This design comes from an exercise in tuning for small area, a short achievable clock period and few clock cycles per item on the open sky130 flow, not from production work. At most, simulation tests tie the RTL to the original design; equivalence was not proved. Some runs may be left out. An edit can pass the tests and still lose a function that they never use. The RTL of runs 2 to 5 was laid out without a check of its function.

===== flow/config.mk =====
export PLATFORM = sky130hd
export DESIGN_NAME = itch_decoder_top
export DESIGN_NICKNAME = itch_decoder_top
export VERILOG_FILES = /design/flow/design.v
export SDC_FILE = /design/flow/constraint.sdc
export NUM_CORES = 4
export LEC_CHECK = 0
export CAP_MARGIN = 20
export CORE_AREA = 5 5 455 455
export DIE_AREA = 0 0 460 460
export SLEW_MARGIN = 20

===== flow/run.sh =====
#!/bin/bash
# synth_recipe.tcl (not shown) runs the flow's synth.tcl, then flattens the netlist and writes it again
# the make line also repeats each setting of config.mk as NAME=value (left out here)
make -C /OpenROAD-flow-scripts/flow DESIGN_CONFIG=/design/flow/config.mk WORK_HOME=/design/flow/orfs CLKGATE_MAP_FILE= SYNTH_SCRIPT=/design/flow/synth_recipe.tcl finish

===== flow/constraint.sdc =====
create_clock -name core_clock -period 3.3 [get_ports {clk}]
set_input_delay 0.6600 -clock core_clock [delete_from_list [all_inputs] [get_ports {clk}]]
set_output_delay 0.6600 -clock core_clock [all_outputs]
set_load 0.01 [all_outputs]

===== flow/design.v =====
package t2t_pkg;
    parameter int unsigned MAC_CLK_FREQ_MHZ  = 156;     
    parameter int unsigned CORE_CLK_FREQ_MHZ = 300;     
    parameter int unsigned PCIE_CLK_FREQ_MHZ = 125;     
    parameter int unsigned CSR_CLK_FREQ_MHZ  = 100;     
    parameter int unsigned AXI_DATA_WIDTH    = 64;      
    parameter int unsigned AXI_KEEP_WIDTH    = AXI_DATA_WIDTH / 8;
    parameter int unsigned TIMESTAMP_WIDTH   = 64;      
    parameter int unsigned MAX_SYMBOLS       = 1024;
    parameter int unsigned SYMBOL_IDX_WIDTH  = $clog2(MAX_SYMBOLS);   
    parameter int unsigned SYMBOL_KEY_WIDTH  = 64;      
    parameter int unsigned BOOK_BANKS        = 4;
    parameter int unsigned PRICE_WIDTH       = 32;
    parameter int unsigned QTY_WIDTH         = 32;
    parameter int unsigned DMA_RECORD_BYTES  = 64;
    parameter int unsigned DMA_RING_DEPTH    = 65536;
    parameter int unsigned DMA_IDX_WIDTH     = $clog2(DMA_RING_DEPTH);   
    parameter int unsigned ITCH_SEQ_WIDTH    = 32;
    parameter int unsigned ITCH_ORDERID_WIDTH = 64;
    typedef enum logic [7:0] {
        ITCH_SYSTEM_EVENT       = 8'h53,   
        ITCH_STOCK_DIRECTORY    = 8'h52,   
        ITCH_STOCK_TRADING_ACTION = 8'h48,  
        ITCH_REG_SHO            = 8'h59,   
        ITCH_MARKET_PARTICIPANT = 8'h4C,   
        ITCH_MWCB_DECLINE       = 8'h56,   
        ITCH_MWCB_STATUS        = 8'h57,   
        ITCH_IPO_QUOTE          = 8'h4B,   
        ITCH_ADD_ORDER          = 8'h41,   
        ITCH_ADD_ORDER_MPID     = 8'h46,   
        ITCH_ORDER_EXECUTED     = 8'h45,   
        ITCH_ORDER_EXECUTED_PX  = 8'h43,   
        ITCH_ORDER_CANCEL       = 8'h58,   
        ITCH_ORDER_DELETE       = 8'h44,   
        ITCH_ORDER_REPLACE      = 8'h55,   
        ITCH_TRADE              = 8'h50,   
        ITCH_CROSS_TRADE        = 8'h51,   
        ITCH_BROKEN_TRADE       = 8'h42,   
        ITCH_NOII               = 8'h49,   
        ITCH_RPII               = 8'h4E,   
        ITCH_UNKNOWN            = 8'hFF
    } itch_msg_type_e;
    typedef enum logic {
        SIDE_BID = 1'b0,
        SIDE_ASK = 1'b1
    } side_e;
    typedef enum logic [3:0] {
        RISK_ACCEPT          = 4'h0,
        RISK_PRICE_BAND      = 4'h1,
        RISK_TOKEN_BUCKET    = 4'h2,
        RISK_POSITION_LIMIT  = 4'h3,
        RISK_KILL_SWITCH     = 4'h4,
        RISK_STALE_DATA      = 4'h5,
        RISK_SEQ_GAP         = 4'h6,
        RISK_HALT            = 4'h7,
        RISK_UNKNOWN_SYMBOL  = 4'h8,
        RISK_RESERVED        = 4'hF
    } risk_reason_e;
    typedef enum logic [3:0] {
        PARSE_OK             = 4'h0,
        PARSE_CRC_ERROR      = 4'h1,
        PARSE_LENGTH_ERROR   = 4'h2,
        PARSE_IP_CHECKSUM    = 4'h3,
        PARSE_UNSUPPORTED    = 4'h4,
        PARSE_TRUNCATED      = 4'h5
    } parse_error_e;
    typedef struct packed {
        logic [TIMESTAMP_WIDTH-1:0] ingress_ts;    
        logic                       crc_ok;         
        logic                       is_multicast;   
        logic [1:0]                 vlan_count;     
        logic [3:0]                 error_flags;    
    } mac_tuser_t;
    typedef struct packed {
        logic [TIMESTAMP_WIDTH-1:0] ingress_ts;
        logic [31:0]                src_ip;
        logic [31:0]                dst_ip;
        logic [15:0]                src_port;
        logic [15:0]                dst_port;
        logic [15:0]                udp_len;
        logic [15:0]                payload_offset;   
        logic [3:0]                 parse_error;
        logic                       is_valid;
    } parsed_pkt_t;
    typedef struct packed {
        logic [TIMESTAMP_WIDTH-1:0] ingress_ts;
        logic [TIMESTAMP_WIDTH-1:0] decode_ts;
        logic [ITCH_SEQ_WIDTH-1:0]  seq_num;
        itch_msg_type_e             msg_type;
        logic [SYMBOL_KEY_WIDTH-1:0] symbol_key;
        logic [SYMBOL_IDX_WIDTH-1:0] symbol_idx;
        logic                       symbol_valid;
        side_e                      side;
        logic [PRICE_WIDTH-1:0]     price;
        logic [QTY_WIDTH-1:0]       qty;
        logic [ITCH_ORDERID_WIDTH-1:0] order_id;
        logic                       is_book_update;   
        logic                       stale;            
        logic [3:0]                 error_flags;
    } itch_msg_t;
    typedef struct packed {
        logic [PRICE_WIDTH-1:0]     bid_px;
        logic [QTY_WIDTH-1:0]       bid_qty;
        logic [PRICE_WIDTH-1:0]     ask_px;
        logic [QTY_WIDTH-1:0]       ask_qty;
        logic [TIMESTAMP_WIDTH-1:0] last_update_ts;
        logic                       valid;
    } tob_entry_t;
    typedef struct packed {
        logic [TIMESTAMP_WIDTH-1:0] ingress_ts;
        logic [TIMESTAMP_WIDTH-1:0] book_ts;
        logic [SYMBOL_IDX_WIDTH-1:0] symbol_idx;
        tob_entry_t                 tob;
        logic [PRICE_WIDTH-1:0]     last_trade_px;
        logic [QTY_WIDTH-1:0]       last_trade_qty;
        logic                       tob_changed;
        logic                       trade_occurred;
        logic                       stale;
        itch_msg_type_e             trigger_msg_type;
    } book_event_t;
    typedef struct packed {
        book_event_t                book_event;
        logic [31:0]                ref_price;        
        logic signed [31:0]         position;         
        logic [31:0]                notional;         
    } risk_input_t;
    typedef struct packed {
        logic                       accept;
        risk_reason_e               reason;
        logic [TIMESTAMP_WIDTH-1:0] decision_ts;
        book_event_t                book_event;       
    } risk_output_t;
    typedef struct packed {
        logic [63:0]                reserved_hi;      
        logic [15:0]                pad;
        logic [15:0]                payload_crc16;
        logic [31:0]                feature2;         
        logic [31:0]                feature1;         
        logic [31:0]                feature0;         
        logic [31:0]                ref_px;
        logic [31:0]                price;
        logic [31:0]                qty;
        logic [7:0]                 flags;
        logic [7:0]                 side;
        logic [15:0]                sym_idx;
        logic [63:0]                ts_dec;
        logic [63:0]                ts_ing;
        logic [31:0]                reserved_lo;
        logic [31:0]                seq;
    } dma_record_t;
    typedef enum logic [11:0] {
        CSR_BUILD_ID        = 12'h000,
        CSR_CTRL            = 12'h004,
        CSR_PRICE_BAND_BPS  = 12'h008,
        CSR_TOKEN_RATE      = 12'h00C,
        CSR_POSITION_LIMIT  = 12'h010,
        CSR_STALE_USEC      = 12'h014,
        CSR_SEQ_GAP_THR     = 12'h018,
        CSR_KILL            = 12'h01C,
        CSR_SYMTAB_DATA     = 12'h020,
        CSR_SYMTAB_COMMIT   = 12'h040,
        CSR_LAT_HIST_BASE   = 12'h100,
        CSR_DROPS           = 12'h180,
        CSR_CRC_BAD         = 12'h184,
        CSR_SEQ_GAPS        = 12'h188,
        CSR_ACCEPTS         = 12'h18C,
        CSR_BLOCKS          = 12'h190,
        CSR_EVENT_LOG       = 12'h200,
        CSR_RING_BASE_LO    = 12'h300,
        CSR_RING_BASE_HI    = 12'h304,
        CSR_RING_LEN        = 12'h308,
        CSR_PROD_IDX        = 12'h320,
        CSR_CONS_IDX_SHADOW = 12'h324,
        CSR_MSIX_CFG        = 12'h328
    } csr_addr_e;
endpackage
module itch_decoder #(
    parameter int unsigned MAX_MSG_BYTES = 64
) (
    input  logic                    clk,
    input  logic                    rst_n,
    input  logic [MAX_MSG_BYTES*8-1:0] s_axis_tdata,
    input  logic [7:0]              s_axis_tkeep,       
    input  logic                    s_axis_tlast,
    input  logic [95:0]             s_axis_tuser,       
    input  logic                    s_axis_tvalid,
    output logic                    s_axis_tready,
    output t2t_pkg::itch_msg_t               decoded_msg,
    output logic                    decoded_valid,
    input  logic                    decoded_ready,
    output logic [t2t_pkg::SYMBOL_KEY_WIDTH-1:0] sym_lookup_key,
    output logic                    sym_lookup_valid,
    input  logic [t2t_pkg::SYMBOL_IDX_WIDTH-1:0] sym_lookup_idx,
    input  logic                    sym_lookup_hit,
    input  logic                    sym_lookup_ready,
    output logic [31:0]             stat_add_orders,
    output logic [31:0]             stat_executes,
    output logic [31:0]             stat_cancels,
    output logic [31:0]             stat_deletes,
    output logic [31:0]             stat_replaces,
    output logic [31:0]             stat_trades,
    output logic [31:0]             stat_unknown
);
    typedef enum logic [2:0] {
        DEC_IDLE,
        DEC_PARSE,
        DEC_LOOKUP,
        DEC_EMIT
    } dec_state_e;
    dec_state_e state;
    logic [MAX_MSG_BYTES*8-1:0] msg_data;
    logic [7:0]  msg_len;
    logic [31:0] msg_seq;
    logic [7:0]  msg_type;
    logic [7:0]  msg_flags;
    logic [63:0] ingress_ts;
    logic [15:0] stock_locate;
    logic [15:0] tracking_num;
    logic [47:0] itch_timestamp;
    logic [63:0] order_ref;
    logic [7:0]  side_char;
    logic [31:0] shares;
    logic [63:0] stock_symbol;
    logic [31:0] price;
    logic [63:0] new_order_ref;      
    logic [31:0] canceled_shares;    
    logic [31:0] executed_shares;    
    logic [31:0] execution_price;    
    logic [63:0] match_number;       
    t2t_pkg::itch_msg_t   decoded_reg;
    logic        decode_valid;
    always_ff @(posedge clk or negedge rst_n) begin
        if (!rst_n) begin
            state         <= DEC_IDLE;
            msg_data      <= '0;
            msg_len       <= '0;
            msg_seq       <= '0;
            msg_type      <= '0;
            msg_flags     <= '0;
            ingress_ts    <= '0;
            decoded_reg   <= '0;
            decode_valid  <= 1'b0;
        end else begin
            case (state)
                DEC_IDLE: begin
                    decode_valid <= 1'b0;
                    if (s_axis_tvalid && s_axis_tready) begin
                        msg_data   <= s_axis_tdata;
                        msg_len    <= s_axis_tkeep;
                        msg_seq    <= s_axis_tuser[95:64];
                        msg_type   <= s_axis_tuser[63:56];
                        msg_flags  <= s_axis_tuser[55:48];
                        ingress_ts <= s_axis_tuser[47:0];
                        state <= DEC_PARSE;
                    end
                end
                DEC_PARSE: begin
                    stock_locate   <= {msg_data[8 +: 8], msg_data[16 +: 8]};
                    tracking_num   <= {msg_data[24 +: 8], msg_data[32 +: 8]};
                    itch_timestamp <= {msg_data[40 +: 8], msg_data[48 +: 8], msg_data[56 +: 8], msg_data[64 +: 8], msg_data[72 +: 8], msg_data[80 +: 8]};
                    decoded_reg.ingress_ts   <= ingress_ts;
                    decoded_reg.decode_ts    <= '0;   
                    decoded_reg.seq_num      <= msg_seq;
                    decoded_reg.msg_type     <= t2t_pkg::itch_msg_type_e'(msg_type);
                    decoded_reg.stale        <= msg_flags[7];   
                    decoded_reg.error_flags  <= msg_flags[3:0];
                    case (msg_type)
                        8'h41: begin   
                            order_ref    <= {msg_data[88 +: 8], msg_data[96 +: 8], msg_data[104 +: 8], msg_data[112 +: 8], msg_data[120 +: 8], msg_data[128 +: 8], msg_data[136 +: 8], msg_data[144 +: 8]};
                            side_char    <= msg_data[152 +: 8];
                            shares       <= {msg_data[160 +: 8], msg_data[168 +: 8], msg_data[176 +: 8], msg_data[184 +: 8]};
                            stock_symbol <= {msg_data[192 +: 8], msg_data[200 +: 8], msg_data[208 +: 8], msg_data[216 +: 8], msg_data[224 +: 8], msg_data[232 +: 8], msg_data[240 +: 8], msg_data[248 +: 8]};
                            price        <= {msg_data[256 +: 8], msg_data[264 +: 8], msg_data[272 +: 8], msg_data[280 +: 8]};
                            decoded_reg.order_id      <= {msg_data[88 +: 8], msg_data[96 +: 8], msg_data[104 +: 8], msg_data[112 +: 8], msg_data[120 +: 8], msg_data[128 +: 8], msg_data[136 +: 8], msg_data[144 +: 8]};
                            decoded_reg.side          <= (msg_data[152 +: 8] == 8'h42) ? t2t_pkg::SIDE_BID : t2t_pkg::SIDE_ASK;
                            decoded_reg.qty           <= {msg_data[160 +: 8], msg_data[168 +: 8], msg_data[176 +: 8], msg_data[184 +: 8]};
                            decoded_reg.symbol_key    <= {msg_data[192 +: 8], msg_data[200 +: 8], msg_data[208 +: 8], msg_data[216 +: 8], msg_data[224 +: 8], msg_data[232 +: 8], msg_data[240 +: 8], msg_data[248 +: 8]};
                            decoded_reg.price         <= {msg_data[256 +: 8], msg_data[264 +: 8], msg_data[272 +: 8], msg_data[280 +: 8]};
                            decoded_reg.is_book_update <= 1'b1;
                            state <= DEC_LOOKUP;
                        end
                        8'h46: begin   
                            order_ref    <= {msg_data[88 +: 8], msg_data[96 +: 8], msg_data[104 +: 8], msg_data[112 +: 8], msg_data[120 +: 8], msg_data[128 +: 8], msg_data[136 +: 8], msg_data[144 +: 8]};
                            side_char    <= msg_data[152 +: 8];
                            shares       <= {msg_data[160 +: 8], msg_data[168 +: 8], msg_data[176 +: 8], msg_data[184 +: 8]};
                            stock_symbol <= {msg_data[192 +: 8], msg_data[200 +: 8], msg_data[208 +: 8], msg_data[216 +: 8], msg_data[224 +: 8], msg_data[232 +: 8], msg_data[240 +: 8], msg_data[248 +: 8]};
                            price        <= {msg_data[256 +: 8], msg_data[264 +: 8], msg_data[272 +: 8], msg_data[280 +: 8]};
                            decoded_reg.order_id      <= {msg_data[88 +: 8], msg_data[96 +: 8], msg_data[104 +: 8], msg_data[112 +: 8], msg_data[120 +: 8], msg_data[128 +: 8], msg_data[136 +: 8], msg_data[144 +: 8]};
                            decoded_reg.side          <= (msg_data[152 +: 8] == 8'h42) ? t2t_pkg::SIDE_BID : t2t_pkg::SIDE_ASK;
                            decoded_reg.qty           <= {msg_data[160 +: 8], msg_data[168 +: 8], msg_data[176 +: 8], msg_data[184 +: 8]};
                            decoded_reg.symbol_key    <= {msg_data[192 +: 8], msg_data[200 +: 8], msg_data[208 +: 8], msg_data[216 +: 8], msg_data[224 +: 8], msg_data[232 +: 8], msg_data[240 +: 8], msg_data[248 +: 8]};
                            decoded_reg.price         <= {msg_data[256 +: 8], msg_data[264 +: 8], msg_data[272 +: 8], msg_data[280 +: 8]};
                            decoded_reg.is_book_update <= 1'b1;
                            state <= DEC_LOOKUP;
                        end
                        8'h45: begin   
                            order_ref       <= {msg_data[88 +: 8], msg_data[96 +: 8], msg_data[104 +: 8], msg_data[112 +: 8], msg_data[120 +: 8], msg_data[128 +: 8], msg_data[136 +: 8], msg_data[144 +: 8]};
                            executed_shares <= {msg_data[152 +: 8], msg_data[160 +: 8], msg_data[168 +: 8], msg_data[176 +: 8]};
                            match_number    <= {msg_data[184 +: 8], msg_data[192 +: 8], msg_data[200 +: 8], msg_data[208 +: 8], msg_data[216 +: 8], msg_data[224 +: 8], msg_data[232 +: 8], msg_data[240 +: 8]};
                            decoded_reg.order_id      <= {msg_data[88 +: 8], msg_data[96 +: 8], msg_data[104 +: 8], msg_data[112 +: 8], msg_data[120 +: 8], msg_data[128 +: 8], msg_data[136 +: 8], msg_data[144 +: 8]};
                            decoded_reg.qty           <= {msg_data[152 +: 8], msg_data[160 +: 8], msg_data[168 +: 8], msg_data[176 +: 8]};
                            decoded_reg.is_book_update <= 1'b1;
                            state <= DEC_EMIT;   
                        end
                        8'h43: begin   
                            order_ref       <= {msg_data[88 +: 8], msg_data[96 +: 8], msg_data[104 +: 8], msg_data[112 +: 8], msg_data[120 +: 8], msg_data[128 +: 8], msg_data[136 +: 8], msg_data[144 +: 8]};
                            executed_shares <= {msg_data[152 +: 8], msg_data[160 +: 8], msg_data[168 +: 8], msg_data[176 +: 8]};
                            match_number    <= {msg_data[184 +: 8], msg_data[192 +: 8], msg_data[200 +: 8], msg_data[208 +: 8], msg_data[216 +: 8], msg_data[224 +: 8], msg_data[232 +: 8], msg_data[240 +: 8]};
                            execution_price <= {msg_data[256 +: 8], msg_data[264 +: 8], msg_data[272 +: 8], msg_data[280 +: 8]};
                            decoded_reg.order_id      <= {msg_data[88 +: 8], msg_data[96 +: 8], msg_data[104 +: 8], msg_data[112 +: 8], msg_data[120 +: 8], msg_data[128 +: 8], msg_data[136 +: 8], msg_data[144 +: 8]};
                            decoded_reg.qty           <= {msg_data[152 +: 8], msg_data[160 +: 8], msg_data[168 +: 8], msg_data[176 +: 8]};
                            decoded_reg.price         <= {msg_data[256 +: 8], msg_data[264 +: 8], msg_data[272 +: 8], msg_data[280 +: 8]};
                            decoded_reg.is_book_update <= 1'b1;
                            state <= DEC_EMIT;
                        end
                        8'h58: begin   
                            order_ref        <= {msg_data[88 +: 8], msg_data[96 +: 8], msg_data[104 +: 8], msg_data[112 +: 8], msg_data[120 +: 8], msg_data[128 +: 8], msg_data[136 +: 8], msg_data[144 +: 8]};
                            canceled_shares  <= {msg_data[152 +: 8], msg_data[160 +: 8], msg_data[168 +: 8], msg_data[176 +: 8]};
                            decoded_reg.order_id      <= {msg_data[88 +: 8], msg_data[96 +: 8], msg_data[104 +: 8], msg_data[112 +: 8], msg_data[120 +: 8], msg_data[128 +: 8], msg_data[136 +: 8], msg_data[144 +: 8]};
                            decoded_reg.qty           <= {msg_data[152 +: 8], msg_data[160 +: 8], msg_data[168 +: 8], msg_data[176 +: 8]};
                            decoded_reg.is_book_update <= 1'b1;
                            state <= DEC_EMIT;
                        end
                        8'h44: begin   
                            order_ref <= {msg_data[88 +: 8], msg_data[96 +: 8], msg_data[104 +: 8], msg_data[112 +: 8], msg_data[120 +: 8], msg_data[128 +: 8], msg_data[136 +: 8], msg_data[144 +: 8]};
                            decoded_reg.order_id      <= {msg_data[88 +: 8], msg_data[96 +: 8], msg_data[104 +: 8], msg_data[112 +: 8], msg_data[120 +: 8], msg_data[128 +: 8], msg_data[136 +: 8], msg_data[144 +: 8]};
                            decoded_reg.qty           <= '0;
                            decoded_reg.is_book_update <= 1'b1;
                            state <= DEC_EMIT;
                        end
                        8'h55: begin   
                            order_ref     <= {msg_data[88 +: 8], msg_data[96 +: 8], msg_data[104 +: 8], msg_data[112 +: 8], msg_data[120 +: 8], msg_data[128 +: 8], msg_data[136 +: 8], msg_data[144 +: 8]};
                            new_order_ref <= {msg_data[152 +: 8], msg_data[160 +: 8], msg_data[168 +: 8], msg_data[176 +: 8], msg_data[184 +: 8], msg_data[192 +: 8], msg_data[200 +: 8], msg_data[208 +: 8]};
                            shares        <= {msg_data[216 +: 8], msg_data[224 +: 8], msg_data[232 +: 8], msg_data[240 +: 8]};
                            price         <= {msg_data[248 +: 8], msg_data[256 +: 8], msg_data[264 +: 8], msg_data[272 +: 8]};
                            decoded_reg.order_id      <= {msg_data[152 +: 8], msg_data[160 +: 8], msg_data[168 +: 8], msg_data[176 +: 8], msg_data[184 +: 8], msg_data[192 +: 8], msg_data[200 +: 8], msg_data[208 +: 8]};   
                            decoded_reg.qty           <= {msg_data[216 +: 8], msg_data[224 +: 8], msg_data[232 +: 8], msg_data[240 +: 8]};
                            decoded_reg.price         <= {msg_data[248 +: 8], msg_data[256 +: 8], msg_data[264 +: 8], msg_data[272 +: 8]};
                            decoded_reg.is_book_update <= 1'b1;
                            state <= DEC_EMIT;
                        end
                        8'h50: begin   
                            order_ref    <= {msg_data[88 +: 8], msg_data[96 +: 8], msg_data[104 +: 8], msg_data[112 +: 8], msg_data[120 +: 8], msg_data[128 +: 8], msg_data[136 +: 8], msg_data[144 +: 8]};
                            side_char    <= msg_data[152 +: 8];
                            shares       <= {msg_data[160 +: 8], msg_data[168 +: 8], msg_data[176 +: 8], msg_data[184 +: 8]};
                            stock_symbol <= {msg_data[192 +: 8], msg_data[200 +: 8], msg_data[208 +: 8], msg_data[216 +: 8], msg_data[224 +: 8], msg_data[232 +: 8], msg_data[240 +: 8], msg_data[248 +: 8]};
                            price        <= {msg_data[256 +: 8], msg_data[264 +: 8], msg_data[272 +: 8], msg_data[280 +: 8]};
                            match_number <= {msg_data[288 +: 8], msg_data[296 +: 8], msg_data[304 +: 8], msg_data[312 +: 8], msg_data[320 +: 8], msg_data[328 +: 8], msg_data[336 +: 8], msg_data[344 +: 8]};
                            decoded_reg.order_id      <= {msg_data[88 +: 8], msg_data[96 +: 8], msg_data[104 +: 8], msg_data[112 +: 8], msg_data[120 +: 8], msg_data[128 +: 8], msg_data[136 +: 8], msg_data[144 +: 8]};
                            decoded_reg.side          <= (msg_data[152 +: 8] == 8'h42) ? t2t_pkg::SIDE_BID : t2t_pkg::SIDE_ASK;
                            decoded_reg.qty           <= {msg_data[160 +: 8], msg_data[168 +: 8], msg_data[176 +: 8], msg_data[184 +: 8]};
                            decoded_reg.symbol_key    <= {msg_data[192 +: 8], msg_data[200 +: 8], msg_data[208 +: 8], msg_data[216 +: 8], msg_data[224 +: 8], msg_data[232 +: 8], msg_data[240 +: 8], msg_data[248 +: 8]};
                            decoded_reg.price         <= {msg_data[256 +: 8], msg_data[264 +: 8], msg_data[272 +: 8], msg_data[280 +: 8]};
                            decoded_reg.is_book_update <= 1'b1;
                            state <= DEC_LOOKUP;
                        end
                        8'h53: begin   
                            decoded_reg.is_book_update <= 1'b0;
                            state <= DEC_EMIT;
                        end
                        8'h52: begin   
                            stock_symbol <= {msg_data[88 +: 8], msg_data[96 +: 8], msg_data[104 +: 8], msg_data[112 +: 8], msg_data[120 +: 8], msg_data[128 +: 8], msg_data[136 +: 8], msg_data[144 +: 8]};
                            decoded_reg.symbol_key    <= {msg_data[88 +: 8], msg_data[96 +: 8], msg_data[104 +: 8], msg_data[112 +: 8], msg_data[120 +: 8], msg_data[128 +: 8], msg_data[136 +: 8], msg_data[144 +: 8]};
                            decoded_reg.is_book_update <= 1'b0;
                            state <= DEC_LOOKUP;
                        end
                        default: begin
                            decoded_reg.is_book_update <= 1'b0;
                            decoded_reg.error_flags   <= 4'hF;
                            state <= DEC_EMIT;
                        end
                    endcase
                end
                DEC_LOOKUP: begin
                    if (sym_lookup_ready) begin
                        decoded_reg.symbol_idx   <= sym_lookup_idx;
                        decoded_reg.symbol_valid <= sym_lookup_hit;
                        state <= DEC_EMIT;
                    end
                end
                DEC_EMIT: begin
                    decode_valid <= 1'b1;
                    if (decoded_ready) begin
                        state <= DEC_IDLE;
                    end
                end
            endcase
        end
    end
    assign sym_lookup_key   = decoded_reg.symbol_key;
    assign sym_lookup_valid = (state == DEC_LOOKUP);
    assign decoded_msg   = decoded_reg;
    assign decoded_valid = (state == DEC_EMIT);
    assign s_axis_tready = (state == DEC_IDLE);
    always_ff @(posedge clk or negedge rst_n) begin
        if (!rst_n) begin
            stat_add_orders <= '0;
            stat_executes   <= '0;
            stat_cancels    <= '0;
            stat_deletes    <= '0;
            stat_replaces   <= '0;
            stat_trades     <= '0;
            stat_unknown    <= '0;
        end else if (decoded_valid && decoded_ready) begin
            case (decoded_reg.msg_type)
                t2t_pkg::ITCH_ADD_ORDER, t2t_pkg::ITCH_ADD_ORDER_MPID:
                    stat_add_orders <= stat_add_orders + 1'b1;
                t2t_pkg::ITCH_ORDER_EXECUTED, t2t_pkg::ITCH_ORDER_EXECUTED_PX:
                    stat_executes <= stat_executes + 1'b1;
                t2t_pkg::ITCH_ORDER_CANCEL:
                    stat_cancels <= stat_cancels + 1'b1;
                t2t_pkg::ITCH_ORDER_DELETE:
                    stat_deletes <= stat_deletes + 1'b1;
                t2t_pkg::ITCH_ORDER_REPLACE:
                    stat_replaces <= stat_replaces + 1'b1;
                t2t_pkg::ITCH_TRADE:
                    stat_trades <= stat_trades + 1'b1;
                default:
                    stat_unknown <= stat_unknown + 1'b1;
            endcase
        end
    end
endmodule
module itch_decoder_top (
    input  logic          clk,
    input  logic          rst_n,
    input  logic [511:0]  s_axis_tdata,
    input  logic [7:0]    s_axis_tkeep,
    input  logic          s_axis_tlast,
    input  logic [95:0]   s_axis_tuser,
    input  logic          s_axis_tvalid,
    output logic          s_axis_tready,
    output logic [63:0]   dec_ingress_ts,
    output logic [63:0]   dec_decode_ts,
    output logic [31:0]   dec_seq_num,
    output logic [7:0]    dec_msg_type,
    output logic [63:0]   dec_symbol_key,
    output logic [9:0]    dec_symbol_idx,
    output logic          dec_symbol_valid,
    output logic          dec_side,
    output logic [31:0]   dec_price,
    output logic [31:0]   dec_qty,
    output logic [63:0]   dec_order_id,
    output logic          dec_is_book_update,
    output logic          dec_stale,
    output logic [3:0]    dec_error_flags,
    output logic          decoded_valid,
    input  logic          decoded_ready,
    output logic [63:0]   sym_lookup_key,
    output logic          sym_lookup_valid,
    input  logic [9:0]    sym_lookup_idx,
    input  logic          sym_lookup_hit,
    input  logic          sym_lookup_ready,
    output logic [31:0]   stat_add_orders,
    output logic [31:0]   stat_executes,
    output logic [31:0]   stat_cancels,
    output logic [31:0]   stat_deletes,
    output logic [31:0]   stat_replaces,
    output logic [31:0]   stat_trades,
    output logic [31:0]   stat_unknown
);
    t2t_pkg::itch_msg_t decoded_msg;
    itch_decoder #(
        .MAX_MSG_BYTES (64)
    ) u_decoder (
        .clk              (clk),
        .rst_n            (rst_n),
        .s_axis_tdata     (s_axis_tdata),
        .s_axis_tkeep     (s_axis_tkeep),
        .s_axis_tlast     (s_axis_tlast),
        .s_axis_tuser     (s_axis_tuser),
        .s_axis_tvalid    (s_axis_tvalid),
        .s_axis_tready    (s_axis_tready),
        .decoded_msg      (decoded_msg),
        .decoded_valid    (decoded_valid),
        .decoded_ready    (decoded_ready),
        .sym_lookup_key   (sym_lookup_key),
        .sym_lookup_valid (sym_lookup_valid),
        .sym_lookup_idx   (sym_lookup_idx),
        .sym_lookup_hit   (sym_lookup_hit),
        .sym_lookup_ready (sym_lookup_ready),
        .stat_add_orders  (stat_add_orders),
        .stat_executes    (stat_executes),
        .stat_cancels     (stat_cancels),
        .stat_deletes     (stat_deletes),
        .stat_replaces    (stat_replaces),
        .stat_trades      (stat_trades),
        .stat_unknown     (stat_unknown)
    );
    assign dec_ingress_ts     = decoded_msg.ingress_ts;
    assign dec_decode_ts      = decoded_msg.decode_ts;
    assign dec_seq_num        = decoded_msg.seq_num;
    assign dec_msg_type       = decoded_msg.msg_type;
    assign dec_symbol_key     = decoded_msg.symbol_key;
    assign dec_symbol_idx     = decoded_msg.symbol_idx;
    assign dec_symbol_valid   = decoded_msg.symbol_valid;
    assign dec_side           = decoded_msg.side;
    assign dec_price          = decoded_msg.price;
    assign dec_qty            = decoded_msg.qty;
    assign dec_order_id       = decoded_msg.order_id;
    assign dec_is_book_update = decoded_msg.is_book_update;
    assign dec_stale          = decoded_msg.stale;
    assign dec_error_flags    = decoded_msg.error_flags;
endmodule

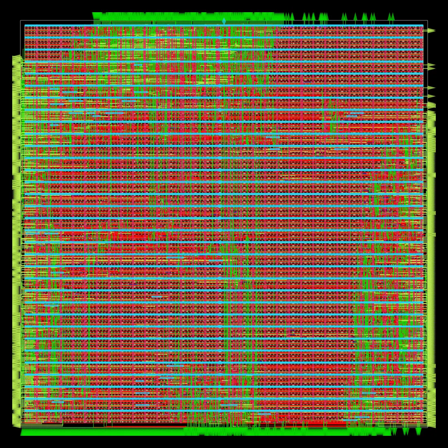
**Above:** run 1 (final layout).
final instance area: 50800 um^2
Die H: 460 um
Non-Filler Instances: 6604
FP Rows: 165
DIE AREA: 212000 um^2

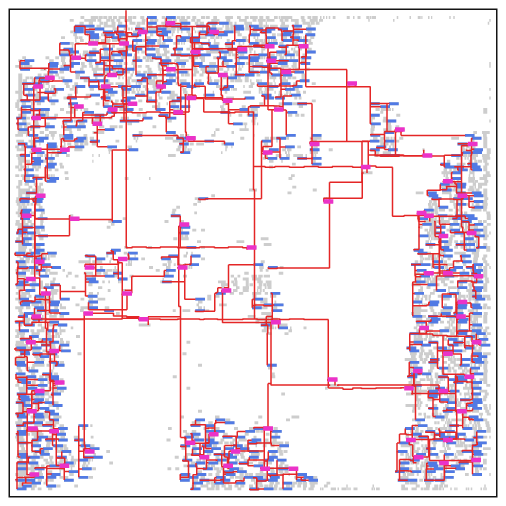
**Above:** run 1 (clock distribution).
legend:
  magenta:
    item: clock-net drivers
    count: 99
  red:
    item: clock wires
    length: 13700 um
  blue:
    item: flip-flops
    count: 817
routed clock nets: 100
Skew-Pair Late Insertion Delay: 0.77 ns

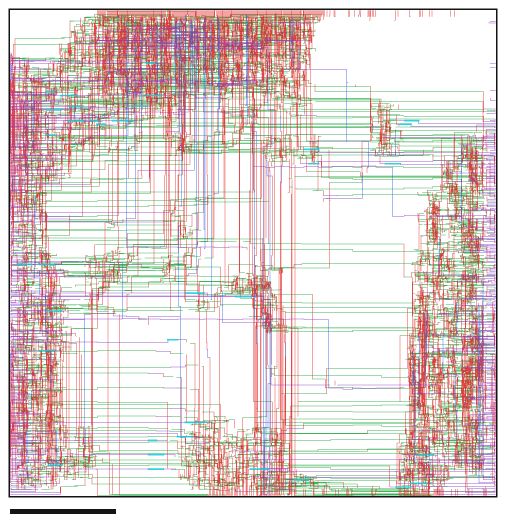
**Above:** run 1 (routed metal, one colour a layer).
The bar under the picture is 100 um long.
legend:
  purple:
    layer: M3
    wire_length: 18600 um
  blue:
    layer: M4
    wire_length: 6560 um
  cyan:
    layer: M5
    wire_length: 443 um
  red:
    layer: M2
    wire_length: 71.8 mm
  green:
    layer: M1
    wire_length: 68.4 mm

==> impl_metrics.ini, run 1 <==
[logic_synthesis]
syn_avg_cell_area_um2 = 12.0
ys_async_sr_fraction = 1.00
synth_seq_area_share = 0.580
syn_inst = 2941
synth-edff-count = 0
netlist.area_leader.share = 0.580
syn_area_um2 = 35200
synthTopCellsByArea = dfrtp_1, mux2_2, xnor2_1
yosysWarnings = 1
synth_seq_cells = 817
yosys.area.top_type = dfrtp_1
ys.flop_type = dfrtp_1
ys_types = 63

[critical_path]
critPathSlowestCell = clkdlybuf4s50_1
critPathLaunchType = register
cp_top_family = buffers and inverters
cp_max_fo = 4
arrival_ns = 2.45
path_cells = inv_1, ha_1, clkdlybuf4s50_1
worstSetupPathType = register to output pin
path_buf_inv = 2
crit_path_end_kind = output pin
critPathRequiredTime_ns = 2.64
cpPeakStageDelay_ns = 0.88

[floorplanning]
start_util = 0.174
ioPinCount = 1302
fp.dieW_um = 460
core_area_um2 = 202000

[hold_path]
hold_class = input pin to async pin

[routing]
routed_wl_um = 166000
drt_iter0_markers = 2057
ant_nets = 0
avgViaCountPerCell = 4.08
drc = 0
wl_per_cell_um = 25.1
vias = 26900
drt_pre_antenna_iters = 8

[timing]
hold_violations = 0
relSlewSlack = 0.421
slew_viol_final = 0
rsz0062_at_grt = no
timing.fmax_ghz = 0.321
period_needed_ns = 3.11
holdWs_ns = 0.443
finalSetupViolations = 0
finalCritPeriodShare = 0.944
fin_skew_ns = 0.0793
worstMarginPinSlew_ns = 0.861
tns_ns = 0

[flow_run]
max-cap-violations = 0

[clock_tree]
htree_levels = 3
cts_tree = done
clkTransAtPathRegs_ns = 0.06
cts.path.max_buffers = 3
postCtsSetupBuffers = 0
cts_buffers = 99
cts_sinks = 817
cts-root-buf = clkbuf_16

[layout]
largest_reg_flops = 298
fin_nets = 4473
areaGrowthSynthToFinish_pct = 44.3
drive_above_1_share = 0.177
final_core_util = 0.252

[global_route]
grt-ovfl-total = 0
grt.total_usage = 0.152
grt_pass1_wl_um = 227000
grt_max_degree = 129
antenna_found_initial = 98
grt_pass1_vias = 27500

[placed_design]
place_area_um2 = 47400
dp_hpwl_um = 132000
routabilityCongestion = 0.884
placedCellCount = 6398
portBuffers = 897

[outcome]
status = no timing/DRC/antenna violations
Testbench counts for the RTL of run 1, summed over its fixed seeds: cycles 56,782, items 16,000.
[run 1: timing repair]
action,4_1_cts,5_1_grt
hold buffers,1,0
gates resized for setup,2,0
endpoints found under the setup margin,2,0
hold endpoints to repair,42,0
[run 1: final timing paths]
check / start / endpoint / slack [ns] / cells past startpoint
hold / removal: rst_n / u_decoder.msg_data[189]$_DFFE_PN0P_ / 0.44 / 2
setup reg to reg: u_decoder.decoded_reg[215]$_DFFE_PN0P_ / u_decoder.stat_replaces[21]$_DFFE_PN0P_ / 0.50 / 6
setup / recovery: u_decoder.state[0]$_DFFE_PN0P_ / sym_lookup_valid / 0.19 / 3
hold reg to reg: u_decoder.ingress_ts[33]$_DFFE_PN0P_ / u_decoder.decoded_reg[347]$_DFFE_PN0P_ / 0.46 / 1
max in group asynchronous: rst_n / u_decoder.stat_deletes[5]$_DFFE_PN0P_ / 1.70 / 4
min in group core_clock: u_decoder.ingress_ts[33]$_DFFE_PN0P_ / u_decoder.decoded_reg[347]$_DFFE_PN0P_ / 0.46 / 1
[run 1: per-layer routing]
metal,global-route usage,up-vias,wire [um]
li1,-,11900,-
met1,0.191,13500,68400
met2,0.229,1199,71800
met3,0.0676,278,18600
met4,0.0552,70,6560
met5,0,-,442
[run 1: metrics by stage]
stage | setup WS, ns
after global placement | 0.121
after global routing | 0.00530
after floorplan | 1.02
after detailed placement | 0.122
after CTS | 0.0939
final | 0.186
[run 1: cells in the mapped netlist (33+ instances only)]
library cell / instances
a222oi_1: 33
and3_1: 66
xnor2_1: 134
a21oi_1: 69
a31oi_1: 65
clkbuf_1: 102
buf_4: 144
mux2i_1: 64
nand2_1: 312
dfrtp_1: 817
nor3_1: 36
nand3_1: 71
inv_1: 36
o21ai_0: 73
mux2_2: 398
nand4_1: 56
xor2_1: 87
nor2_1: 160
[run 1: cell type report]
type,count,area [um^2]
well taps,2672,3340
flip-flops and latches,817,20400
multi-input cells,1877,13300
fillers,21300,151000
inverters,36,135
clock buffers,138,2810
repair buffers,997,10100
diodes,22,55.1
clock inverters,45,556
[run 1: placed cells by master, fill, tap and decap left out, drive strengths merged, types with 5 or more instances in the layout]
cell type,Yosys,routed
nor3,42,42
nand4,57,57
diode,0,22
nand3,72,72
a21oi,69,69
xor2,87,87
nor3b,7,7
ha,12,12
a222oi,33,33
dfrtp,817,817
conb,1,80
clkinvlp,0,8
o22a,5,5
inv,36,46
clkbuf,102,138
a31oi,65,65
nor2b,5,5
xnor2,134,134
bufinv,0,6
nand2b,8,8
mux2i,64,64
buf,188,100
and2,10,10
nor4,20,20
clkinv,0,21
nor4b,5,5
clkdlybuf4s50,0,895
mux2,398,398
o21ai,103,103
nand2,312,312
nor2,160,160
and3,66,66
and4,29,29
[run 1: cell families (layout without fill, tap and decap cells)]
| logic type | after synthesis | count (layout) | share of synthesized area |
|---|---|---|---|
| flip-flops | 817 | 817 | 0.580 |
| AND/OR/NAND/NOR | 817 | 817 | 0.115 |
| multiplexers | 462 | 462 | 0.145 |
| buffers and inverters | 326 | 1216 | 0.0516 |
| AO/OA/AOI/OAI | 285 | 285 | 0.0487 |
| XOR/XNOR | 221 | 221 | 0.0549 |
| adder cells (fa/ha/maj) | 12 | 12 | 0.00426 |
| other | 1 | 102 | 0.000106 |
## Run 2: files that changed since run 1, shown whole
==> flow/design.v <==
package t2t_pkg;
    parameter int unsigned MAC_CLK_FREQ_MHZ  = 156;     
    parameter int unsigned CORE_CLK_FREQ_MHZ = 300;     
    parameter int unsigned PCIE_CLK_FREQ_MHZ = 125;     
    parameter int unsigned CSR_CLK_FREQ_MHZ  = 100;     
    parameter int unsigned AXI_DATA_WIDTH    = 64;      
    parameter int unsigned AXI_KEEP_WIDTH    = AXI_DATA_WIDTH / 8;
    parameter int unsigned TIMESTAMP_WIDTH   = 64;      
    parameter int unsigned MAX_SYMBOLS       = 1024;
    parameter int unsigned SYMBOL_IDX_WIDTH  = $clog2(MAX_SYMBOLS);   
    parameter int unsigned SYMBOL_KEY_WIDTH  = 64;      
    parameter int unsigned BOOK_BANKS        = 4;
    parameter int unsigned PRICE_WIDTH       = 32;
    parameter int unsigned QTY_WIDTH         = 32;
    parameter int unsigned DMA_RECORD_BYTES  = 64;
    parameter int unsigned DMA_RING_DEPTH    = 65536;
    parameter int unsigned DMA_IDX_WIDTH     = $clog2(DMA_RING_DEPTH);   
    parameter int unsigned ITCH_SEQ_WIDTH    = 32;
    parameter int unsigned ITCH_ORDERID_WIDTH = 64;
    typedef enum logic [7:0] {
        ITCH_SYSTEM_EVENT       = 8'h53,   
        ITCH_STOCK_DIRECTORY    = 8'h52,   
        ITCH_STOCK_TRADING_ACTION = 8'h48,  
        ITCH_REG_SHO            = 8'h59,   
        ITCH_MARKET_PARTICIPANT = 8'h4C,   
        ITCH_MWCB_DECLINE       = 8'h56,   
        ITCH_MWCB_STATUS        = 8'h57,   
        ITCH_IPO_QUOTE          = 8'h4B,   
        ITCH_ADD_ORDER          = 8'h41,   
        ITCH_ADD_ORDER_MPID     = 8'h46,   
        ITCH_ORDER_EXECUTED     = 8'h45,   
        ITCH_ORDER_EXECUTED_PX  = 8'h43,   
        ITCH_ORDER_CANCEL       = 8'h58,   
        ITCH_ORDER_DELETE       = 8'h44,   
        ITCH_ORDER_REPLACE      = 8'h55,   
        ITCH_TRADE              = 8'h50,   
        ITCH_CROSS_TRADE        = 8'h51,   
        ITCH_BROKEN_TRADE       = 8'h42,   
        ITCH_NOII               = 8'h49,   
        ITCH_RPII               = 8'h4E,   
        ITCH_UNKNOWN            = 8'hFF
    } itch_msg_type_e;
    typedef enum logic {
        SIDE_BID = 1'b0,
        SIDE_ASK = 1'b1
    } side_e;
    typedef enum logic [3:0] {
        RISK_ACCEPT          = 4'h0,
        RISK_PRICE_BAND      = 4'h1,
        RISK_TOKEN_BUCKET    = 4'h2,
        RISK_POSITION_LIMIT  = 4'h3,
        RISK_KILL_SWITCH     = 4'h4,
        RISK_STALE_DATA      = 4'h5,
        RISK_SEQ_GAP         = 4'h6,
        RISK_HALT            = 4'h7,
        RISK_UNKNOWN_SYMBOL  = 4'h8,
        RISK_RESERVED        = 4'hF
    } risk_reason_e;
    typedef enum logic [3:0] {
        PARSE_OK             = 4'h0,
        PARSE_CRC_ERROR      = 4'h1,
        PARSE_LENGTH_ERROR   = 4'h2,
        PARSE_IP_CHECKSUM    = 4'h3,
        PARSE_UNSUPPORTED    = 4'h4,
        PARSE_TRUNCATED      = 4'h5
    } parse_error_e;
    typedef struct packed {
        logic [TIMESTAMP_WIDTH-1:0] ingress_ts;    
        logic                       crc_ok;         
        logic                       is_multicast;   
        logic [1:0]                 vlan_count;     
        logic [3:0]                 error_flags;    
    } mac_tuser_t;
    typedef struct packed {
        logic [TIMESTAMP_WIDTH-1:0] ingress_ts;
        logic [31:0]                src_ip;
        logic [31:0]                dst_ip;
        logic [15:0]                src_port;
        logic [15:0]                dst_port;
        logic [15:0]                udp_len;
        logic [15:0]                payload_offset;   
        logic [3:0]                 parse_error;
        logic                       is_valid;
    } parsed_pkt_t;
    typedef struct packed {
        logic [TIMESTAMP_WIDTH-1:0] ingress_ts;
        logic [TIMESTAMP_WIDTH-1:0] decode_ts;
        logic [ITCH_SEQ_WIDTH-1:0]  seq_num;
        itch_msg_type_e             msg_type;
        logic [SYMBOL_KEY_WIDTH-1:0] symbol_key;
        logic [SYMBOL_IDX_WIDTH-1:0] symbol_idx;
        logic                       symbol_valid;
        side_e                      side;
        logic [PRICE_WIDTH-1:0]     price;
        logic [QTY_WIDTH-1:0]       qty;
        logic [ITCH_ORDERID_WIDTH-1:0] order_id;
        logic                       is_book_update;   
        logic                       stale;            
        logic [3:0]                 error_flags;
    } itch_msg_t;
    typedef struct packed {
        logic [PRICE_WIDTH-1:0]     bid_px;
        logic [QTY_WIDTH-1:0]       bid_qty;
        logic [PRICE_WIDTH-1:0]     ask_px;
        logic [QTY_WIDTH-1:0]       ask_qty;
        logic [TIMESTAMP_WIDTH-1:0] last_update_ts;
        logic                       valid;
    } tob_entry_t;
    typedef struct packed {
        logic [TIMESTAMP_WIDTH-1:0] ingress_ts;
        logic [TIMESTAMP_WIDTH-1:0] book_ts;
        logic [SYMBOL_IDX_WIDTH-1:0] symbol_idx;
        tob_entry_t                 tob;
        logic [PRICE_WIDTH-1:0]     last_trade_px;
        logic [QTY_WIDTH-1:0]       last_trade_qty;
        logic                       tob_changed;
        logic                       trade_occurred;
        logic                       stale;
        itch_msg_type_e             trigger_msg_type;
    } book_event_t;
    typedef struct packed {
        book_event_t                book_event;
        logic [31:0]                ref_price;        
        logic signed [31:0]         position;         
        logic [31:0]                notional;         
    } risk_input_t;
    typedef struct packed {
        logic                       accept;
        risk_reason_e               reason;
        logic [TIMESTAMP_WIDTH-1:0] decision_ts;
        book_event_t                book_event;       
    } risk_output_t;
    typedef struct packed {
        logic [63:0]                reserved_hi;      
        logic [15:0]                pad;
        logic [15:0]                payload_crc16;
        logic [31:0]                feature2;         
        logic [31:0]                feature1;         
        logic [31:0]                feature0;         
        logic [31:0]                ref_px;
        logic [31:0]                price;
        logic [31:0]                qty;
        logic [7:0]                 flags;
        logic [7:0]                 side;
        logic [15:0]                sym_idx;
        logic [63:0]                ts_dec;
        logic [63:0]                ts_ing;
        logic [31:0]                reserved_lo;
        logic [31:0]                seq;
    } dma_record_t;
    typedef enum logic [11:0] {
        CSR_BUILD_ID        = 12'h000,
        CSR_CTRL            = 12'h004,
        CSR_PRICE_BAND_BPS  = 12'h008,
        CSR_TOKEN_RATE      = 12'h00C,
        CSR_POSITION_LIMIT  = 12'h010,
        CSR_STALE_USEC      = 12'h014,
        CSR_SEQ_GAP_THR     = 12'h018,
        CSR_KILL            = 12'h01C,
        CSR_SYMTAB_DATA     = 12'h020,
        CSR_SYMTAB_COMMIT   = 12'h040,
        CSR_LAT_HIST_BASE   = 12'h100,
        CSR_DROPS           = 12'h180,
        CSR_CRC_BAD         = 12'h184,
        CSR_SEQ_GAPS        = 12'h188,
        CSR_ACCEPTS         = 12'h18C,
        CSR_BLOCKS          = 12'h190,
        CSR_EVENT_LOG       = 12'h200,
        CSR_RING_BASE_LO    = 12'h300,
        CSR_RING_BASE_HI    = 12'h304,
        CSR_RING_LEN        = 12'h308,
        CSR_PROD_IDX        = 12'h320,
        CSR_CONS_IDX_SHADOW = 12'h324,
        CSR_MSIX_CFG        = 12'h328
    } csr_addr_e;
endpackage
module itch_decoder #(
    parameter int unsigned MAX_MSG_BYTES = 64
) (
    input  logic                    clk,
    input  logic                    rst_n,
    input  logic [MAX_MSG_BYTES*8-1:0] s_axis_tdata,
    input  logic [7:0]              s_axis_tkeep,
    input  logic                    s_axis_tlast,
    input  logic [95:0]             s_axis_tuser,
    input  logic                    s_axis_tvalid,
    output logic                    s_axis_tready,
    output t2t_pkg::itch_msg_t      decoded_msg,
    output logic                    decoded_valid,
    input  logic                    decoded_ready,
    output logic [t2t_pkg::SYMBOL_KEY_WIDTH-1:0] sym_lookup_key,
    output logic                    sym_lookup_valid,
    input  logic [t2t_pkg::SYMBOL_IDX_WIDTH-1:0] sym_lookup_idx,
    input  logic                    sym_lookup_hit,
    input  logic                    sym_lookup_ready,
    output logic [31:0]             stat_add_orders,
    output logic [31:0]             stat_executes,
    output logic [31:0]             stat_cancels,
    output logic [31:0]             stat_deletes,
    output logic [31:0]             stat_replaces,
    output logic [31:0]             stat_trades,
    output logic [31:0]             stat_unknown
);
    logic [7:0] in_type;
    logic       in_u, in_r, in_d, in_ecx;
    logic [63:0] in_order_id, in_symbol;
    logic [31:0] in_qty, in_price;
    logic        in_side;
    assign in_type = s_axis_tuser[63:56];
    assign in_u    = (in_type == 8'h55);
    assign in_r    = (in_type == 8'h52);
    assign in_d    = (in_type == 8'h44);
    assign in_ecx  = (in_type == 8'h45) || (in_type == 8'h43) || (in_type == 8'h58);
    assign in_order_id = in_u ?
        {s_axis_tdata[152 +: 8], s_axis_tdata[160 +: 8], s_axis_tdata[168 +: 8], s_axis_tdata[176 +: 8],
         s_axis_tdata[184 +: 8], s_axis_tdata[192 +: 8], s_axis_tdata[200 +: 8], s_axis_tdata[208 +: 8]} :
        {s_axis_tdata[88 +: 8],  s_axis_tdata[96 +: 8],  s_axis_tdata[104 +: 8], s_axis_tdata[112 +: 8],
         s_axis_tdata[120 +: 8], s_axis_tdata[128 +: 8], s_axis_tdata[136 +: 8], s_axis_tdata[144 +: 8]};
    assign in_symbol = in_r ?
        {s_axis_tdata[88 +: 8],  s_axis_tdata[96 +: 8],  s_axis_tdata[104 +: 8], s_axis_tdata[112 +: 8],
         s_axis_tdata[120 +: 8], s_axis_tdata[128 +: 8], s_axis_tdata[136 +: 8], s_axis_tdata[144 +: 8]} :
        {s_axis_tdata[192 +: 8], s_axis_tdata[200 +: 8], s_axis_tdata[208 +: 8], s_axis_tdata[216 +: 8],
         s_axis_tdata[224 +: 8], s_axis_tdata[232 +: 8], s_axis_tdata[240 +: 8], s_axis_tdata[248 +: 8]};
    always_comb begin
        if (in_u)
            in_qty = {s_axis_tdata[216 +: 8], s_axis_tdata[224 +: 8], s_axis_tdata[232 +: 8], s_axis_tdata[240 +: 8]};
        else if (in_d)
            in_qty = '0;
        else if (in_ecx)
            in_qty = {s_axis_tdata[152 +: 8], s_axis_tdata[160 +: 8], s_axis_tdata[168 +: 8], s_axis_tdata[176 +: 8]};
        else
            in_qty = {s_axis_tdata[160 +: 8], s_axis_tdata[168 +: 8], s_axis_tdata[176 +: 8], s_axis_tdata[184 +: 8]};
    end
    assign in_price = in_u ?
        {s_axis_tdata[248 +: 8], s_axis_tdata[256 +: 8], s_axis_tdata[264 +: 8], s_axis_tdata[272 +: 8]} :
        {s_axis_tdata[256 +: 8], s_axis_tdata[264 +: 8], s_axis_tdata[272 +: 8], s_axis_tdata[280 +: 8]};
    assign in_side = (s_axis_tdata[152 +: 8] != 8'h42);
    logic        full;         
    logic        lk_done;      
    logic [47:0] r_ts;
    logic [31:0] r_seq;
    logic [7:0]  r_type;
    logic        r_stale;
    logic [3:0]  r_flags;
    logic [63:0] r_order_id;
    logic [63:0] r_symbol;
    logic [31:0] r_qty;
    logic [31:0] r_price;
    logic        r_side;
    logic        r_needs_lk;   
    logic [9:0]  r_idx;
    logic        r_hit;
    logic r_a, r_f, r_e, r_c, r_x, r_dl, r_u, r_p, r_s, r_r;
    logic r_known, ans_ok, take;
    assign r_a  = (r_type == 8'h41);
    assign r_f  = (r_type == 8'h46);
    assign r_e  = (r_type == 8'h45);
    assign r_c  = (r_type == 8'h43);
    assign r_x  = (r_type == 8'h58);
    assign r_dl = (r_type == 8'h44);
    assign r_u  = (r_type == 8'h55);
    assign r_p  = (r_type == 8'h50);
    assign r_s  = (r_type == 8'h53);
    assign r_r  = (r_type == 8'h52);
    assign r_known    = r_a | r_f | r_e | r_c | r_x | r_dl | r_u | r_p | r_s | r_r;
    assign ans_ok        = !r_needs_lk || lk_done || sym_lookup_ready;
    assign decoded_valid = full && ans_ok;
    assign take          = decoded_valid && decoded_ready;
    assign s_axis_tready = !full || take;
    always_ff @(posedge clk or negedge rst_n) begin
        if (!rst_n) begin
            full    <= 1'b0;
            lk_done <= 1'b0;
        end else if (s_axis_tready) begin
            full    <= s_axis_tvalid;
            lk_done <= 1'b0;
        end else if (sym_lookup_ready) begin
            lk_done <= 1'b1;
        end
    end
    always_ff @(posedge clk) begin
        if (s_axis_tready) begin
            r_ts       <= s_axis_tuser[47:0];
            r_seq      <= s_axis_tuser[95:64];
            r_type     <= in_type;
            r_stale    <= s_axis_tuser[55];
            r_flags    <= s_axis_tuser[51:48];
            r_order_id <= in_order_id;
            r_symbol   <= in_symbol;
            r_qty      <= in_qty;
            r_price    <= in_price;
            r_side     <= in_side;
            r_needs_lk <= (in_type == 8'h41) || (in_type == 8'h46) || (in_type == 8'h50) || in_r;
        end
        if (!lk_done) begin
            r_idx <= sym_lookup_idx;
            r_hit <= sym_lookup_hit;
        end
    end
    assign sym_lookup_valid = full && r_needs_lk && !lk_done;
    assign sym_lookup_key   = r_symbol;
    always_comb begin
        decoded_msg                = '0;
        decoded_msg.ingress_ts     = {16'h0, r_ts};
        decoded_msg.decode_ts      = '0;
        decoded_msg.seq_num        = r_seq;
        decoded_msg.msg_type       = t2t_pkg::itch_msg_type_e'(r_type);
        decoded_msg.symbol_key     = r_symbol;
        decoded_msg.symbol_idx     = lk_done ? r_idx : sym_lookup_idx;
        decoded_msg.symbol_valid   = lk_done ? r_hit : sym_lookup_hit;
        decoded_msg.side           = t2t_pkg::side_e'(r_side);
        decoded_msg.price          = r_price;
        decoded_msg.qty            = r_qty;
        decoded_msg.order_id       = r_order_id;
        decoded_msg.is_book_update = r_known && !r_s && !r_r;
        decoded_msg.stale          = r_stale;
        decoded_msg.error_flags    = r_known ? r_flags : 4'hF;
    end
    always_ff @(posedge clk or negedge rst_n) begin
        if (!rst_n) begin
            stat_add_orders <= '0;
            stat_executes   <= '0;
            stat_cancels    <= '0;
            stat_deletes    <= '0;
            stat_replaces   <= '0;
            stat_trades     <= '0;
            stat_unknown    <= '0;
        end else if (take) begin
            if (r_a || r_f)      stat_add_orders <= stat_add_orders + 1'b1;
            else if (r_e || r_c) stat_executes   <= stat_executes + 1'b1;
            else if (r_x)        stat_cancels    <= stat_cancels + 1'b1;
            else if (r_dl)       stat_deletes    <= stat_deletes + 1'b1;
            else if (r_u)        stat_replaces   <= stat_replaces + 1'b1;
            else if (r_p)        stat_trades     <= stat_trades + 1'b1;
            else                 stat_unknown    <= stat_unknown + 1'b1;
        end
    end
endmodule
module itch_decoder_top (
    input  logic          clk,
    input  logic          rst_n,
    input  logic [511:0]  s_axis_tdata,
    input  logic [7:0]    s_axis_tkeep,
    input  logic          s_axis_tlast,
    input  logic [95:0]   s_axis_tuser,
    input  logic          s_axis_tvalid,
    output logic          s_axis_tready,
    output logic [63:0]   dec_ingress_ts,
    output logic [63:0]   dec_decode_ts,
    output logic [31:0]   dec_seq_num,
    output logic [7:0]    dec_msg_type,
    output logic [63:0]   dec_symbol_key,
    output logic [9:0]    dec_symbol_idx,
    output logic          dec_symbol_valid,
    output logic          dec_side,
    output logic [31:0]   dec_price,
    output logic [31:0]   dec_qty,
    output logic [63:0]   dec_order_id,
    output logic          dec_is_book_update,
    output logic          dec_stale,
    output logic [3:0]    dec_error_flags,
    output logic          decoded_valid,
    input  logic          decoded_ready,
    output logic [63:0]   sym_lookup_key,
    output logic          sym_lookup_valid,
    input  logic [9:0]    sym_lookup_idx,
    input  logic          sym_lookup_hit,
    input  logic          sym_lookup_ready,
    output logic [31:0]   stat_add_orders,
    output logic [31:0]   stat_executes,
    output logic [31:0]   stat_cancels,
    output logic [31:0]   stat_deletes,
    output logic [31:0]   stat_replaces,
    output logic [31:0]   stat_trades,
    output logic [31:0]   stat_unknown
);
    t2t_pkg::itch_msg_t decoded_msg;
    itch_decoder #(
        .MAX_MSG_BYTES (64)
    ) u_decoder (
        .clk              (clk),
        .rst_n            (rst_n),
        .s_axis_tdata     (s_axis_tdata),
        .s_axis_tkeep     (s_axis_tkeep),
        .s_axis_tlast     (s_axis_tlast),
        .s_axis_tuser     (s_axis_tuser),
        .s_axis_tvalid    (s_axis_tvalid),
        .s_axis_tready    (s_axis_tready),
        .decoded_msg      (decoded_msg),
        .decoded_valid    (decoded_valid),
        .decoded_ready    (decoded_ready),
        .sym_lookup_key   (sym_lookup_key),
        .sym_lookup_valid (sym_lookup_valid),
        .sym_lookup_idx   (sym_lookup_idx),
        .sym_lookup_hit   (sym_lookup_hit),
        .sym_lookup_ready (sym_lookup_ready),
        .stat_add_orders  (stat_add_orders),
        .stat_executes    (stat_executes),
        .stat_cancels     (stat_cancels),
        .stat_deletes     (stat_deletes),
        .stat_replaces    (stat_replaces),
        .stat_trades      (stat_trades),
        .stat_unknown     (stat_unknown)
    );
    assign dec_ingress_ts     = decoded_msg.ingress_ts;
    assign dec_decode_ts      = decoded_msg.decode_ts;
    assign dec_seq_num        = decoded_msg.seq_num;
    assign dec_msg_type       = decoded_msg.msg_type;
    assign dec_symbol_key     = decoded_msg.symbol_key;
    assign dec_symbol_idx     = decoded_msg.symbol_idx;
    assign dec_symbol_valid   = decoded_msg.symbol_valid;
    assign dec_side           = decoded_msg.side;
    assign dec_price          = decoded_msg.price;
    assign dec_qty            = decoded_msg.qty;
    assign dec_order_id       = decoded_msg.order_id;
    assign dec_is_book_update = decoded_msg.is_book_update;
    assign dec_stale          = decoded_msg.stale;
    assign dec_error_flags    = decoded_msg.error_flags;
endmodule
==> flow/config.mk <==
export PLATFORM = sky130hd
export DESIGN_NAME = itch_decoder_top
export DESIGN_NICKNAME = itch_decoder_top
export VERILOG_FILES = /design/flow/design.v
export SDC_FILE = /design/flow/constraint.sdc
export NUM_CORES = 4
export LEC_CHECK = 0
export CAP_MARGIN = 20
export CORE_MARGIN = 2
export CORE_UTILIZATION = 45
export SLEW_MARGIN = 20
==> impl_metrics.ini, run 2 <==
[floorplanning]
start_util = 0.455
rows = 83
fp.dieH_um = 232
fp.dieW_um = 232

[logic_synthesis]
netlist_top_cells_count = edfxtp_1, dfrtp_1, mux2_2, buf_4, xnor2_1
ys_types = 54
ys.flop_type = edfxtp_1
syn_area_um2 = 23400
synth_seq_area_share = 0.621
yosysWarnings = 1
syn_avg_cell_area_um2 = 13.7
netlist.area_leader.share = 0.369
synth-edff-count = 287
yosys.area.top_type = edfxtp_1
yosysMostFrequentCell = edfxtp_1
synthTopCellsByArea = edfxtp_1, dfrtp_1, mux2_2
syn_inst = 1707
ys_async_sr_fraction = 0.431
synth_seq_cells = 524

[outcome]
stop_stage = 3_2_place_iop
first-error = [ERROR PPL-0024] Number of IO pins (1302) exceeds maximum number of available positions (834). Increase the die perimeter from 927.24um to 1770.72um.
status = aborted with a tool error
[run 2: cell types whose count changed after synthesis, sizes merged, moves of 33 or more]
cell    before  now
dfrtp      817  226
edfxtp       0  287
nand2      312   78
mux2       398  176
o21ai      103    2
nor2       160   64
clkbuf     102   24
a31oi       65    0
a21oi       69    5
a222oi      33    0
[run 2: cells by family after synthesis]
| group | after synthesis | share of synthesized area |
|---|---|---|
| flip-flops | 524 | 0.621 |
| AND/OR/NAND/NOR | 482 | 0.118 |
| buffers and inverters | 222 | 0.0613 |
| XOR/XNOR | 219 | 0.0821 |
| multiplexers | 208 | 0.0986 |
| AO/OA/AOI/OAI | 44 | 0.0155 |
| adder cells (fa/ha/maj) | 7 | 0.00375 |
| other | 1 | 0.000161 |
## Run 3: what changed since run 2
--- a/flow/config.mk
+++ b/flow/config.mk
@@ -7,5 +7,6 @@
 export LEC_CHECK = 0
 export CAP_MARGIN = 20
 export CORE_MARGIN = 2
-export CORE_UTILIZATION = 45
+export CORE_UTILIZATION = 60
+export SETUP_SLACK_MARGIN = 1.0
 export SLEW_MARGIN = 20
==> impl_metrics.ini, run 3 <==
[logic_synthesis]
syn_area_um2 = 23400
yosysMostFrequentCell = edfxtp_1
netlist_top_cells_count = edfxtp_1, dfrtp_1, mux2_2, buf_4, xnor2_1
yosysWarnings = 1
yosys.area.top_type = edfxtp_1
netlist.area_leader.share = 0.369
syn_inst = 1707
ys_async_sr_fraction = 0.431
synth-edff-count = 287
syn_avg_cell_area_um2 = 13.7
ys_types = 54
ys.flop_type = edfxtp_1
synthTopCellsByArea = edfxtp_1, dfrtp_1, mux2_2
synth_seq_cells = 524
synth_seq_area_share = 0.621

[floorplanning]
fp.dieH_um = 201
rows = 72
fp.dieW_um = 201
start_util = 0.606

[outcome]
first-error = [ERROR PPL-0024] Number of IO pins (1302) exceeds maximum number of available positions (722). Increase the die perimeter from 805.16um to 1770.72um.
status = aborted with a tool error
stop_stage = 3_2_place_iop
==> run 3: cell counts after synthesis <==
Identical to the previous run, type by type.
==> run 3: kinds of logic after synthesis <==
group	after synthesis	share of synthesized area
adders and majority gates	7	0.00375
and+or+nand+nor	482	0.118
DFF	524	0.621
AOI/OAI and AO/OA	44	0.0155
other	1	0.000161
muxes	208	0.0986
xor gates and xnor gates	219	0.0821
buffers and inverters	222	0.0613
## Run 4: what changed since run 3
--- a/flow/design.v
+++ b/flow/design.v
@@ -202,7 +202,7 @@
     output logic [31:0]             stat_unknown
 );
     logic [7:0] in_type;
-    logic       in_u, in_r, in_d, in_ecx;
+    logic       in_u, in_r, in_d, in_ecx, in_s, in_book;
     logic [63:0] in_order_id, in_symbol;
     logic [31:0] in_qty, in_price;
     logic        in_side;
@@ -211,6 +211,8 @@
     assign in_r    = (in_type == 8'h52);
     assign in_d    = (in_type == 8'h44);
     assign in_ecx  = (in_type == 8'h45) || (in_type == 8'h43) || (in_type == 8'h58);
+    assign in_s    = (in_type == 8'h53);
+    assign in_book = (in_type == 8'h41) || (in_type == 8'h46) || (in_type == 8'h50) || in_ecx || in_d || in_u;
     assign in_order_id = in_u ?
         {s_axis_tdata[152 +: 8], s_axis_tdata[160 +: 8], s_axis_tdata[168 +: 8], s_axis_tdata[176 +: 8],
          s_axis_tdata[184 +: 8], s_axis_tdata[192 +: 8], s_axis_tdata[200 +: 8], s_axis_tdata[208 +: 8]} :
@@ -235,23 +237,23 @@
         {s_axis_tdata[248 +: 8], s_axis_tdata[256 +: 8], s_axis_tdata[264 +: 8], s_axis_tdata[272 +: 8]} :
         {s_axis_tdata[256 +: 8], s_axis_tdata[264 +: 8], s_axis_tdata[272 +: 8], s_axis_tdata[280 +: 8]};
     assign in_side = (s_axis_tdata[152 +: 8] != 8'h42);
-    logic        full;         
-    logic        lk_done;      
+    logic        emit_r;
+    logic        look_r;
     logic [47:0] r_ts;
     logic [31:0] r_seq;
     logic [7:0]  r_type;
     logic        r_stale;
-    logic [3:0]  r_flags;
+    logic [3:0]  r_err;        
+    logic        r_book;       
     logic [63:0] r_order_id;
     logic [63:0] r_symbol;
     logic [31:0] r_qty;
     logic [31:0] r_price;
     logic        r_side;
-    logic        r_needs_lk;   
     logic [9:0]  r_idx;
     logic        r_hit;
-    logic r_a, r_f, r_e, r_c, r_x, r_dl, r_u, r_p, r_s, r_r;
-    logic r_known, ans_ok, take;
+    logic in_needs_lk, take;
+    logic r_a, r_f, r_e, r_c, r_x, r_dl, r_u, r_p;
     assign r_a  = (r_type == 8'h41);
     assign r_f  = (r_type == 8'h46);
     assign r_e  = (r_type == 8'h45);
@@ -260,22 +262,20 @@
     assign r_dl = (r_type == 8'h44);
     assign r_u  = (r_type == 8'h55);
     assign r_p  = (r_type == 8'h50);
-    assign r_s  = (r_type == 8'h53);
-    assign r_r  = (r_type == 8'h52);
-    assign r_known    = r_a | r_f | r_e | r_c | r_x | r_dl | r_u | r_p | r_s | r_r;
-    assign ans_ok        = !r_needs_lk || lk_done || sym_lookup_ready;
-    assign decoded_valid = full && ans_ok;
+    assign in_needs_lk = (in_type == 8'h41) || (in_type == 8'h46) || (in_type == 8'h50) || in_r;
+    assign decoded_valid = emit_r || (look_r && sym_lookup_ready);
     assign take          = decoded_valid && decoded_ready;
-    assign s_axis_tready = !full || take;
+    assign s_axis_tready = !(emit_r || look_r) || take;
     always_ff @(posedge clk or negedge rst_n) begin
         if (!rst_n) begin
-            full    <= 1'b0;
-            lk_done <= 1'b0;
+            emit_r <= 1'b0;
+            look_r <= 1'b0;
         end else if (s_axis_tready) begin
-            full    <= s_axis_tvalid;
-            lk_done <= 1'b0;
-        end else if (sym_lookup_ready) begin
-            lk_done <= 1'b1;
+            emit_r <= s_axis_tvalid && !in_needs_lk;
+            look_r <= s_axis_tvalid && in_needs_lk;
+        end else if (look_r && sym_lookup_ready) begin
+            emit_r <= 1'b1;
+            look_r <= 1'b0;
         end
     end
     always_ff @(posedge clk) begin
@@ -284,20 +284,20 @@
             r_seq      <= s_axis_tuser[95:64];
             r_type     <= in_type;
             r_stale    <= s_axis_tuser[55];
-            r_flags    <= s_axis_tuser[51:48];
+            r_err      <= (in_book || in_s || in_r) ? s_axis_tuser[51:48] : 4'hF;
+            r_book     <= in_book;
             r_order_id <= in_order_id;
             r_symbol   <= in_symbol;
             r_qty      <= in_qty;
             r_price    <= in_price;
             r_side     <= in_side;
-            r_needs_lk <= (in_type == 8'h41) || (in_type == 8'h46) || (in_type == 8'h50) || in_r;
         end
-        if (!lk_done) begin
+        if (!emit_r) begin
             r_idx <= sym_lookup_idx;
             r_hit <= sym_lookup_hit;
         end
     end
-    assign sym_lookup_valid = full && r_needs_lk && !lk_done;
+    assign sym_lookup_valid = look_r;
     assign sym_lookup_key   = r_symbol;
     always_comb begin
         decoded_msg                = '0;
@@ -306,15 +306,15 @@
         decoded_msg.seq_num        = r_seq;
         decoded_msg.msg_type       = t2t_pkg::itch_msg_type_e'(r_type);
         decoded_msg.symbol_key     = r_symbol;
-        decoded_msg.symbol_idx     = lk_done ? r_idx : sym_lookup_idx;
-        decoded_msg.symbol_valid   = lk_done ? r_hit : sym_lookup_hit;
+        decoded_msg.symbol_idx     = emit_r ? r_idx : sym_lookup_idx;
+        decoded_msg.symbol_valid   = emit_r ? r_hit : sym_lookup_hit;
         decoded_msg.side           = t2t_pkg::side_e'(r_side);
         decoded_msg.price          = r_price;
         decoded_msg.qty            = r_qty;
         decoded_msg.order_id       = r_order_id;
-        decoded_msg.is_book_update = r_known && !r_s && !r_r;
+        decoded_msg.is_book_update = r_book;
         decoded_msg.stale          = r_stale;
-        decoded_msg.error_flags    = r_known ? r_flags : 4'hF;
+        decoded_msg.error_flags    = r_err;
     end
     always_ff @(posedge clk or negedge rst_n) begin
         if (!rst_n) begin
==> flow/flow/run.sh (new file) <==
#!/bin/bash
# Own layout flow: the standard flow (standard.sh) with these changes:
#  - port buffers are buf_2 cells instead of the delay buffer buffer_ports picks by default
#    (every port still gets its own buffer);
#  - pins may sit one routing track apart, so the die can be much smaller than the pin count
#    would otherwise allow; the clock pin is placed alone mid-left (pins_pre.tcl).
# Each ORFS step logs to orfs/logs/...; standard.sh's own output goes to standard.log.
set -euo pipefail
here=$(pwd)
half=$(awk '/^export DIE_AREA/ {print ($5 + $7) / 2}' config.mk)
export BUFFER_PORTS_ARGS="-buffer_cell sky130_fd_sc_hd__buf_2"
export PLACE_PINS_ARGS="-min_distance 1 -min_distance_in_tracks -corner_avoidance 15 -exclude left:$(( ${half%.*} - 8 ))-$(( ${half%.*} + 8 ))"
export PRE_IO_PLACEMENT_TCL="$here/flow/pins_pre.tcl"
echo "PLACE_PINS_ARGS=$PLACE_PINS_ARGS" > run.log
bash standard.sh > standard.log 2>&1
==> flow/flow/pins_pre.tcl (new file) <==
# Put the clock pin alone in the middle of the left edge; place_pins keeps the
# stretch around it free (see PLACE_PINS_ARGS in run.sh), so no other pin sits
# one track from it.
set die [ord::get_die_area]
set ymid [expr {([lindex $die 1] + [lindex $die 3]) / 2.0}]
place_pin -pin_name clk -layer met3 -location [list 0.4 $ymid] -force_to_die_boundary
==> flow/standard.sh (new file) <==
#!/bin/bash
# synth_recipe.tcl (not shown) runs the flow's synth.tcl, then flattens the netlist and writes it again
# the make line also repeats each setting of config.mk as NAME=value (left out here)
make -C /OpenROAD-flow-scripts/flow DESIGN_CONFIG=/design/flow/config.mk WORK_HOME=/design/flow/orfs CLKGATE_MAP_FILE= SYNTH_SCRIPT=/design/flow/synth_recipe.tcl "${@:-finish}"
--- a/flow/config.mk
+++ b/flow/config.mk
@@ -6,7 +6,9 @@
 export NUM_CORES = 4
 export LEC_CHECK = 0
 export CAP_MARGIN = 20
-export CORE_MARGIN = 2
-export CORE_UTILIZATION = 60
-export SETUP_SLACK_MARGIN = 1.0
+export CORE_AREA = 5 5 235 235
+export CTS_CLUSTER_DIAMETER = 100
+export CTS_CLUSTER_SIZE = 30
+export DIE_AREA = 0 0 240 240
+export SETUP_SLACK_MARGIN = 1.2
 export SLEW_MARGIN = 20
removed: flow/run.sh
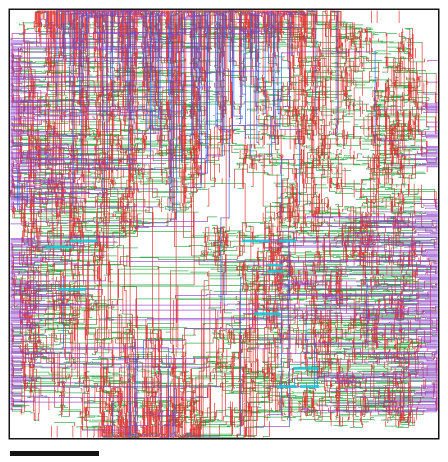
**Above:** run 4 (routed metal, one colour a layer).
The bar under the picture is 50 um long.
legend:
  red:
    layer: M2
    wire_length: 38.6 mm
  green:
    layer: M1
    wire_length: 33.1 mm
  cyan:
    layer: M5
    wire_length: 122 um
  purple:
    layer: M3
    wire_length: 13900 um
  blue:
    layer: M4
    wire_length: 5580 um

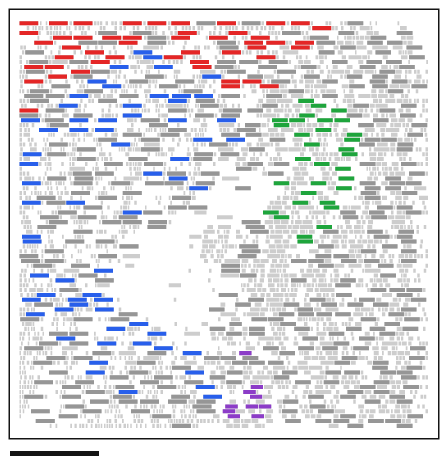
**Above:** run 4 (sequential cells grouped by signal name).
The bar under the picture is 50 um long. Other sequential cells in the stronger grey, the rest of the logic in the fainter grey.
legend:
  green:
    name_in_the_netlist: `u_decoder.stat_cancels`
    flops: 32
  purple:
    name_in_the_netlist: `u_decoder.r_idx`
    flops: 10
    where: bottom middle
  red:
    name_in_the_netlist: `u_decoder.r_ts`
    flops: 48
  blue:
    name_in_the_netlist: `u_decoder.r_symbol`
    flops: 64
FF/Latch Area: 14500 um^2

==> impl_metrics.ini, run 4 <==
[logic_synthesis]
synthTopCellsByArea = edfxtp_1, dfrtp_1, nand2_1
syn_avg_cell_area_um2 = 11.8
yosys.area.top_type = edfxtp_1
muxShareOfSynthArea = 0.0385
ys_types = 58
ys.flop_type = edfxtp_1
ys_async_sr_fraction = 0.431
synth_top_family_by_area = simple AND/OR/NAND/NOR gates
netlist_top_cells_count = nand2_1, edfxtp_1, dfrtp_1, buf_4, xnor2_1
synth_seq_cells = 524
yosysWarnings = 1
yosysMostFrequentCell = nand2_1
synth_fa_ha_area_frac = 0.00375
syn_area_um2 = 23400
netlist.area_leader.share = 0.369
synth-simple-area-share = 0.177
syn_inst = 1980

[global_route]
grt.busiest_layer = met2
use_met2 = 0.422
antenna_found_initial = 44
grt_pass1_vias = 18800
grt-ovfl-total = 0
grt_pass1_wl_um = 125000
grt_util_met1 = 0.358

[clock_tree]
cts_sinks = 524
clk_latency_ns = 0.61
cts_tree = done
cts.path.max_buffers = 3
htree_levels = 1
clkTransAtPathRegs_ns = 0.11
cts_buffers = 23
cts-root-buf = clkbuf_16

[hold_path]
hold_class = input pin to async pin

[timing]
fin_ws_ns = 0.763
relSlewSlack = 0.332
tns_ns = 0
slew_viol_final = 0
finalSetupViolations = 0
hold_violations = 0
period_needed_ns = 2.54
finalCritPeriodShare = 0.769
rsz0062_at_grt = yes
timing.fmax_ghz = 0.394
fin_skew_ns = 0.0669

[routing]
ant_nets = 0
avgViaCountPerCell = 5.32
drc = 0
wl_per_cell_um = 25.0
routed_wl_um = 91300
vias = 19400

[critical_path]
reg2reg_from = u_decoder.r_type[4]$_DFFE_PN_
worstSetupStartpoint = u_decoder.r_type[4]$_DFFE_PN_
arrival_ns = 3.00
worstSetupPathType = register to register
critPathRequiredTime_ns = 3.77
critPathLaunchType = register
cp_max_fo = 5
crit_path_end_kind = register

[placed_design]
dp_hpwl_um = 69600
place_area_um2 = 28600
routabilityCongestion = 0.963
portBuffers = 897
dp_slack_ns = 0.482

[floorplanning]
start_util = 0.446
core_area_um2 = 52400
rows = 84
fp.dieW_um = 240
fp.dieH_um = 240
die_area_um2 = 57600

[layout]
final_common_cell = buf_2
layout_common_cells = buf_2, nand2_1, edfxtp_1, dfrtp_1, xnor2_1
n_fill_cell = 4405
areaGrowthSynthToFinish_pct = 34.7
stdcell_area_um2 = 31500
fin_nets = 3547

[flow_run]
max-cap-violations = 0

[outcome]
status = no timing/DRC/antenna violations
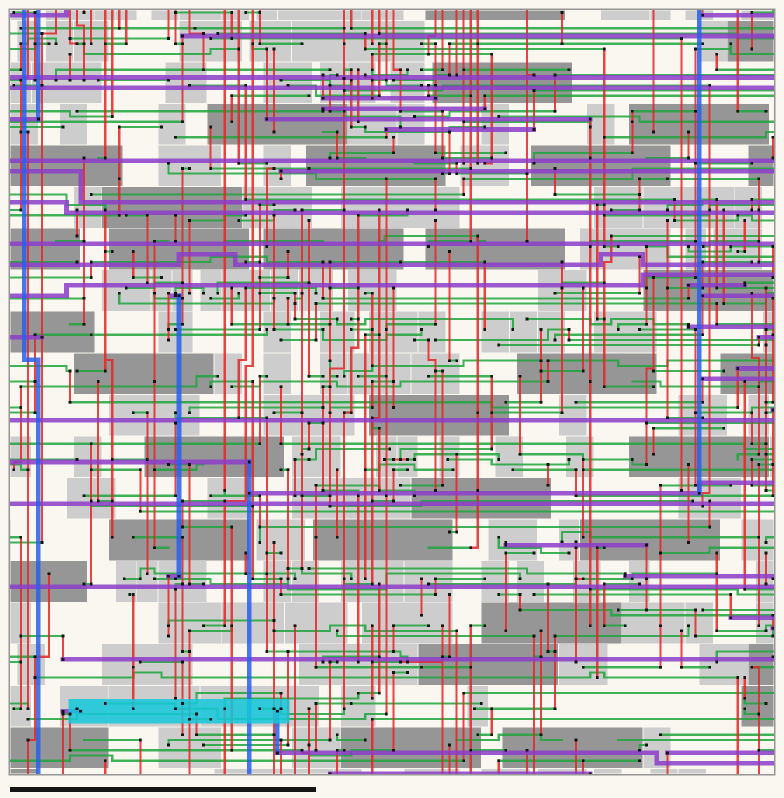
**Above:** run 4 (a small window of the routed layout).
The bar under the picture is 20 um long. Window x 155 to 205, y 35 to 85 um. Cells in grey, sequential cells in the stronger grey; small squares are vias.
legend:
  purple:
    layer: M3
  green:
    layer: M1
  cyan:
    layer: M5
  blue:
    layer: M4
  red:
    layer: M2
most frequent: dfrtp_1 (28), buf_2 (27)
netlist names of flops here include: `u_decoder.stat_executes` (13), `u_decoder.stat_add_orders` (9), `u_decoder.stat_unknown` (5)
cells with their middle in the window: 137
sequential cells in the window: 28

-- run 4: changes by cell type after synthesis, sizes merged, moves of 8 or more --
cell     previous run  this run
xnor2             128       137
clkbuf             24        57
and2               16         8
and4               16        27
o2bb2ai            32         0
nand2              78       469
mux2i              32         1
nor2               64        53
nand4              63        54
buf               170       152
mux2              176        79
o211ai              1        32
xor2               91        83
-- run 4: area by class of cell --
cell class,count,area share
clock inverter,10,0.00497
timing repair buffer,1029,0.192
antenna,32,0.00254
clock buffer,32,0.0197
tap,688,0.0273
sequential,524,0.460
multi-input combinational,1301,0.289
inverter,28,0.00346
-- run 4: routing by layer --
metal / vias to the layer above / wire [um]
met2: 1090 / 38600
met4: 22 / 5580
li1: 8519 / -
met3: 269 / 13900
met1: 9481 / 33100
met5: - / 122
-- run 4: worst max-delay path, cell delays in order, from the launching register on --
cell and delay, ns:
edfxtp_1 0.40, or4b_4 0.55, or4_4 0.46, buf_12 0.15
buf_4 0.15, nor4_4 0.28, buf_6 0.20, nand4_1 0.12
xnor2_1 0.15
-- run 4: worst paths after layout --
path,to,cells past startpoint,slack (ns)
max,u_decoder.stat_executes[29]$_DFFE_PN0P_,8,0.76
min,u_decoder.stat_deletes[8]$_DFFE_PN0P_,1,0.01
max reg2reg,u_decoder.stat_executes[29]$_DFFE_PN0P_,8,0.76
min reg2reg,u_decoder.stat_cancels[31]$_DFFE_PN0P_,1,0.47
max in group asynchronous,u_decoder.stat_cancels[21]$_DFFE_PN0P_,2,2.29
min in group core_clock,u_decoder.r_ts[39]$_DFFE_PN_,1,0.23
-- run 4: stage by stage --
stage,util,instances
2_1_floorplan,-,2059
3_5_place_dp,0.546,3465
4_1_cts,0.581,3577
5_1_grt,0.599,3629
6_report,0.600,3644
3_3_place_gp,0.546,3465
-- run 4: cells by family (layout without fill, tap and decap cells) --
logic type	after synthesis	in the layout
buf+inv	237	1099
mux	80	80
fa+ha+maj	7	7
xor+xnor	220	220
flops	524	524
simple gates	858	861
other cells	1	112
compound gates	53	53
-- run 4: what timing repair did --
action,CTS,global route
buffers inserted,63,31
gates cloned,7,4
setup endpoints to repair,503,241
pin swaps,50,81
resized for setup,98,150
hold buffers,0,0
**Run 4: clock distribution**

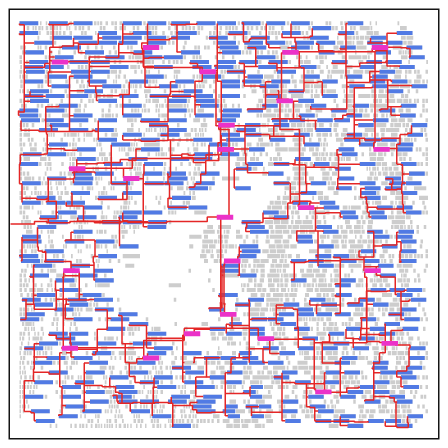

## Run 5: what changed since run 4
--- a/flow/config.mk
+++ b/flow/config.mk
@@ -7,8 +7,6 @@
 export LEC_CHECK = 0
 export CAP_MARGIN = 20
 export CORE_AREA = 5 5 235 235
-export CTS_CLUSTER_DIAMETER = 100
-export CTS_CLUSTER_SIZE = 30
 export DIE_AREA = 0 0 240 240
 export SETUP_SLACK_MARGIN = 1.2
 export SLEW_MARGIN = 20
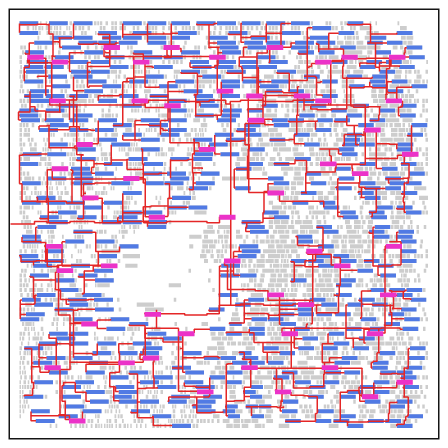
**Above:** run 5 (clock distribution).
legend:
  blue:
    item: flip-flops
    count: 524
  red:
    item: clock wires
    length: 6870 um
  magenta:
    item: clock-net drivers
    count: 56
routed clock nets: 57
flops lie: all over the die

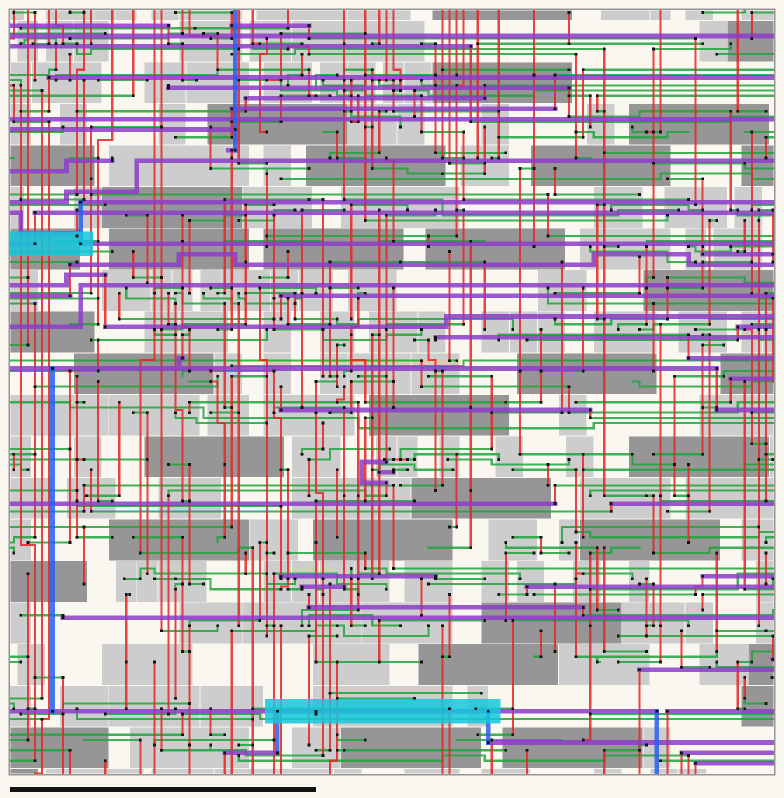
**Above:** run 5 (a small window of the routed layout).
The bar under the picture is 20 um long. Window x 155 to 205, y 35 to 85 um. Cells in grey, sequential cells in the stronger grey; small squares are vias.
legend:
  red:
    layer: M2
  green:
    layer: M1
  purple:
    layer: M3
  cyan:
    layer: M5
  blue:
    layer: M4
most frequent: buf_2 (28), dfrtp_1 (28), nand2_1 (11)
cells with their middle in the window: 146
netlist names of flops here include: `u_decoder.stat_executes` (13), `u_decoder.stat_add_orders` (9), `u_decoder.stat_unknown` (5)
sequential cells in the window: 28

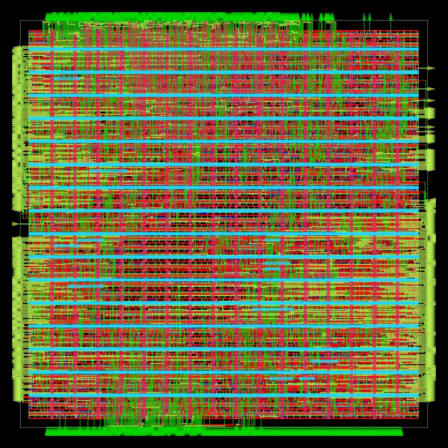
**Above:** run 5 (final layout).
final instance area: 32900 um^2
final core utilization: 0.627

==> impl_metrics.ini, run 5 <==
[timing]
rsz0062_at_grt = yes
finalCritPeriodShare = 0.767
timing.fmax_ghz = 0.395
finalSetupViolations = 0
relSlewSlack = 0.333
slew_viol_final = 0
hold_violations = 0
tns_ns = 0
worstMarginPinSlew_ns = 1.00
fin_ws_ns = 0.770
fin_skew_ns = 0.0240
period_needed_ns = 2.53

[critical_path]
cpPeakStageDelay_ns = 0.55
critPathLaunchType = register
critPathRequiredTime_ns = 3.84
worstSetupStartpoint = u_decoder.r_type[4]$_DFFE_PN_
cp_max_fo = 5
crit_path_end_kind = register
reg2reg_from = u_decoder.r_type[4]$_DFFE_PN_
worstSetupPathType = register to register
arrival_ns = 3.07
path_cells = or4b_4, buf_4, or4b_4, or3_4, nor4_2, xnor2_1
critPathSlowestCell = or4b_4

[layout]
final_common_cell = buf_2
areaGrowthSynthToFinish_pct = 40.7
layout_common_cells = buf_2, nand2_1, edfxtp_1, dfrtp_1, xnor2_1
layoutNonFillerInstCount = 3709
fin_nets = 3581
drive_above_1_share = 0.472

[clock_tree]
cts_tree = done
clk_latency_ns = 0.62
clkTransAtPathRegs_ns = 0.06
cts-root-buf = clkbuf_16
htree_levels = 2
cts.path.max_buffers = 3
cts_sinks = 524

[routing]
routed_wl_um = 92900
drt_iter0_markers = 1439
ant_nets = 0
vias = 19800
avgViaCountPerCell = 5.33
wl_per_cell_um = 25.0
drc = 0

[logic_synthesis]
yosysWarnings = 1
synth_seq_cells = 524
ys_async_sr_fraction = 0.431
yosys.area.top_type = edfxtp_1
netlist.area_leader.share = 0.369
synth_seq_area_share = 0.620
synth-edff-count = 287
syn_inst = 1980
ys_types = 58
ys.flop_type = edfxtp_1
netlist_top_cells_count = nand2_1, edfxtp_1, dfrtp_1, buf_4, xnor2_1
syn_area_um2 = 23400

[global_route]
grt_max_degree = 109
grt-ovfl-total = 0
grt.total_usage = 0.297
grt_pass1_wl_um = 128000

[floorplanning]
rows = 84
fp.dieH_um = 240
ioPinCount = 1301
die_area_um2 = 57600
core_area_um2 = 52400

[placed_design]
portBuffers = 897
placedCellCount = 3465
dp_slack_ns = 0.482
dp_hpwl_um = 69600

[hold_path]
hold_class = input pin to async pin

[flow_run]
max-cap-violations = 0

[outcome]
status = no timing/DRC/antenna violations
run 5: cell count changes in the layout (fill, tap and decap cells not counted), moves of 6 or more:
cell	change
nand2_1	-8
xnor2_2	+8
buf_4	-16
xnor2_1	-8
bufinv_16	+6
clkinv_1	+10
clkinv_2	+10
buf_6	+12
clkbuf_16	+34
run 5: worst paths after layout:
path	end	slack, ns	cells past startpoint
worst max-delay path	u_decoder.stat_deletes[11]$_DFFE_PN0P_	0.77	6
worst min-delay path	u_decoder.stat_deletes[29]$_DFFE_PN0P_	0.009	1
worst max register to register	u_decoder.stat_deletes[11]$_DFFE_PN0P_	0.77	6
worst min register to register	u_decoder.stat_cancels[31]$_DFFE_PN0P_	0.46	1
max in group asynchronous	u_decoder.stat_replaces[21]$_DFFE_PN0P_	2.29	2
min in group core_clock	u_decoder.r_ts[39]$_DFFE_PN_	0.21	1
run 5: area by class of cell:
type	instances	area (um^2)
Inverter	28	109
Antenna cell	34	85.1
Fill cell	4220	19600
Multi-Input combinational cell	1301	9310
Timing Repair Buffer	1030	6150
Clock inverter	32	335
Sequential cell	524	14500
Clock buffer	72	1540
Tap cell	688	861
run 5: metrics by stage:
stage                     hold slack (ns)  instance area, um^2
after detailed placement            0.453                28600
after CTS                         0.00521                32000
after floorplan                     0.364                24600
final                             0.00877                32900
after global routing               0.0466                32800
after global placement              0.455                28600
run 5: cell families (layout without fill, tap and decap cells):
group	after synthesis	count (layout)	share of synthesized area
AO/OA/AOI/OAI	53	53	0.0160
XOR/XNOR	220	220	0.0825
adder cells (fa/ha/maj)	7	7	0.00375
buffers and inverters	237	1162	0.0620
flip-flops	524	524	0.620
multiplexers	80	80	0.0385
other	1	114	0.000160
AND/OR/NAND/NOR	858	861	0.177
run 5: repair_timing:
| item | 4_1_cts | 5_1_grt |
|---|---|---|
| buffers inserted | 79 | 17 |
| cloned | 6 | 4 |
| pin swaps | 79 | 104 |
| setup endpoints to repair | 508 | 291 |
| hold buffers | 0 | 0 |
| resized for setup | 171 | 127 |
run 5: worst max-delay path: cells and delay by family (launching register included):
| family | cells | cell delay [ns] |
|---|---|---|
| XOR/XNOR | 1 | 0.15 |
| AND/OR/NAND/NOR | 4 | 1.73 |
| buffers and inverters | 1 | 0.17 |
| flip-flops | 1 | 0.40 |
run 5: metal layers:
| metal | up-vias | routed length [um] | GRT usage |
|---|---|---|---|
| met5 | - | 163 | 0 |
| met4 | 24 | 5450 | 0.141 |
| met3 | 289 | 14500 | 0.169 |
| met2 | 1254 | 39500 | 0.427 |
| met1 | 9562 | 33300 | 0.362 |
| li1 | 8643 | - | - |
**Run 5: sequential cells grouped by signal name**

The bar under the picture is 50 um long. Other sequential cells in the stronger grey, the rest of the logic in the fainter grey.
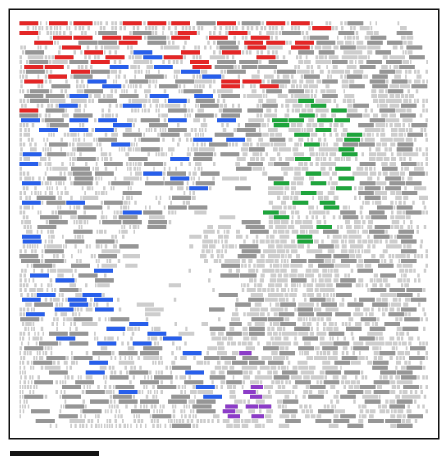

## Run 6: what changed since run 5
--- a/flow/design.v
+++ b/flow/design.v
@@ -253,15 +253,19 @@
     logic [9:0]  r_idx;
     logic        r_hit;
     logic in_needs_lk, take;
-    logic r_a, r_f, r_e, r_c, r_x, r_dl, r_u, r_p;
-    assign r_a  = (r_type == 8'h41);
-    assign r_f  = (r_type == 8'h46);
-    assign r_e  = (r_type == 8'h45);
-    assign r_c  = (r_type == 8'h43);
-    assign r_x  = (r_type == 8'h58);
-    assign r_dl = (r_type == 8'h44);
-    assign r_u  = (r_type == 8'h55);
-    assign r_p  = (r_type == 8'h50);
+    logic [6:0] r_cls, in_cls;
+    always_comb begin
+        in_cls = 7'b1000000;
+        case (in_type)
+            8'h41, 8'h46: in_cls = 7'b0000001;
+            8'h45, 8'h43: in_cls = 7'b0000010;
+            8'h58:        in_cls = 7'b0000100;
+            8'h44:        in_cls = 7'b0001000;
+            8'h55:        in_cls = 7'b0010000;
+            8'h50:        in_cls = 7'b0100000;
+            default:      in_cls = 7'b1000000;
+        endcase
+    end
     assign in_needs_lk = (in_type == 8'h41) || (in_type == 8'h46) || (in_type == 8'h50) || in_r;
     assign decoded_valid = emit_r || (look_r && sym_lookup_ready);
     assign take          = decoded_valid && decoded_ready;
@@ -283,6 +287,7 @@
             r_ts       <= s_axis_tuser[47:0];
             r_seq      <= s_axis_tuser[95:64];
             r_type     <= in_type;
+            r_cls      <= in_cls;
             r_stale    <= s_axis_tuser[55];
             r_err      <= (in_book || in_s || in_r) ? s_axis_tuser[51:48] : 4'hF;
             r_book     <= in_book;
@@ -325,14 +330,14 @@
             stat_replaces   <= '0;
             stat_trades     <= '0;
             stat_unknown    <= '0;
-        end else if (take) begin
-            if (r_a || r_f)      stat_add_orders <= stat_add_orders + 1'b1;
-            else if (r_e || r_c) stat_executes   <= stat_executes + 1'b1;
-            else if (r_x)        stat_cancels    <= stat_cancels + 1'b1;
-            else if (r_dl)       stat_deletes    <= stat_deletes + 1'b1;
-            else if (r_u)        stat_replaces   <= stat_replaces + 1'b1;
-            else if (r_p)        stat_trades     <= stat_trades + 1'b1;
-            else                 stat_unknown    <= stat_unknown + 1'b1;
+        end else begin
+            if (take && r_cls[0]) stat_add_orders <= stat_add_orders + 1'b1;
+            if (take && r_cls[1]) stat_executes   <= stat_executes + 1'b1;
+            if (take && r_cls[2]) stat_cancels    <= stat_cancels + 1'b1;
+            if (take && r_cls[3]) stat_deletes    <= stat_deletes + 1'b1;
+            if (take && r_cls[4]) stat_replaces   <= stat_replaces + 1'b1;
+            if (take && r_cls[5]) stat_trades     <= stat_trades + 1'b1;
+            if (take && r_cls[6]) stat_unknown    <= stat_unknown + 1'b1;
         end
     end
 endmodule
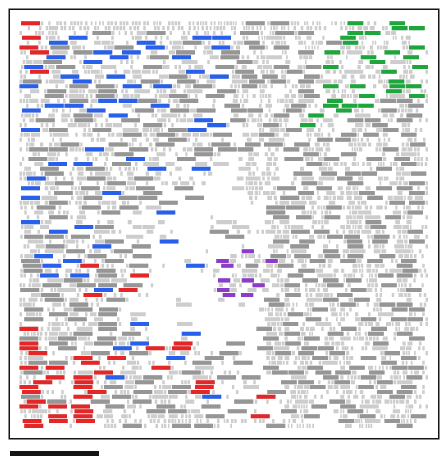
**Above:** run 6 (sequential cells grouped by signal name).
The bar under the picture is 50 um long. Other sequential cells in the stronger grey, the rest of the logic in the fainter grey.
legend:
  red:
    name_in_the_netlist: `u_decoder.r_ts`
    flops: 48
  purple:
    name_in_the_netlist: `u_decoder.r_idx`
    flops: 10
  blue:
    name_in_the_netlist: `u_decoder.r_symbol`
    flops: 64
  green:
    name_in_the_netlist: `u_decoder.stat_cancels`
    flops: 32
    where: top right

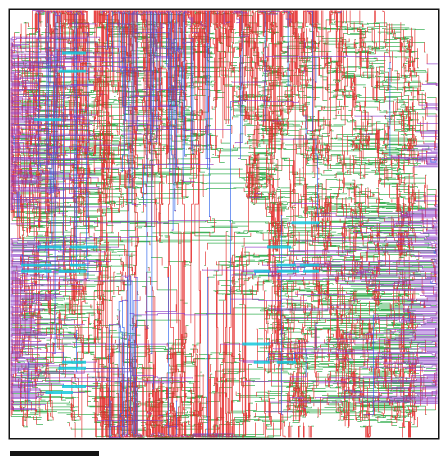
**Above:** run 6 (routed metal, one colour a layer).
The bar under the picture is 50 um long.
legend:
  purple:
    layer: M3
    wire_length: 11800 um
  red:
    layer: M2
    wire_length: 38.0 mm
  green:
    layer: M1
    wire_length: 29.9 mm
  cyan:
    layer: M5
    wire_length: 270 um
  blue:
    layer: M4
    wire_length: 5580 um

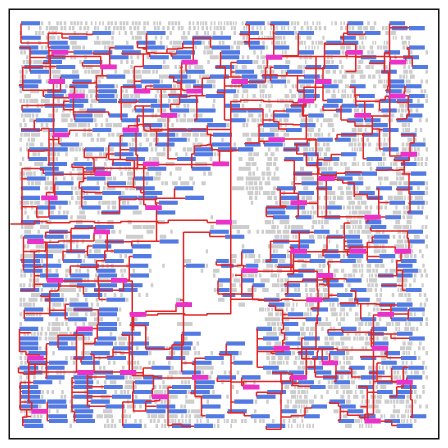
**Above:** run 6 (clock distribution).
legend:
  magenta:
    item: clock-net drivers
    count: 56
  blue:
    item: flip-flops
    count: 531
  red:
    item: clock wires
    length: 6830 um
routed clock nets: 57
skew final: 0.0161 ns

==> impl_metrics.ini, run 6 <==
[outcome]
status = no timing/DRC/antenna violations

[critical_path]
arrival_ns = 1.73
worstSetupPathType = register to output pin
path_buf_inv = 3
critPathRequiredTime_ns = 2.64
r2r_cells = 7
cp_common_cell = buf_6
rrSetupSlack_ns = 0.97
cp_max_fo = 8
crit_cells = 4
cpPeakStageDelay_ns = 0.44
r2r_end = u_decoder.stat_trades[26]$_DFFE_PN0P_
crit_path_end_kind = output pin
cp_top_family = flip-flops
path_cells = buf_12, buf_6, mux2_4, buf_6
reg2reg_from = u_decoder.emit_r$_DFFE_PN0P_
critPathLaunchType = register
critPathSlowestCell = dfrtp_2

[layout]
drive_above_1_share = 0.489
areaGrowthSynthToFinish_pct = 33.4
final_core_util = 0.588
final_common_cell = buf_2
fin_nets = 3218
layout_common_cells = buf_2, edfxtp_1, dfrtp_1, xnor2_1, nand2_1

[logic_synthesis]
yosysWarnings = 1
synth-edff-count = 294
syn_avg_cell_area_um2 = 13.7
yosysMostFrequentCell = edfxtp_1
synth_seq_cells = 531
ys_types = 53
ys.flop_type = edfxtp_1
netlist_top_cells_count = edfxtp_1, dfrtp_1, mux2_2, buf_4, xnor2_1
netlist.area_leader.share = 0.382
synthTopCellsByArea = edfxtp_1, dfrtp_1, mux2_2
syn_inst = 1688
synth_seq_area_share = 0.636
ys_async_sr_fraction = 0.426

[floorplanning]
core_area_um2 = 52400
fp.dieW_um = 240
rows = 84
fp.dieH_um = 240
start_util = 0.441
die_area_um2 = 57600
ioPinCount = 1301

[hold_path]
hold_class = input pin to async pin

[clock_tree]
cts_sinks = 531
cts-root-buf = clkbuf_16
cts_buffers = 56
cts_tree = done
clk_latency_ns = 0.61
htree_levels = 2
clkTransAtPathRegs_ns = 0.06
cts.path.max_buffers = 3

[global_route]
grt.total_usage = 0.275
grt_max_degree = 135
grt_pass1_wl_um = 117000
grt_pass1_vias = 17200
antenna_found_initial = 63
grt-ovfl-total = 0

[timing]
tns_ns = 0
rsz0062_at_grt = yes
slew_viol_final = 0
timing.fmax_ghz = 0.418
worstMarginPinSlew_ns = 0.599
finalSetupViolations = 0
finalCritPeriodShare = 0.726
hold_violations = 0
period_needed_ns = 2.39
relSlewSlack = 0.597
fin_ws_ns = 0.905

[routing]
ant_nets = 0
drt_pre_antenna_iters = 5
drt_iter0_markers = 1366
wl_per_cell_um = 25.5
drc = 0
routed_wl_um = 85600
avgViaCountPerCell = 5.22
vias = 17500

[placed_design]
dp_hpwl_um = 67500
dp_slack_ns = 0.569
routabilityCongestion = 0.969
portBuffers = 897

[flow_run]
max-cap-violations = 0
Testbench counts for the RTL of run 6, summed over its fixed seeds: cycles 17,920, items 16,000.
## run 6: worst register-to-register path, cell delays in order, from the launching register on
cell and delay [ns]:
dfrtp_2 0.41, buf_12 0.14, a21oi_4 0.05, buf_6 0.14, or4_4 0.50, or4_4 0.65
nand2b_4 0.19, xnor2_1 0.13
## run 6: per-stage QoR
step                      cell area [um^2]  instances  hold WS [ns]
after floorplan                      24200       1767         0.364
after global placement               28300       3184         0.450
after detailed placement             28300       3184         0.456
after CTS                            30300       3297        0.0619
after global routing                 30800       3330        0.0987
final                                30800       3352        0.0808
## run 6: layout make-up
type | instances | area (um^2)
diodes | 40 | 100
clock buffers | 73 | 1590
clock inverters | 31 | 283
fillers | 4365 | 21600
inverters | 26 | 100
multi-input cells | 1018 | 8070
flip-flops and latches | 531 | 14700
well taps | 688 | 861
repair buffers | 945 | 5140
## run 6: how the worst max path moves through the flow
stage,end,start,slack [ns]
floorplan,s_axis_tready,u_decoder.look_r$_DFFE_PN0P_,-2.51
global placement,u_decoder.r_order_id[63]$_DFFE_PN_,s_axis_tuser[58],0.55
detailed placement,u_decoder.r_order_id[63]$_DFFE_PN_,s_axis_tuser[58],0.57
CTS,decoded_valid,u_decoder.emit_r$_DFFE_PN0P_,0.88
global route,s_axis_tready,u_decoder.emit_r$_DFFE_PN0P_,0.83
finish,dec_symbol_idx[9],u_decoder.emit_r$_DFFE_PN0P_,0.91
## run 6: metal layers
layer  part of all wire  wire [um]  vias up  track usage
li1                   -          -     7679            -
met4              0.065       5580       46        0.141
met5             0.0031        269        -            0
met1               0.35      29900     8521        0.319
met2               0.44      38000     1009        0.413
met3               0.14      11800      240        0.149
## run 6: what timing repair did
action	4_1_cts	5_1_grt
gates cloned	0	3
pin swaps	5	14
endpoints found under the setup margin	64	340
resized for setup	22	65
buffers inserted	9	12
hold buffers	0	0
## run 6: cell families after synthesis
group	count (synthesis)	share of synthesized area
multiplexers	179	0.0871
other	1	0.000162
AO/OA/AOI/OAI	53	0.0200
buffers and inverters	218	0.0596
AND/OR/NAND/NOR	481	0.111
flip-flops	531	0.636
adder cells (fa/ha/maj)	7	0.00379
XOR/XNOR	218	0.0826
**Run 6: final layout**

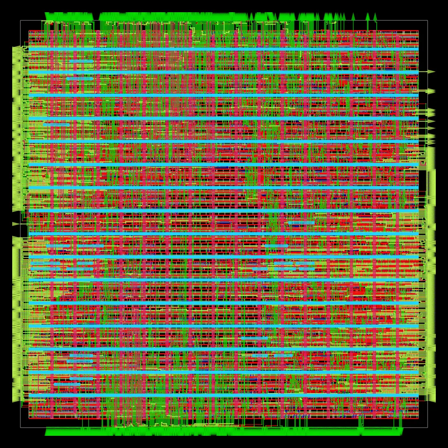

## Run 7: what changed since run 6
--- a/flow/config.mk
+++ b/flow/config.mk
@@ -7,6 +7,8 @@
 export LEC_CHECK = 0
 export CAP_MARGIN = 20
 export CORE_AREA = 5 5 235 235
+export CTS_CLUSTER_DIAMETER = 100
+export CTS_CLUSTER_SIZE = 30
 export DIE_AREA = 0 0 240 240
 export SETUP_SLACK_MARGIN = 1.2
 export SLEW_MARGIN = 20
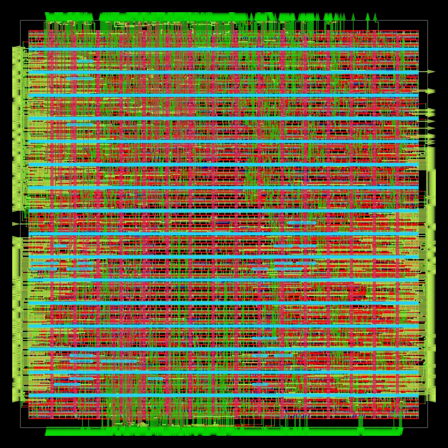
**Above:** run 7 (final layout).
final instance area: 29700 um^2
Die H: 240 um
Non-Filler Instances: 3282
final core utilization: 0.567

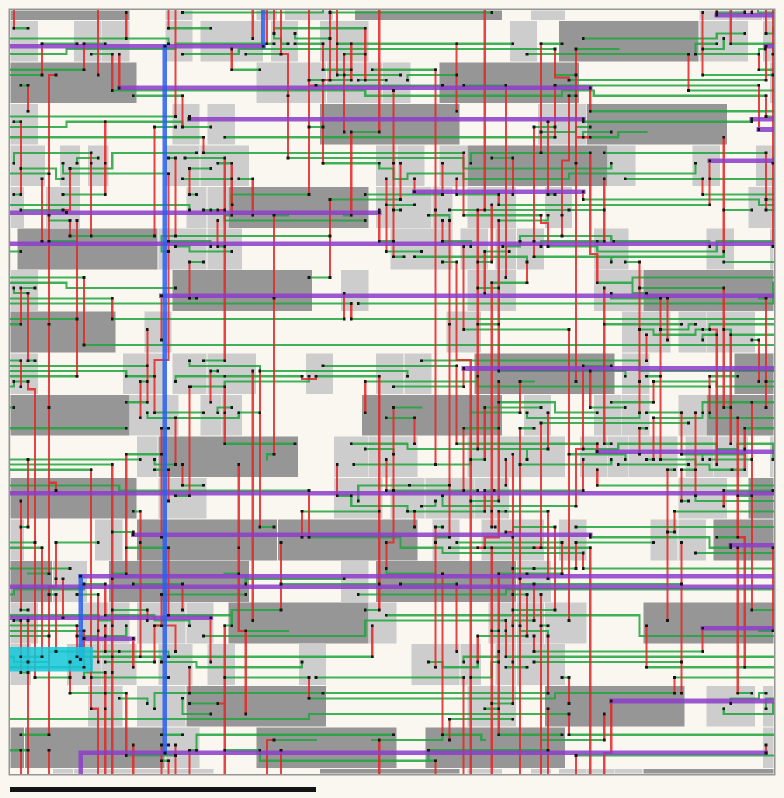
**Above:** run 7 (a small window of the routed layout).
The bar under the picture is 20 um long. Window x 155 to 205, y 35 to 85 um. Cells in grey, sequential cells in the stronger grey; small squares are vias.
legend:
  green:
    layer: M1
  purple:
    layer: M3
  blue:
    layer: M4
  cyan:
    layer: M5
  red:
    layer: M2
most frequent: buf_2 (29), dfrtp_1 (27), xnor2_1 (16)
cells with their middle in the window: 143
netlist names of flops here include: `u_decoder.stat_replaces` (14), `u_decoder.stat_executes` (12)
sequential cells in the window: 27

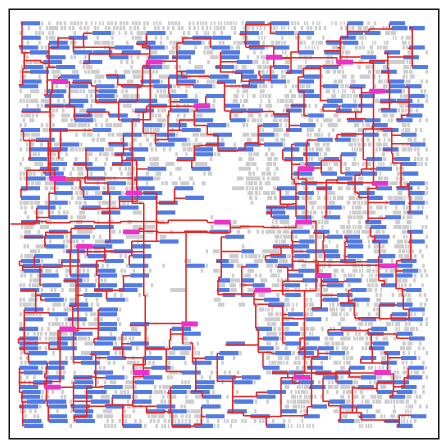
**Above:** run 7 (clock distribution).
legend:
  red:
    item: clock wires
    length: 6010 um
  blue:
    item: flip-flops
    count: 531
  magenta:
    item: clock-net drivers
    count: 23
flops lie: all over the die

==> impl_metrics.ini, run 7 <==
[outcome]
status = no timing/DRC/antenna violations

[placed_design]
place_area_um2 = 28300
portBuffers = 897
routabilityCongestion = 0.969
dp_slack_ns = 0.569
dp_hpwl_um = 67500

[timing]
relSlewSlack = 0.600
worstMarginPinSlew_ns = 0.594
timing.fmax_ghz = 0.419
fin_skew_ns = 0.0429
fin_ws_ns = 0.915
rsz0062_at_grt = yes
hold_violations = 0
finalCritPeriodShare = 0.723
tns_ns = 0
finalSetupViolations = 0
period_needed_ns = 2.39
slew_viol_final = 0

[routing]
drt_iter0_markers = 1335
avgViaCountPerCell = 5.24
drc = 0
vias = 17200
routed_wl_um = 84500
ant_nets = 0
wl_per_cell_um = 25.7
drt_pre_antenna_iters = 5

[global_route]
grt_pass1_wl_um = 116000
grt-ovfl-total = 0
use_met2 = 0.409
grt_util_met1 = 0.322
grt.busiest_layer = met2
grt.total_usage = 0.270
grt_use_met3 = 0.134
antenna_found_initial = 65
grt_pass1_vias = 16900
grt_max_degree = 135

[logic_synthesis]
netlist_top_cells_count = edfxtp_1, dfrtp_1, mux2_2, buf_4, xnor2_1
synth-edff-count = 294
yosysWarnings = 1
yosys.area.top_type = edfxtp_1
syn_area_um2 = 23100
syn_avg_cell_area_um2 = 13.7
netlist.area_leader.share = 0.382
synthTopCellsByArea = edfxtp_1, dfrtp_1, mux2_2
synth_seq_area_share = 0.636
ys_types = 53
yosysMostFrequentCell = edfxtp_1
ys.flop_type = edfxtp_1
ys_async_sr_fraction = 0.426
synth_seq_cells = 531
syn_inst = 1688

[critical_path]
worstSetupPathType = register to output pin
arrival_ns = 1.73
critPathLaunchType = register
crit_path_end_kind = output pin
cp_max_fo = 7
r2r_cells = 8
critPathRequiredTime_ns = 2.64

[layout]
fin_nets = 3185
drive_above_1_share = 0.479
layout_common_cells = buf_2, edfxtp_1, dfrtp_1, xnor2_1, nand2_1
areaGrowthSynthToFinish_pct = 28.5
final_common_cell = buf_2

[clock_tree]
cts.path.max_buffers = 3
cts_hold_buffers = 0
cts_tree = done
cts-root-buf = clkbuf_16
cts_buffers = 23
clk_latency_ns = 0.60
htree_levels = 1
clkTransAtPathRegs_ns = 0.12
cts_sinks = 531

[floorplanning]
core_area_um2 = 52400
die_area_um2 = 57600
fp.dieW_um = 240
rows = 84
ioPinCount = 1301
start_util = 0.441

[flow_run]
max-cap-violations = 0

[hold_path]
hold_class = input pin to async pin
run 7: cell counts after synthesis:
Identical to the previous run, type by type.
run 7: cell families after synthesis:
logic type      synth area share
buf+inv                   0.0596
flops                      0.636
other cells             0.000162
fa+ha+maj                0.00379
simple gates               0.111
mux                       0.0871
xor+xnor                  0.0826
compound gates            0.0200
run 7: worst paths after layout:
kind / from / end / slack, ns
worst max-delay path: u_decoder.emit_r$_DFFE_PN0P_ / dec_symbol_idx[4] / 0.91
worst min-delay path: rst_n / u_decoder.stat_trades[27]$_DFFE_PN0P_ / 0.09
worst max register to register: u_decoder.emit_r$_DFFE_PN0P_ / u_decoder.stat_trades[31]$_DFFE_PN0P_ / 0.99
worst min register to register: u_decoder.stat_cancels[31]$_DFFE_PN0P_ / u_decoder.stat_cancels[31]$_DFFE_PN0P_ / 0.47
max in group asynchronous: rst_n / u_decoder.stat_replaces[7]$_DFFE_PN0P_ / 2.34
min in group core_clock: s_axis_tuser[39] / u_decoder.r_ts[39]$_DFFE_PN_ / 0.23
run 7: timing repair:
action,in CTS,in global routing
resized for setup,61,37
cloned,1,2
pin swaps,8,15
setup buffers,10,11
setup endpoints to repair,69,391
run 7: final cells by class:
class,instances,area (um^2)
Antenna cell,39,97.6
Clock buffer,26,587
Clock inverter,9,108
Fill cell,4456,22700
Inverter,26,100
Multi-Input combinational cell,1018,8080
Sequential cell,531,14700
Tap cell,688,861
Timing Repair Buffer,945,5170
run 7: per-layer routing:
metal | part of all wire | vias to the layer above | wire length, um
met5 | 0.0033 | - | 276
met4 | 0.066 | 50 | 5590
met3 | 0.13 | 215 | 11300
met2 | 0.45 | 924 | 37700
met1 | 0.35 | 8469 | 29700
li1 | - | 7554 | -
run 7: critical path, stage by stage (launching register included):
cell     delay [ns]
dfrtp_2        0.46
buf_12         0.14
buf_16         0.13
mux2_2         0.29
buf_6          0.14
run 7: per-stage QoR:
stage               instances  hold WS, ns
CTS                      3230       0.0838
finish                   3282       0.0895
floorplan                1767        0.364
global route             3260        0.125
detailed placement       3184        0.456
global placement         3184        0.450
**Run 7: sequential cells grouped by signal name**

The bar under the picture is 50 um long. Other sequential cells in the stronger grey, the rest of the logic in the fainter grey.
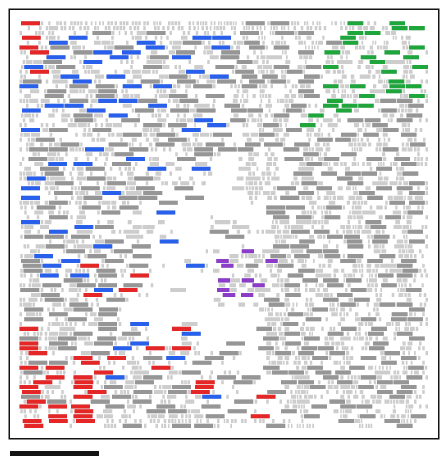

## Run 8: what changed since run 7
==> flow/flow/run.sh (replaced) <==
#!/bin/bash
# Own layout flow: the standard flow (standard.sh) with these changes:
#  - port buffers are buf_1 cells instead of the delay buffer buffer_ports picks by default
#    (every port still gets its own buffer);
#  - pins may sit one routing track apart, so the die can be much smaller than the pin count
#    would otherwise allow; the clock pin is placed alone mid-left (pins_pre.tcl).
# Each ORFS step logs to orfs/logs/...; standard.sh's own output goes to standard.log.
set -euo pipefail
here=$(pwd)
half=$(awk '/^export DIE_AREA/ {print ($5 + $7) / 2}' config.mk)
export BUFFER_PORTS_ARGS="-buffer_cell sky130_fd_sc_hd__buf_1"
export PLACE_PINS_ARGS="-min_distance 1 -min_distance_in_tracks -corner_avoidance 15 -exclude left:$(( ${half%.*} - 8 ))-$(( ${half%.*} + 8 ))"
export PRE_IO_PLACEMENT_TCL="$here/flow/pins_pre.tcl"
echo "PLACE_PINS_ARGS=$PLACE_PINS_ARGS" > run.log
bash standard.sh > standard.log 2>&1
--- a/flow/config.mk
+++ b/flow/config.mk
@@ -7,8 +7,7 @@
 export LEC_CHECK = 0
 export CAP_MARGIN = 20
 export CORE_AREA = 5 5 235 235
-export CTS_CLUSTER_DIAMETER = 100
-export CTS_CLUSTER_SIZE = 30
+export CTS_BUF_LIST = sky130_fd_sc_hd__clkbuf_4 sky130_fd_sc_hd__clkbuf_8
 export DIE_AREA = 0 0 240 240
 export SETUP_SLACK_MARGIN = 1.2
 export SLEW_MARGIN = 20
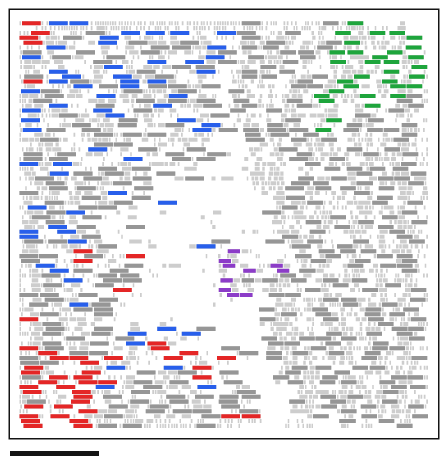
**Above:** run 8 (sequential cells grouped by signal name).
The bar under the picture is 50 um long. Other sequential cells in the stronger grey, the rest of the logic in the fainter grey.
legend:
  green:
    name_in_the_netlist: `u_decoder.stat_cancels`
    flops: 32
    where: top right
  blue:
    name_in_the_netlist: `u_decoder.r_symbol`
    flops: 64
  red:
    name_in_the_netlist: `u_decoder.r_ts`
    flops: 48
  purple:
    name_in_the_netlist: `u_decoder.r_idx`
    flops: 10
    where: middle
final core utilization: 0.563
FF/Latch Area: 14700 um^2

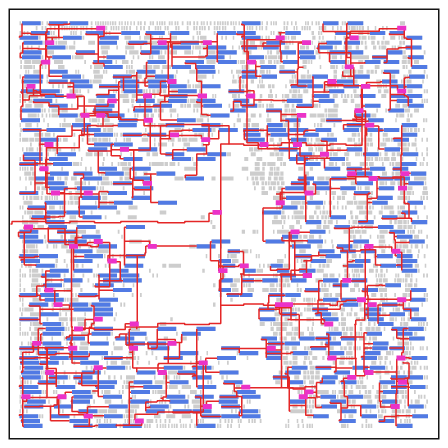
**Above:** run 8 (clock distribution).
legend:
  blue:
    item: flip-flops
    count: 531
  red:
    item: clock wires
    length: 7350 um
  magenta:
    item: clock-net drivers
    count: 91
flops lie: all over the die
routed clock nets: 92
skew final: 0.0339 ns
Skew-Pair Late Insertion Delay: 0.68 ns

==> impl_metrics.ini, run 8 <==
[outcome]
status = no timing/DRC/antenna violations

[critical_path]
crit_path_end_kind = register
arrival_ns = 2.98
cp_common_cell = or4_4
critPathSlowestCell = or4_4
cpPeakStageDelay_ns = 0.62
critPathRequiredTime_ns = 3.84
cp_max_fo = 16
path_cells = buf_12, a21oi_4, buf_4, or4_4, or4_4, nand2b_4, xnor2_2
rrSetupSlack_ns = 0.86
critPathLaunchType = register
worstSetupPathType = register to register

[layout]
n_fill_cell = 4594
areaGrowthSynthToFinish_pct = 27.6
final_common_cell = buf_1
layoutNonFillerInstCount = 3398
layout_common_cells = buf_1, edfxtp_1, dfrtp_1, xnor2_1, nand2_1
fin_nets = 3251
drive_above_1_share = 0.181
multi_input_area_um2 = 7990

[clock_tree]
cts.path.max_buffers = 3
cts_buffers = 91
cts_tree = done
cts_sinks = 531
clkTransAtPathRegs_ns = 0.06
cts-root-buf = clkbuf_8
htree_levels = 3

[routing]
routed_wl_um = 83500
wl_per_cell_um = 24.6
drt_pre_antenna_iters = 5
drc = 0
vias = 17600
drt_iter0_markers = 1324
avgViaCountPerCell = 5.17
ant_nets = 0

[flow_run]
max-cap-violations = 0

[global_route]
use_met2 = 0.394
grt_max_degree = 118
grt.total_usage = 0.270
grt.busiest_layer = met2
antenna_found_initial = 38
grt-ovfl-total = 0
grt_pass1_vias = 17500
grt_util_met1 = 0.310
grt_pass1_wl_um = 115000
grt_use_met3 = 0.147

[floorplanning]
ioPinCount = 1301
rows = 84
die_area_um2 = 57600
fp.dieH_um = 240
start_util = 0.441
core_area_um2 = 52400
fp.dieW_um = 240

[timing]
worstMarginPinSlew_ns = 0.758
timing.fmax_ghz = 0.409
finalSetupViolations = 0
rsz0062_at_grt = yes
relSlewSlack = 0.495
finalCritPeriodShare = 0.740
hold_violations = 0
holdWs_ns = 0.143
period_needed_ns = 2.44
slew_viol_final = 0

[logic_synthesis]
netlist.area_leader.share = 0.382
synth-edff-count = 294
netlist_top_cells_count = edfxtp_1, dfrtp_1, mux2_2, buf_4, xnor2_1
yosysMostFrequentCell = edfxtp_1
synth_seq_area_share = 0.636
ys.flop_type = edfxtp_1
yosys.area.top_type = edfxtp_1
yosysWarnings = 1
syn_avg_cell_area_um2 = 13.7
synth_seq_cells = 531
syn_inst = 1688
ys_async_sr_fraction = 0.426
syn_area_um2 = 23100
synthTopCellsByArea = edfxtp_1, dfrtp_1, mux2_2
ys_types = 53

[hold_path]
hold_class = input pin to register

[placed_design]
routabilityCongestion = 0.963
portBuffers = 897
dp_hpwl_um = 65800
placedCellCount = 3190
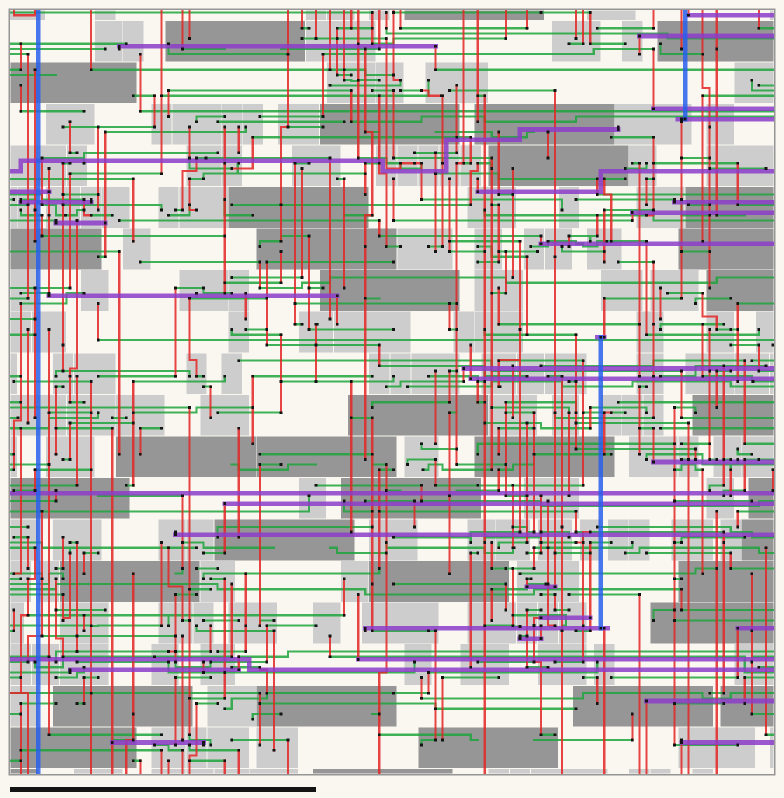
**Above:** run 8 (a small window of the routed layout).
The bar under the picture is 20 um long. Window x 155 to 205, y 35 to 85 um. Cells in grey, sequential cells in the stronger grey; small squares are vias.
legend:
  purple:
    layer: M3
  green:
    layer: M1
  blue:
    layer: M4
  red:
    layer: M2
most frequent: dfrtp_1 (29), buf_1 (21), xnor2_1 (16)
netlist names of flops here include: `u_decoder.stat_replaces` (14), `u_decoder.stat_executes` (12), `u_decoder.stat_unknown` (3)
sequential cells in the window: 29
cells with their middle in the window: 164

## run 8: per-stage QoR
step	util	TNS (ns)	area (um^2)	worst slack (ns)
2_1_floorplan	-	-721.14	24200	-2.51
3_3_place_gp	0.519	0	27200	0.491
3_5_place_dp	0.519	0	27200	0.504
4_1_cts	0.559	0	29300	0.831
5_1_grt	0.562	0	29500	0.783
6_report	0.563	0	29500	0.856
## run 8: path summary, 6_finish.rpt
kind                                                   startpoint  cells past startpoint                                 endpoint
setup / recovery                     u_decoder.emit_r$_DFFE_PN0P_                      7    u_decoder.stat_trades[26]$_DFFE_PN0P_
max in group asynchronous                                   rst_n                      3  u_decoder.stat_executes[17]$_DFFE_PN0P_
hold reg to reg            u_decoder.stat_unknown[31]$_DFFE_PN0P_                      1   u_decoder.stat_unknown[31]$_DFFE_PN0P_
hold / removal                                   s_axis_tuser[30]                      1             u_decoder.r_ts[30]$_DFFE_PN_
min in group asynchronous                                   rst_n                      2    u_decoder.stat_trades[30]$_DFFE_PN0P_
setup reg to reg                     u_decoder.emit_r$_DFFE_PN0P_                      7    u_decoder.stat_trades[26]$_DFFE_PN0P_
## run 8: cell families after synthesis
group                      after synthesis  synth area share
AOI/OAI and AO/OA                       53            0.0200
xor gates and xnor gates               218            0.0826
adders and majority gates                7           0.00379
buffers and inverters                  218            0.0596
DFF                                    531             0.636
muxes                                  179            0.0871
other                                    1          0.000162
and+or+nand+nor                        481             0.111
## run 8: layer usage
metal  part of all wire  routed length [um]  vias up
li1                   -                   -     7731
met1               0.35               29200     8528
met2               0.43               36000     1029
met3               0.14               11700      251
met4              0.077                6390       32
met5             0.0023                 188        -
## run 8: cell type report
| type | count | share of cell area |
|---|---|---|
| inverters | 26 | 0.00348 |
| diodes | 24 | 0.00204 |
| repair buffers | 943 | 0.133 |
| clock inverters | 34 | 0.00810 |
| well taps | 688 | 0.0292 |
| multi-input cells | 1018 | 0.271 |
| flip-flops and latches | 531 | 0.499 |
| clock buffers | 134 | 0.0551 |
## run 8: critical path: cells and delay by family (launching register included)
kind	cells	cell delay, ns
simple gates	3	1.40
xor+xnor	1	0.15
flops	1	0.37
compound gates	1	0.04
buf+inv	2	0.36
## run 8: what timing repair did
action | 4_1_cts | 5_1_grt
gates resized for setup | 46 | 36
hold buffers | 1 | 0
hold endpoints to repair | 29 | 0
buffers inserted | 8 | 7
setup endpoints to repair | 96 | 103
pin swaps | 5 | 2

==> gallery <==
Routed metal, one colour a layer.
The bar under the picture is 50 um long.
shot_01.png
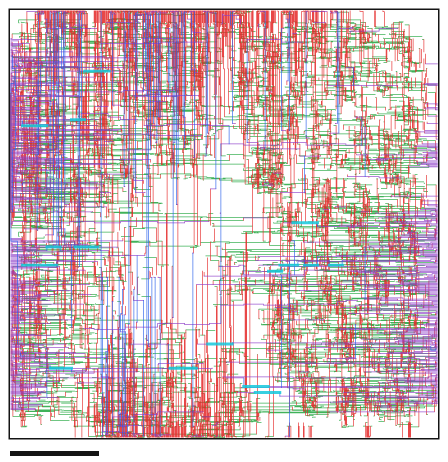
shot_02.png
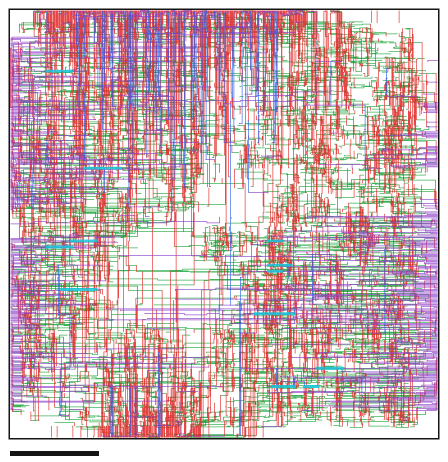
- shot_01.png = run 8
- shot_02.png = run 5

[what the ideal ports hide]
How much do the figures lean on ideal ports? The routed layouts below were timed once more, with nothing changed but the port constraints. Step 1 assumes that a clkbuf_16 drives the clock port and a buf_2 every other input. Step 2 adds t to the input delays and takes it off the output delays; t is the mean of the earliest and latest rising clock arrival at the registers after step 1. Input paths then give back, and output paths get back, about the clock's delay inside the block. a / b / c = no drivers / after step 1 / after step 2; a / b = the first two.
| run | shift t [ns] | setup WS [ns] | worst setup path after step 2 | cell pins on the clock port's net |
|---|---|---|---|---|
| run 1 | 0.801 | 0.186 / 0.111 / 0.086 | input to register | 1 |
| run 4 | 0.615 | 0.763 / 0.763 / 0.401 | input to register | 1 |
| run 5 | 0.653 | 0.770 / 0.770 / 0.543 | input to register | 1 |
| run 6 | 0.641 | 0.905 / 0.862 / 0.427 | input to register | 1 |
| run 7 | 0.619 | 0.915 / 0.870 / 0.498 | input to register | 1 |
| run 8 | 0.704 | 0.856 / 0.856 / 0.337 | input to register | 1 |
After both steps every run listed still meets setup and hold. The setup slack of run 8, which loses most, moves by 0.000 ns with the drivers and by -0.519 ns with both steps.
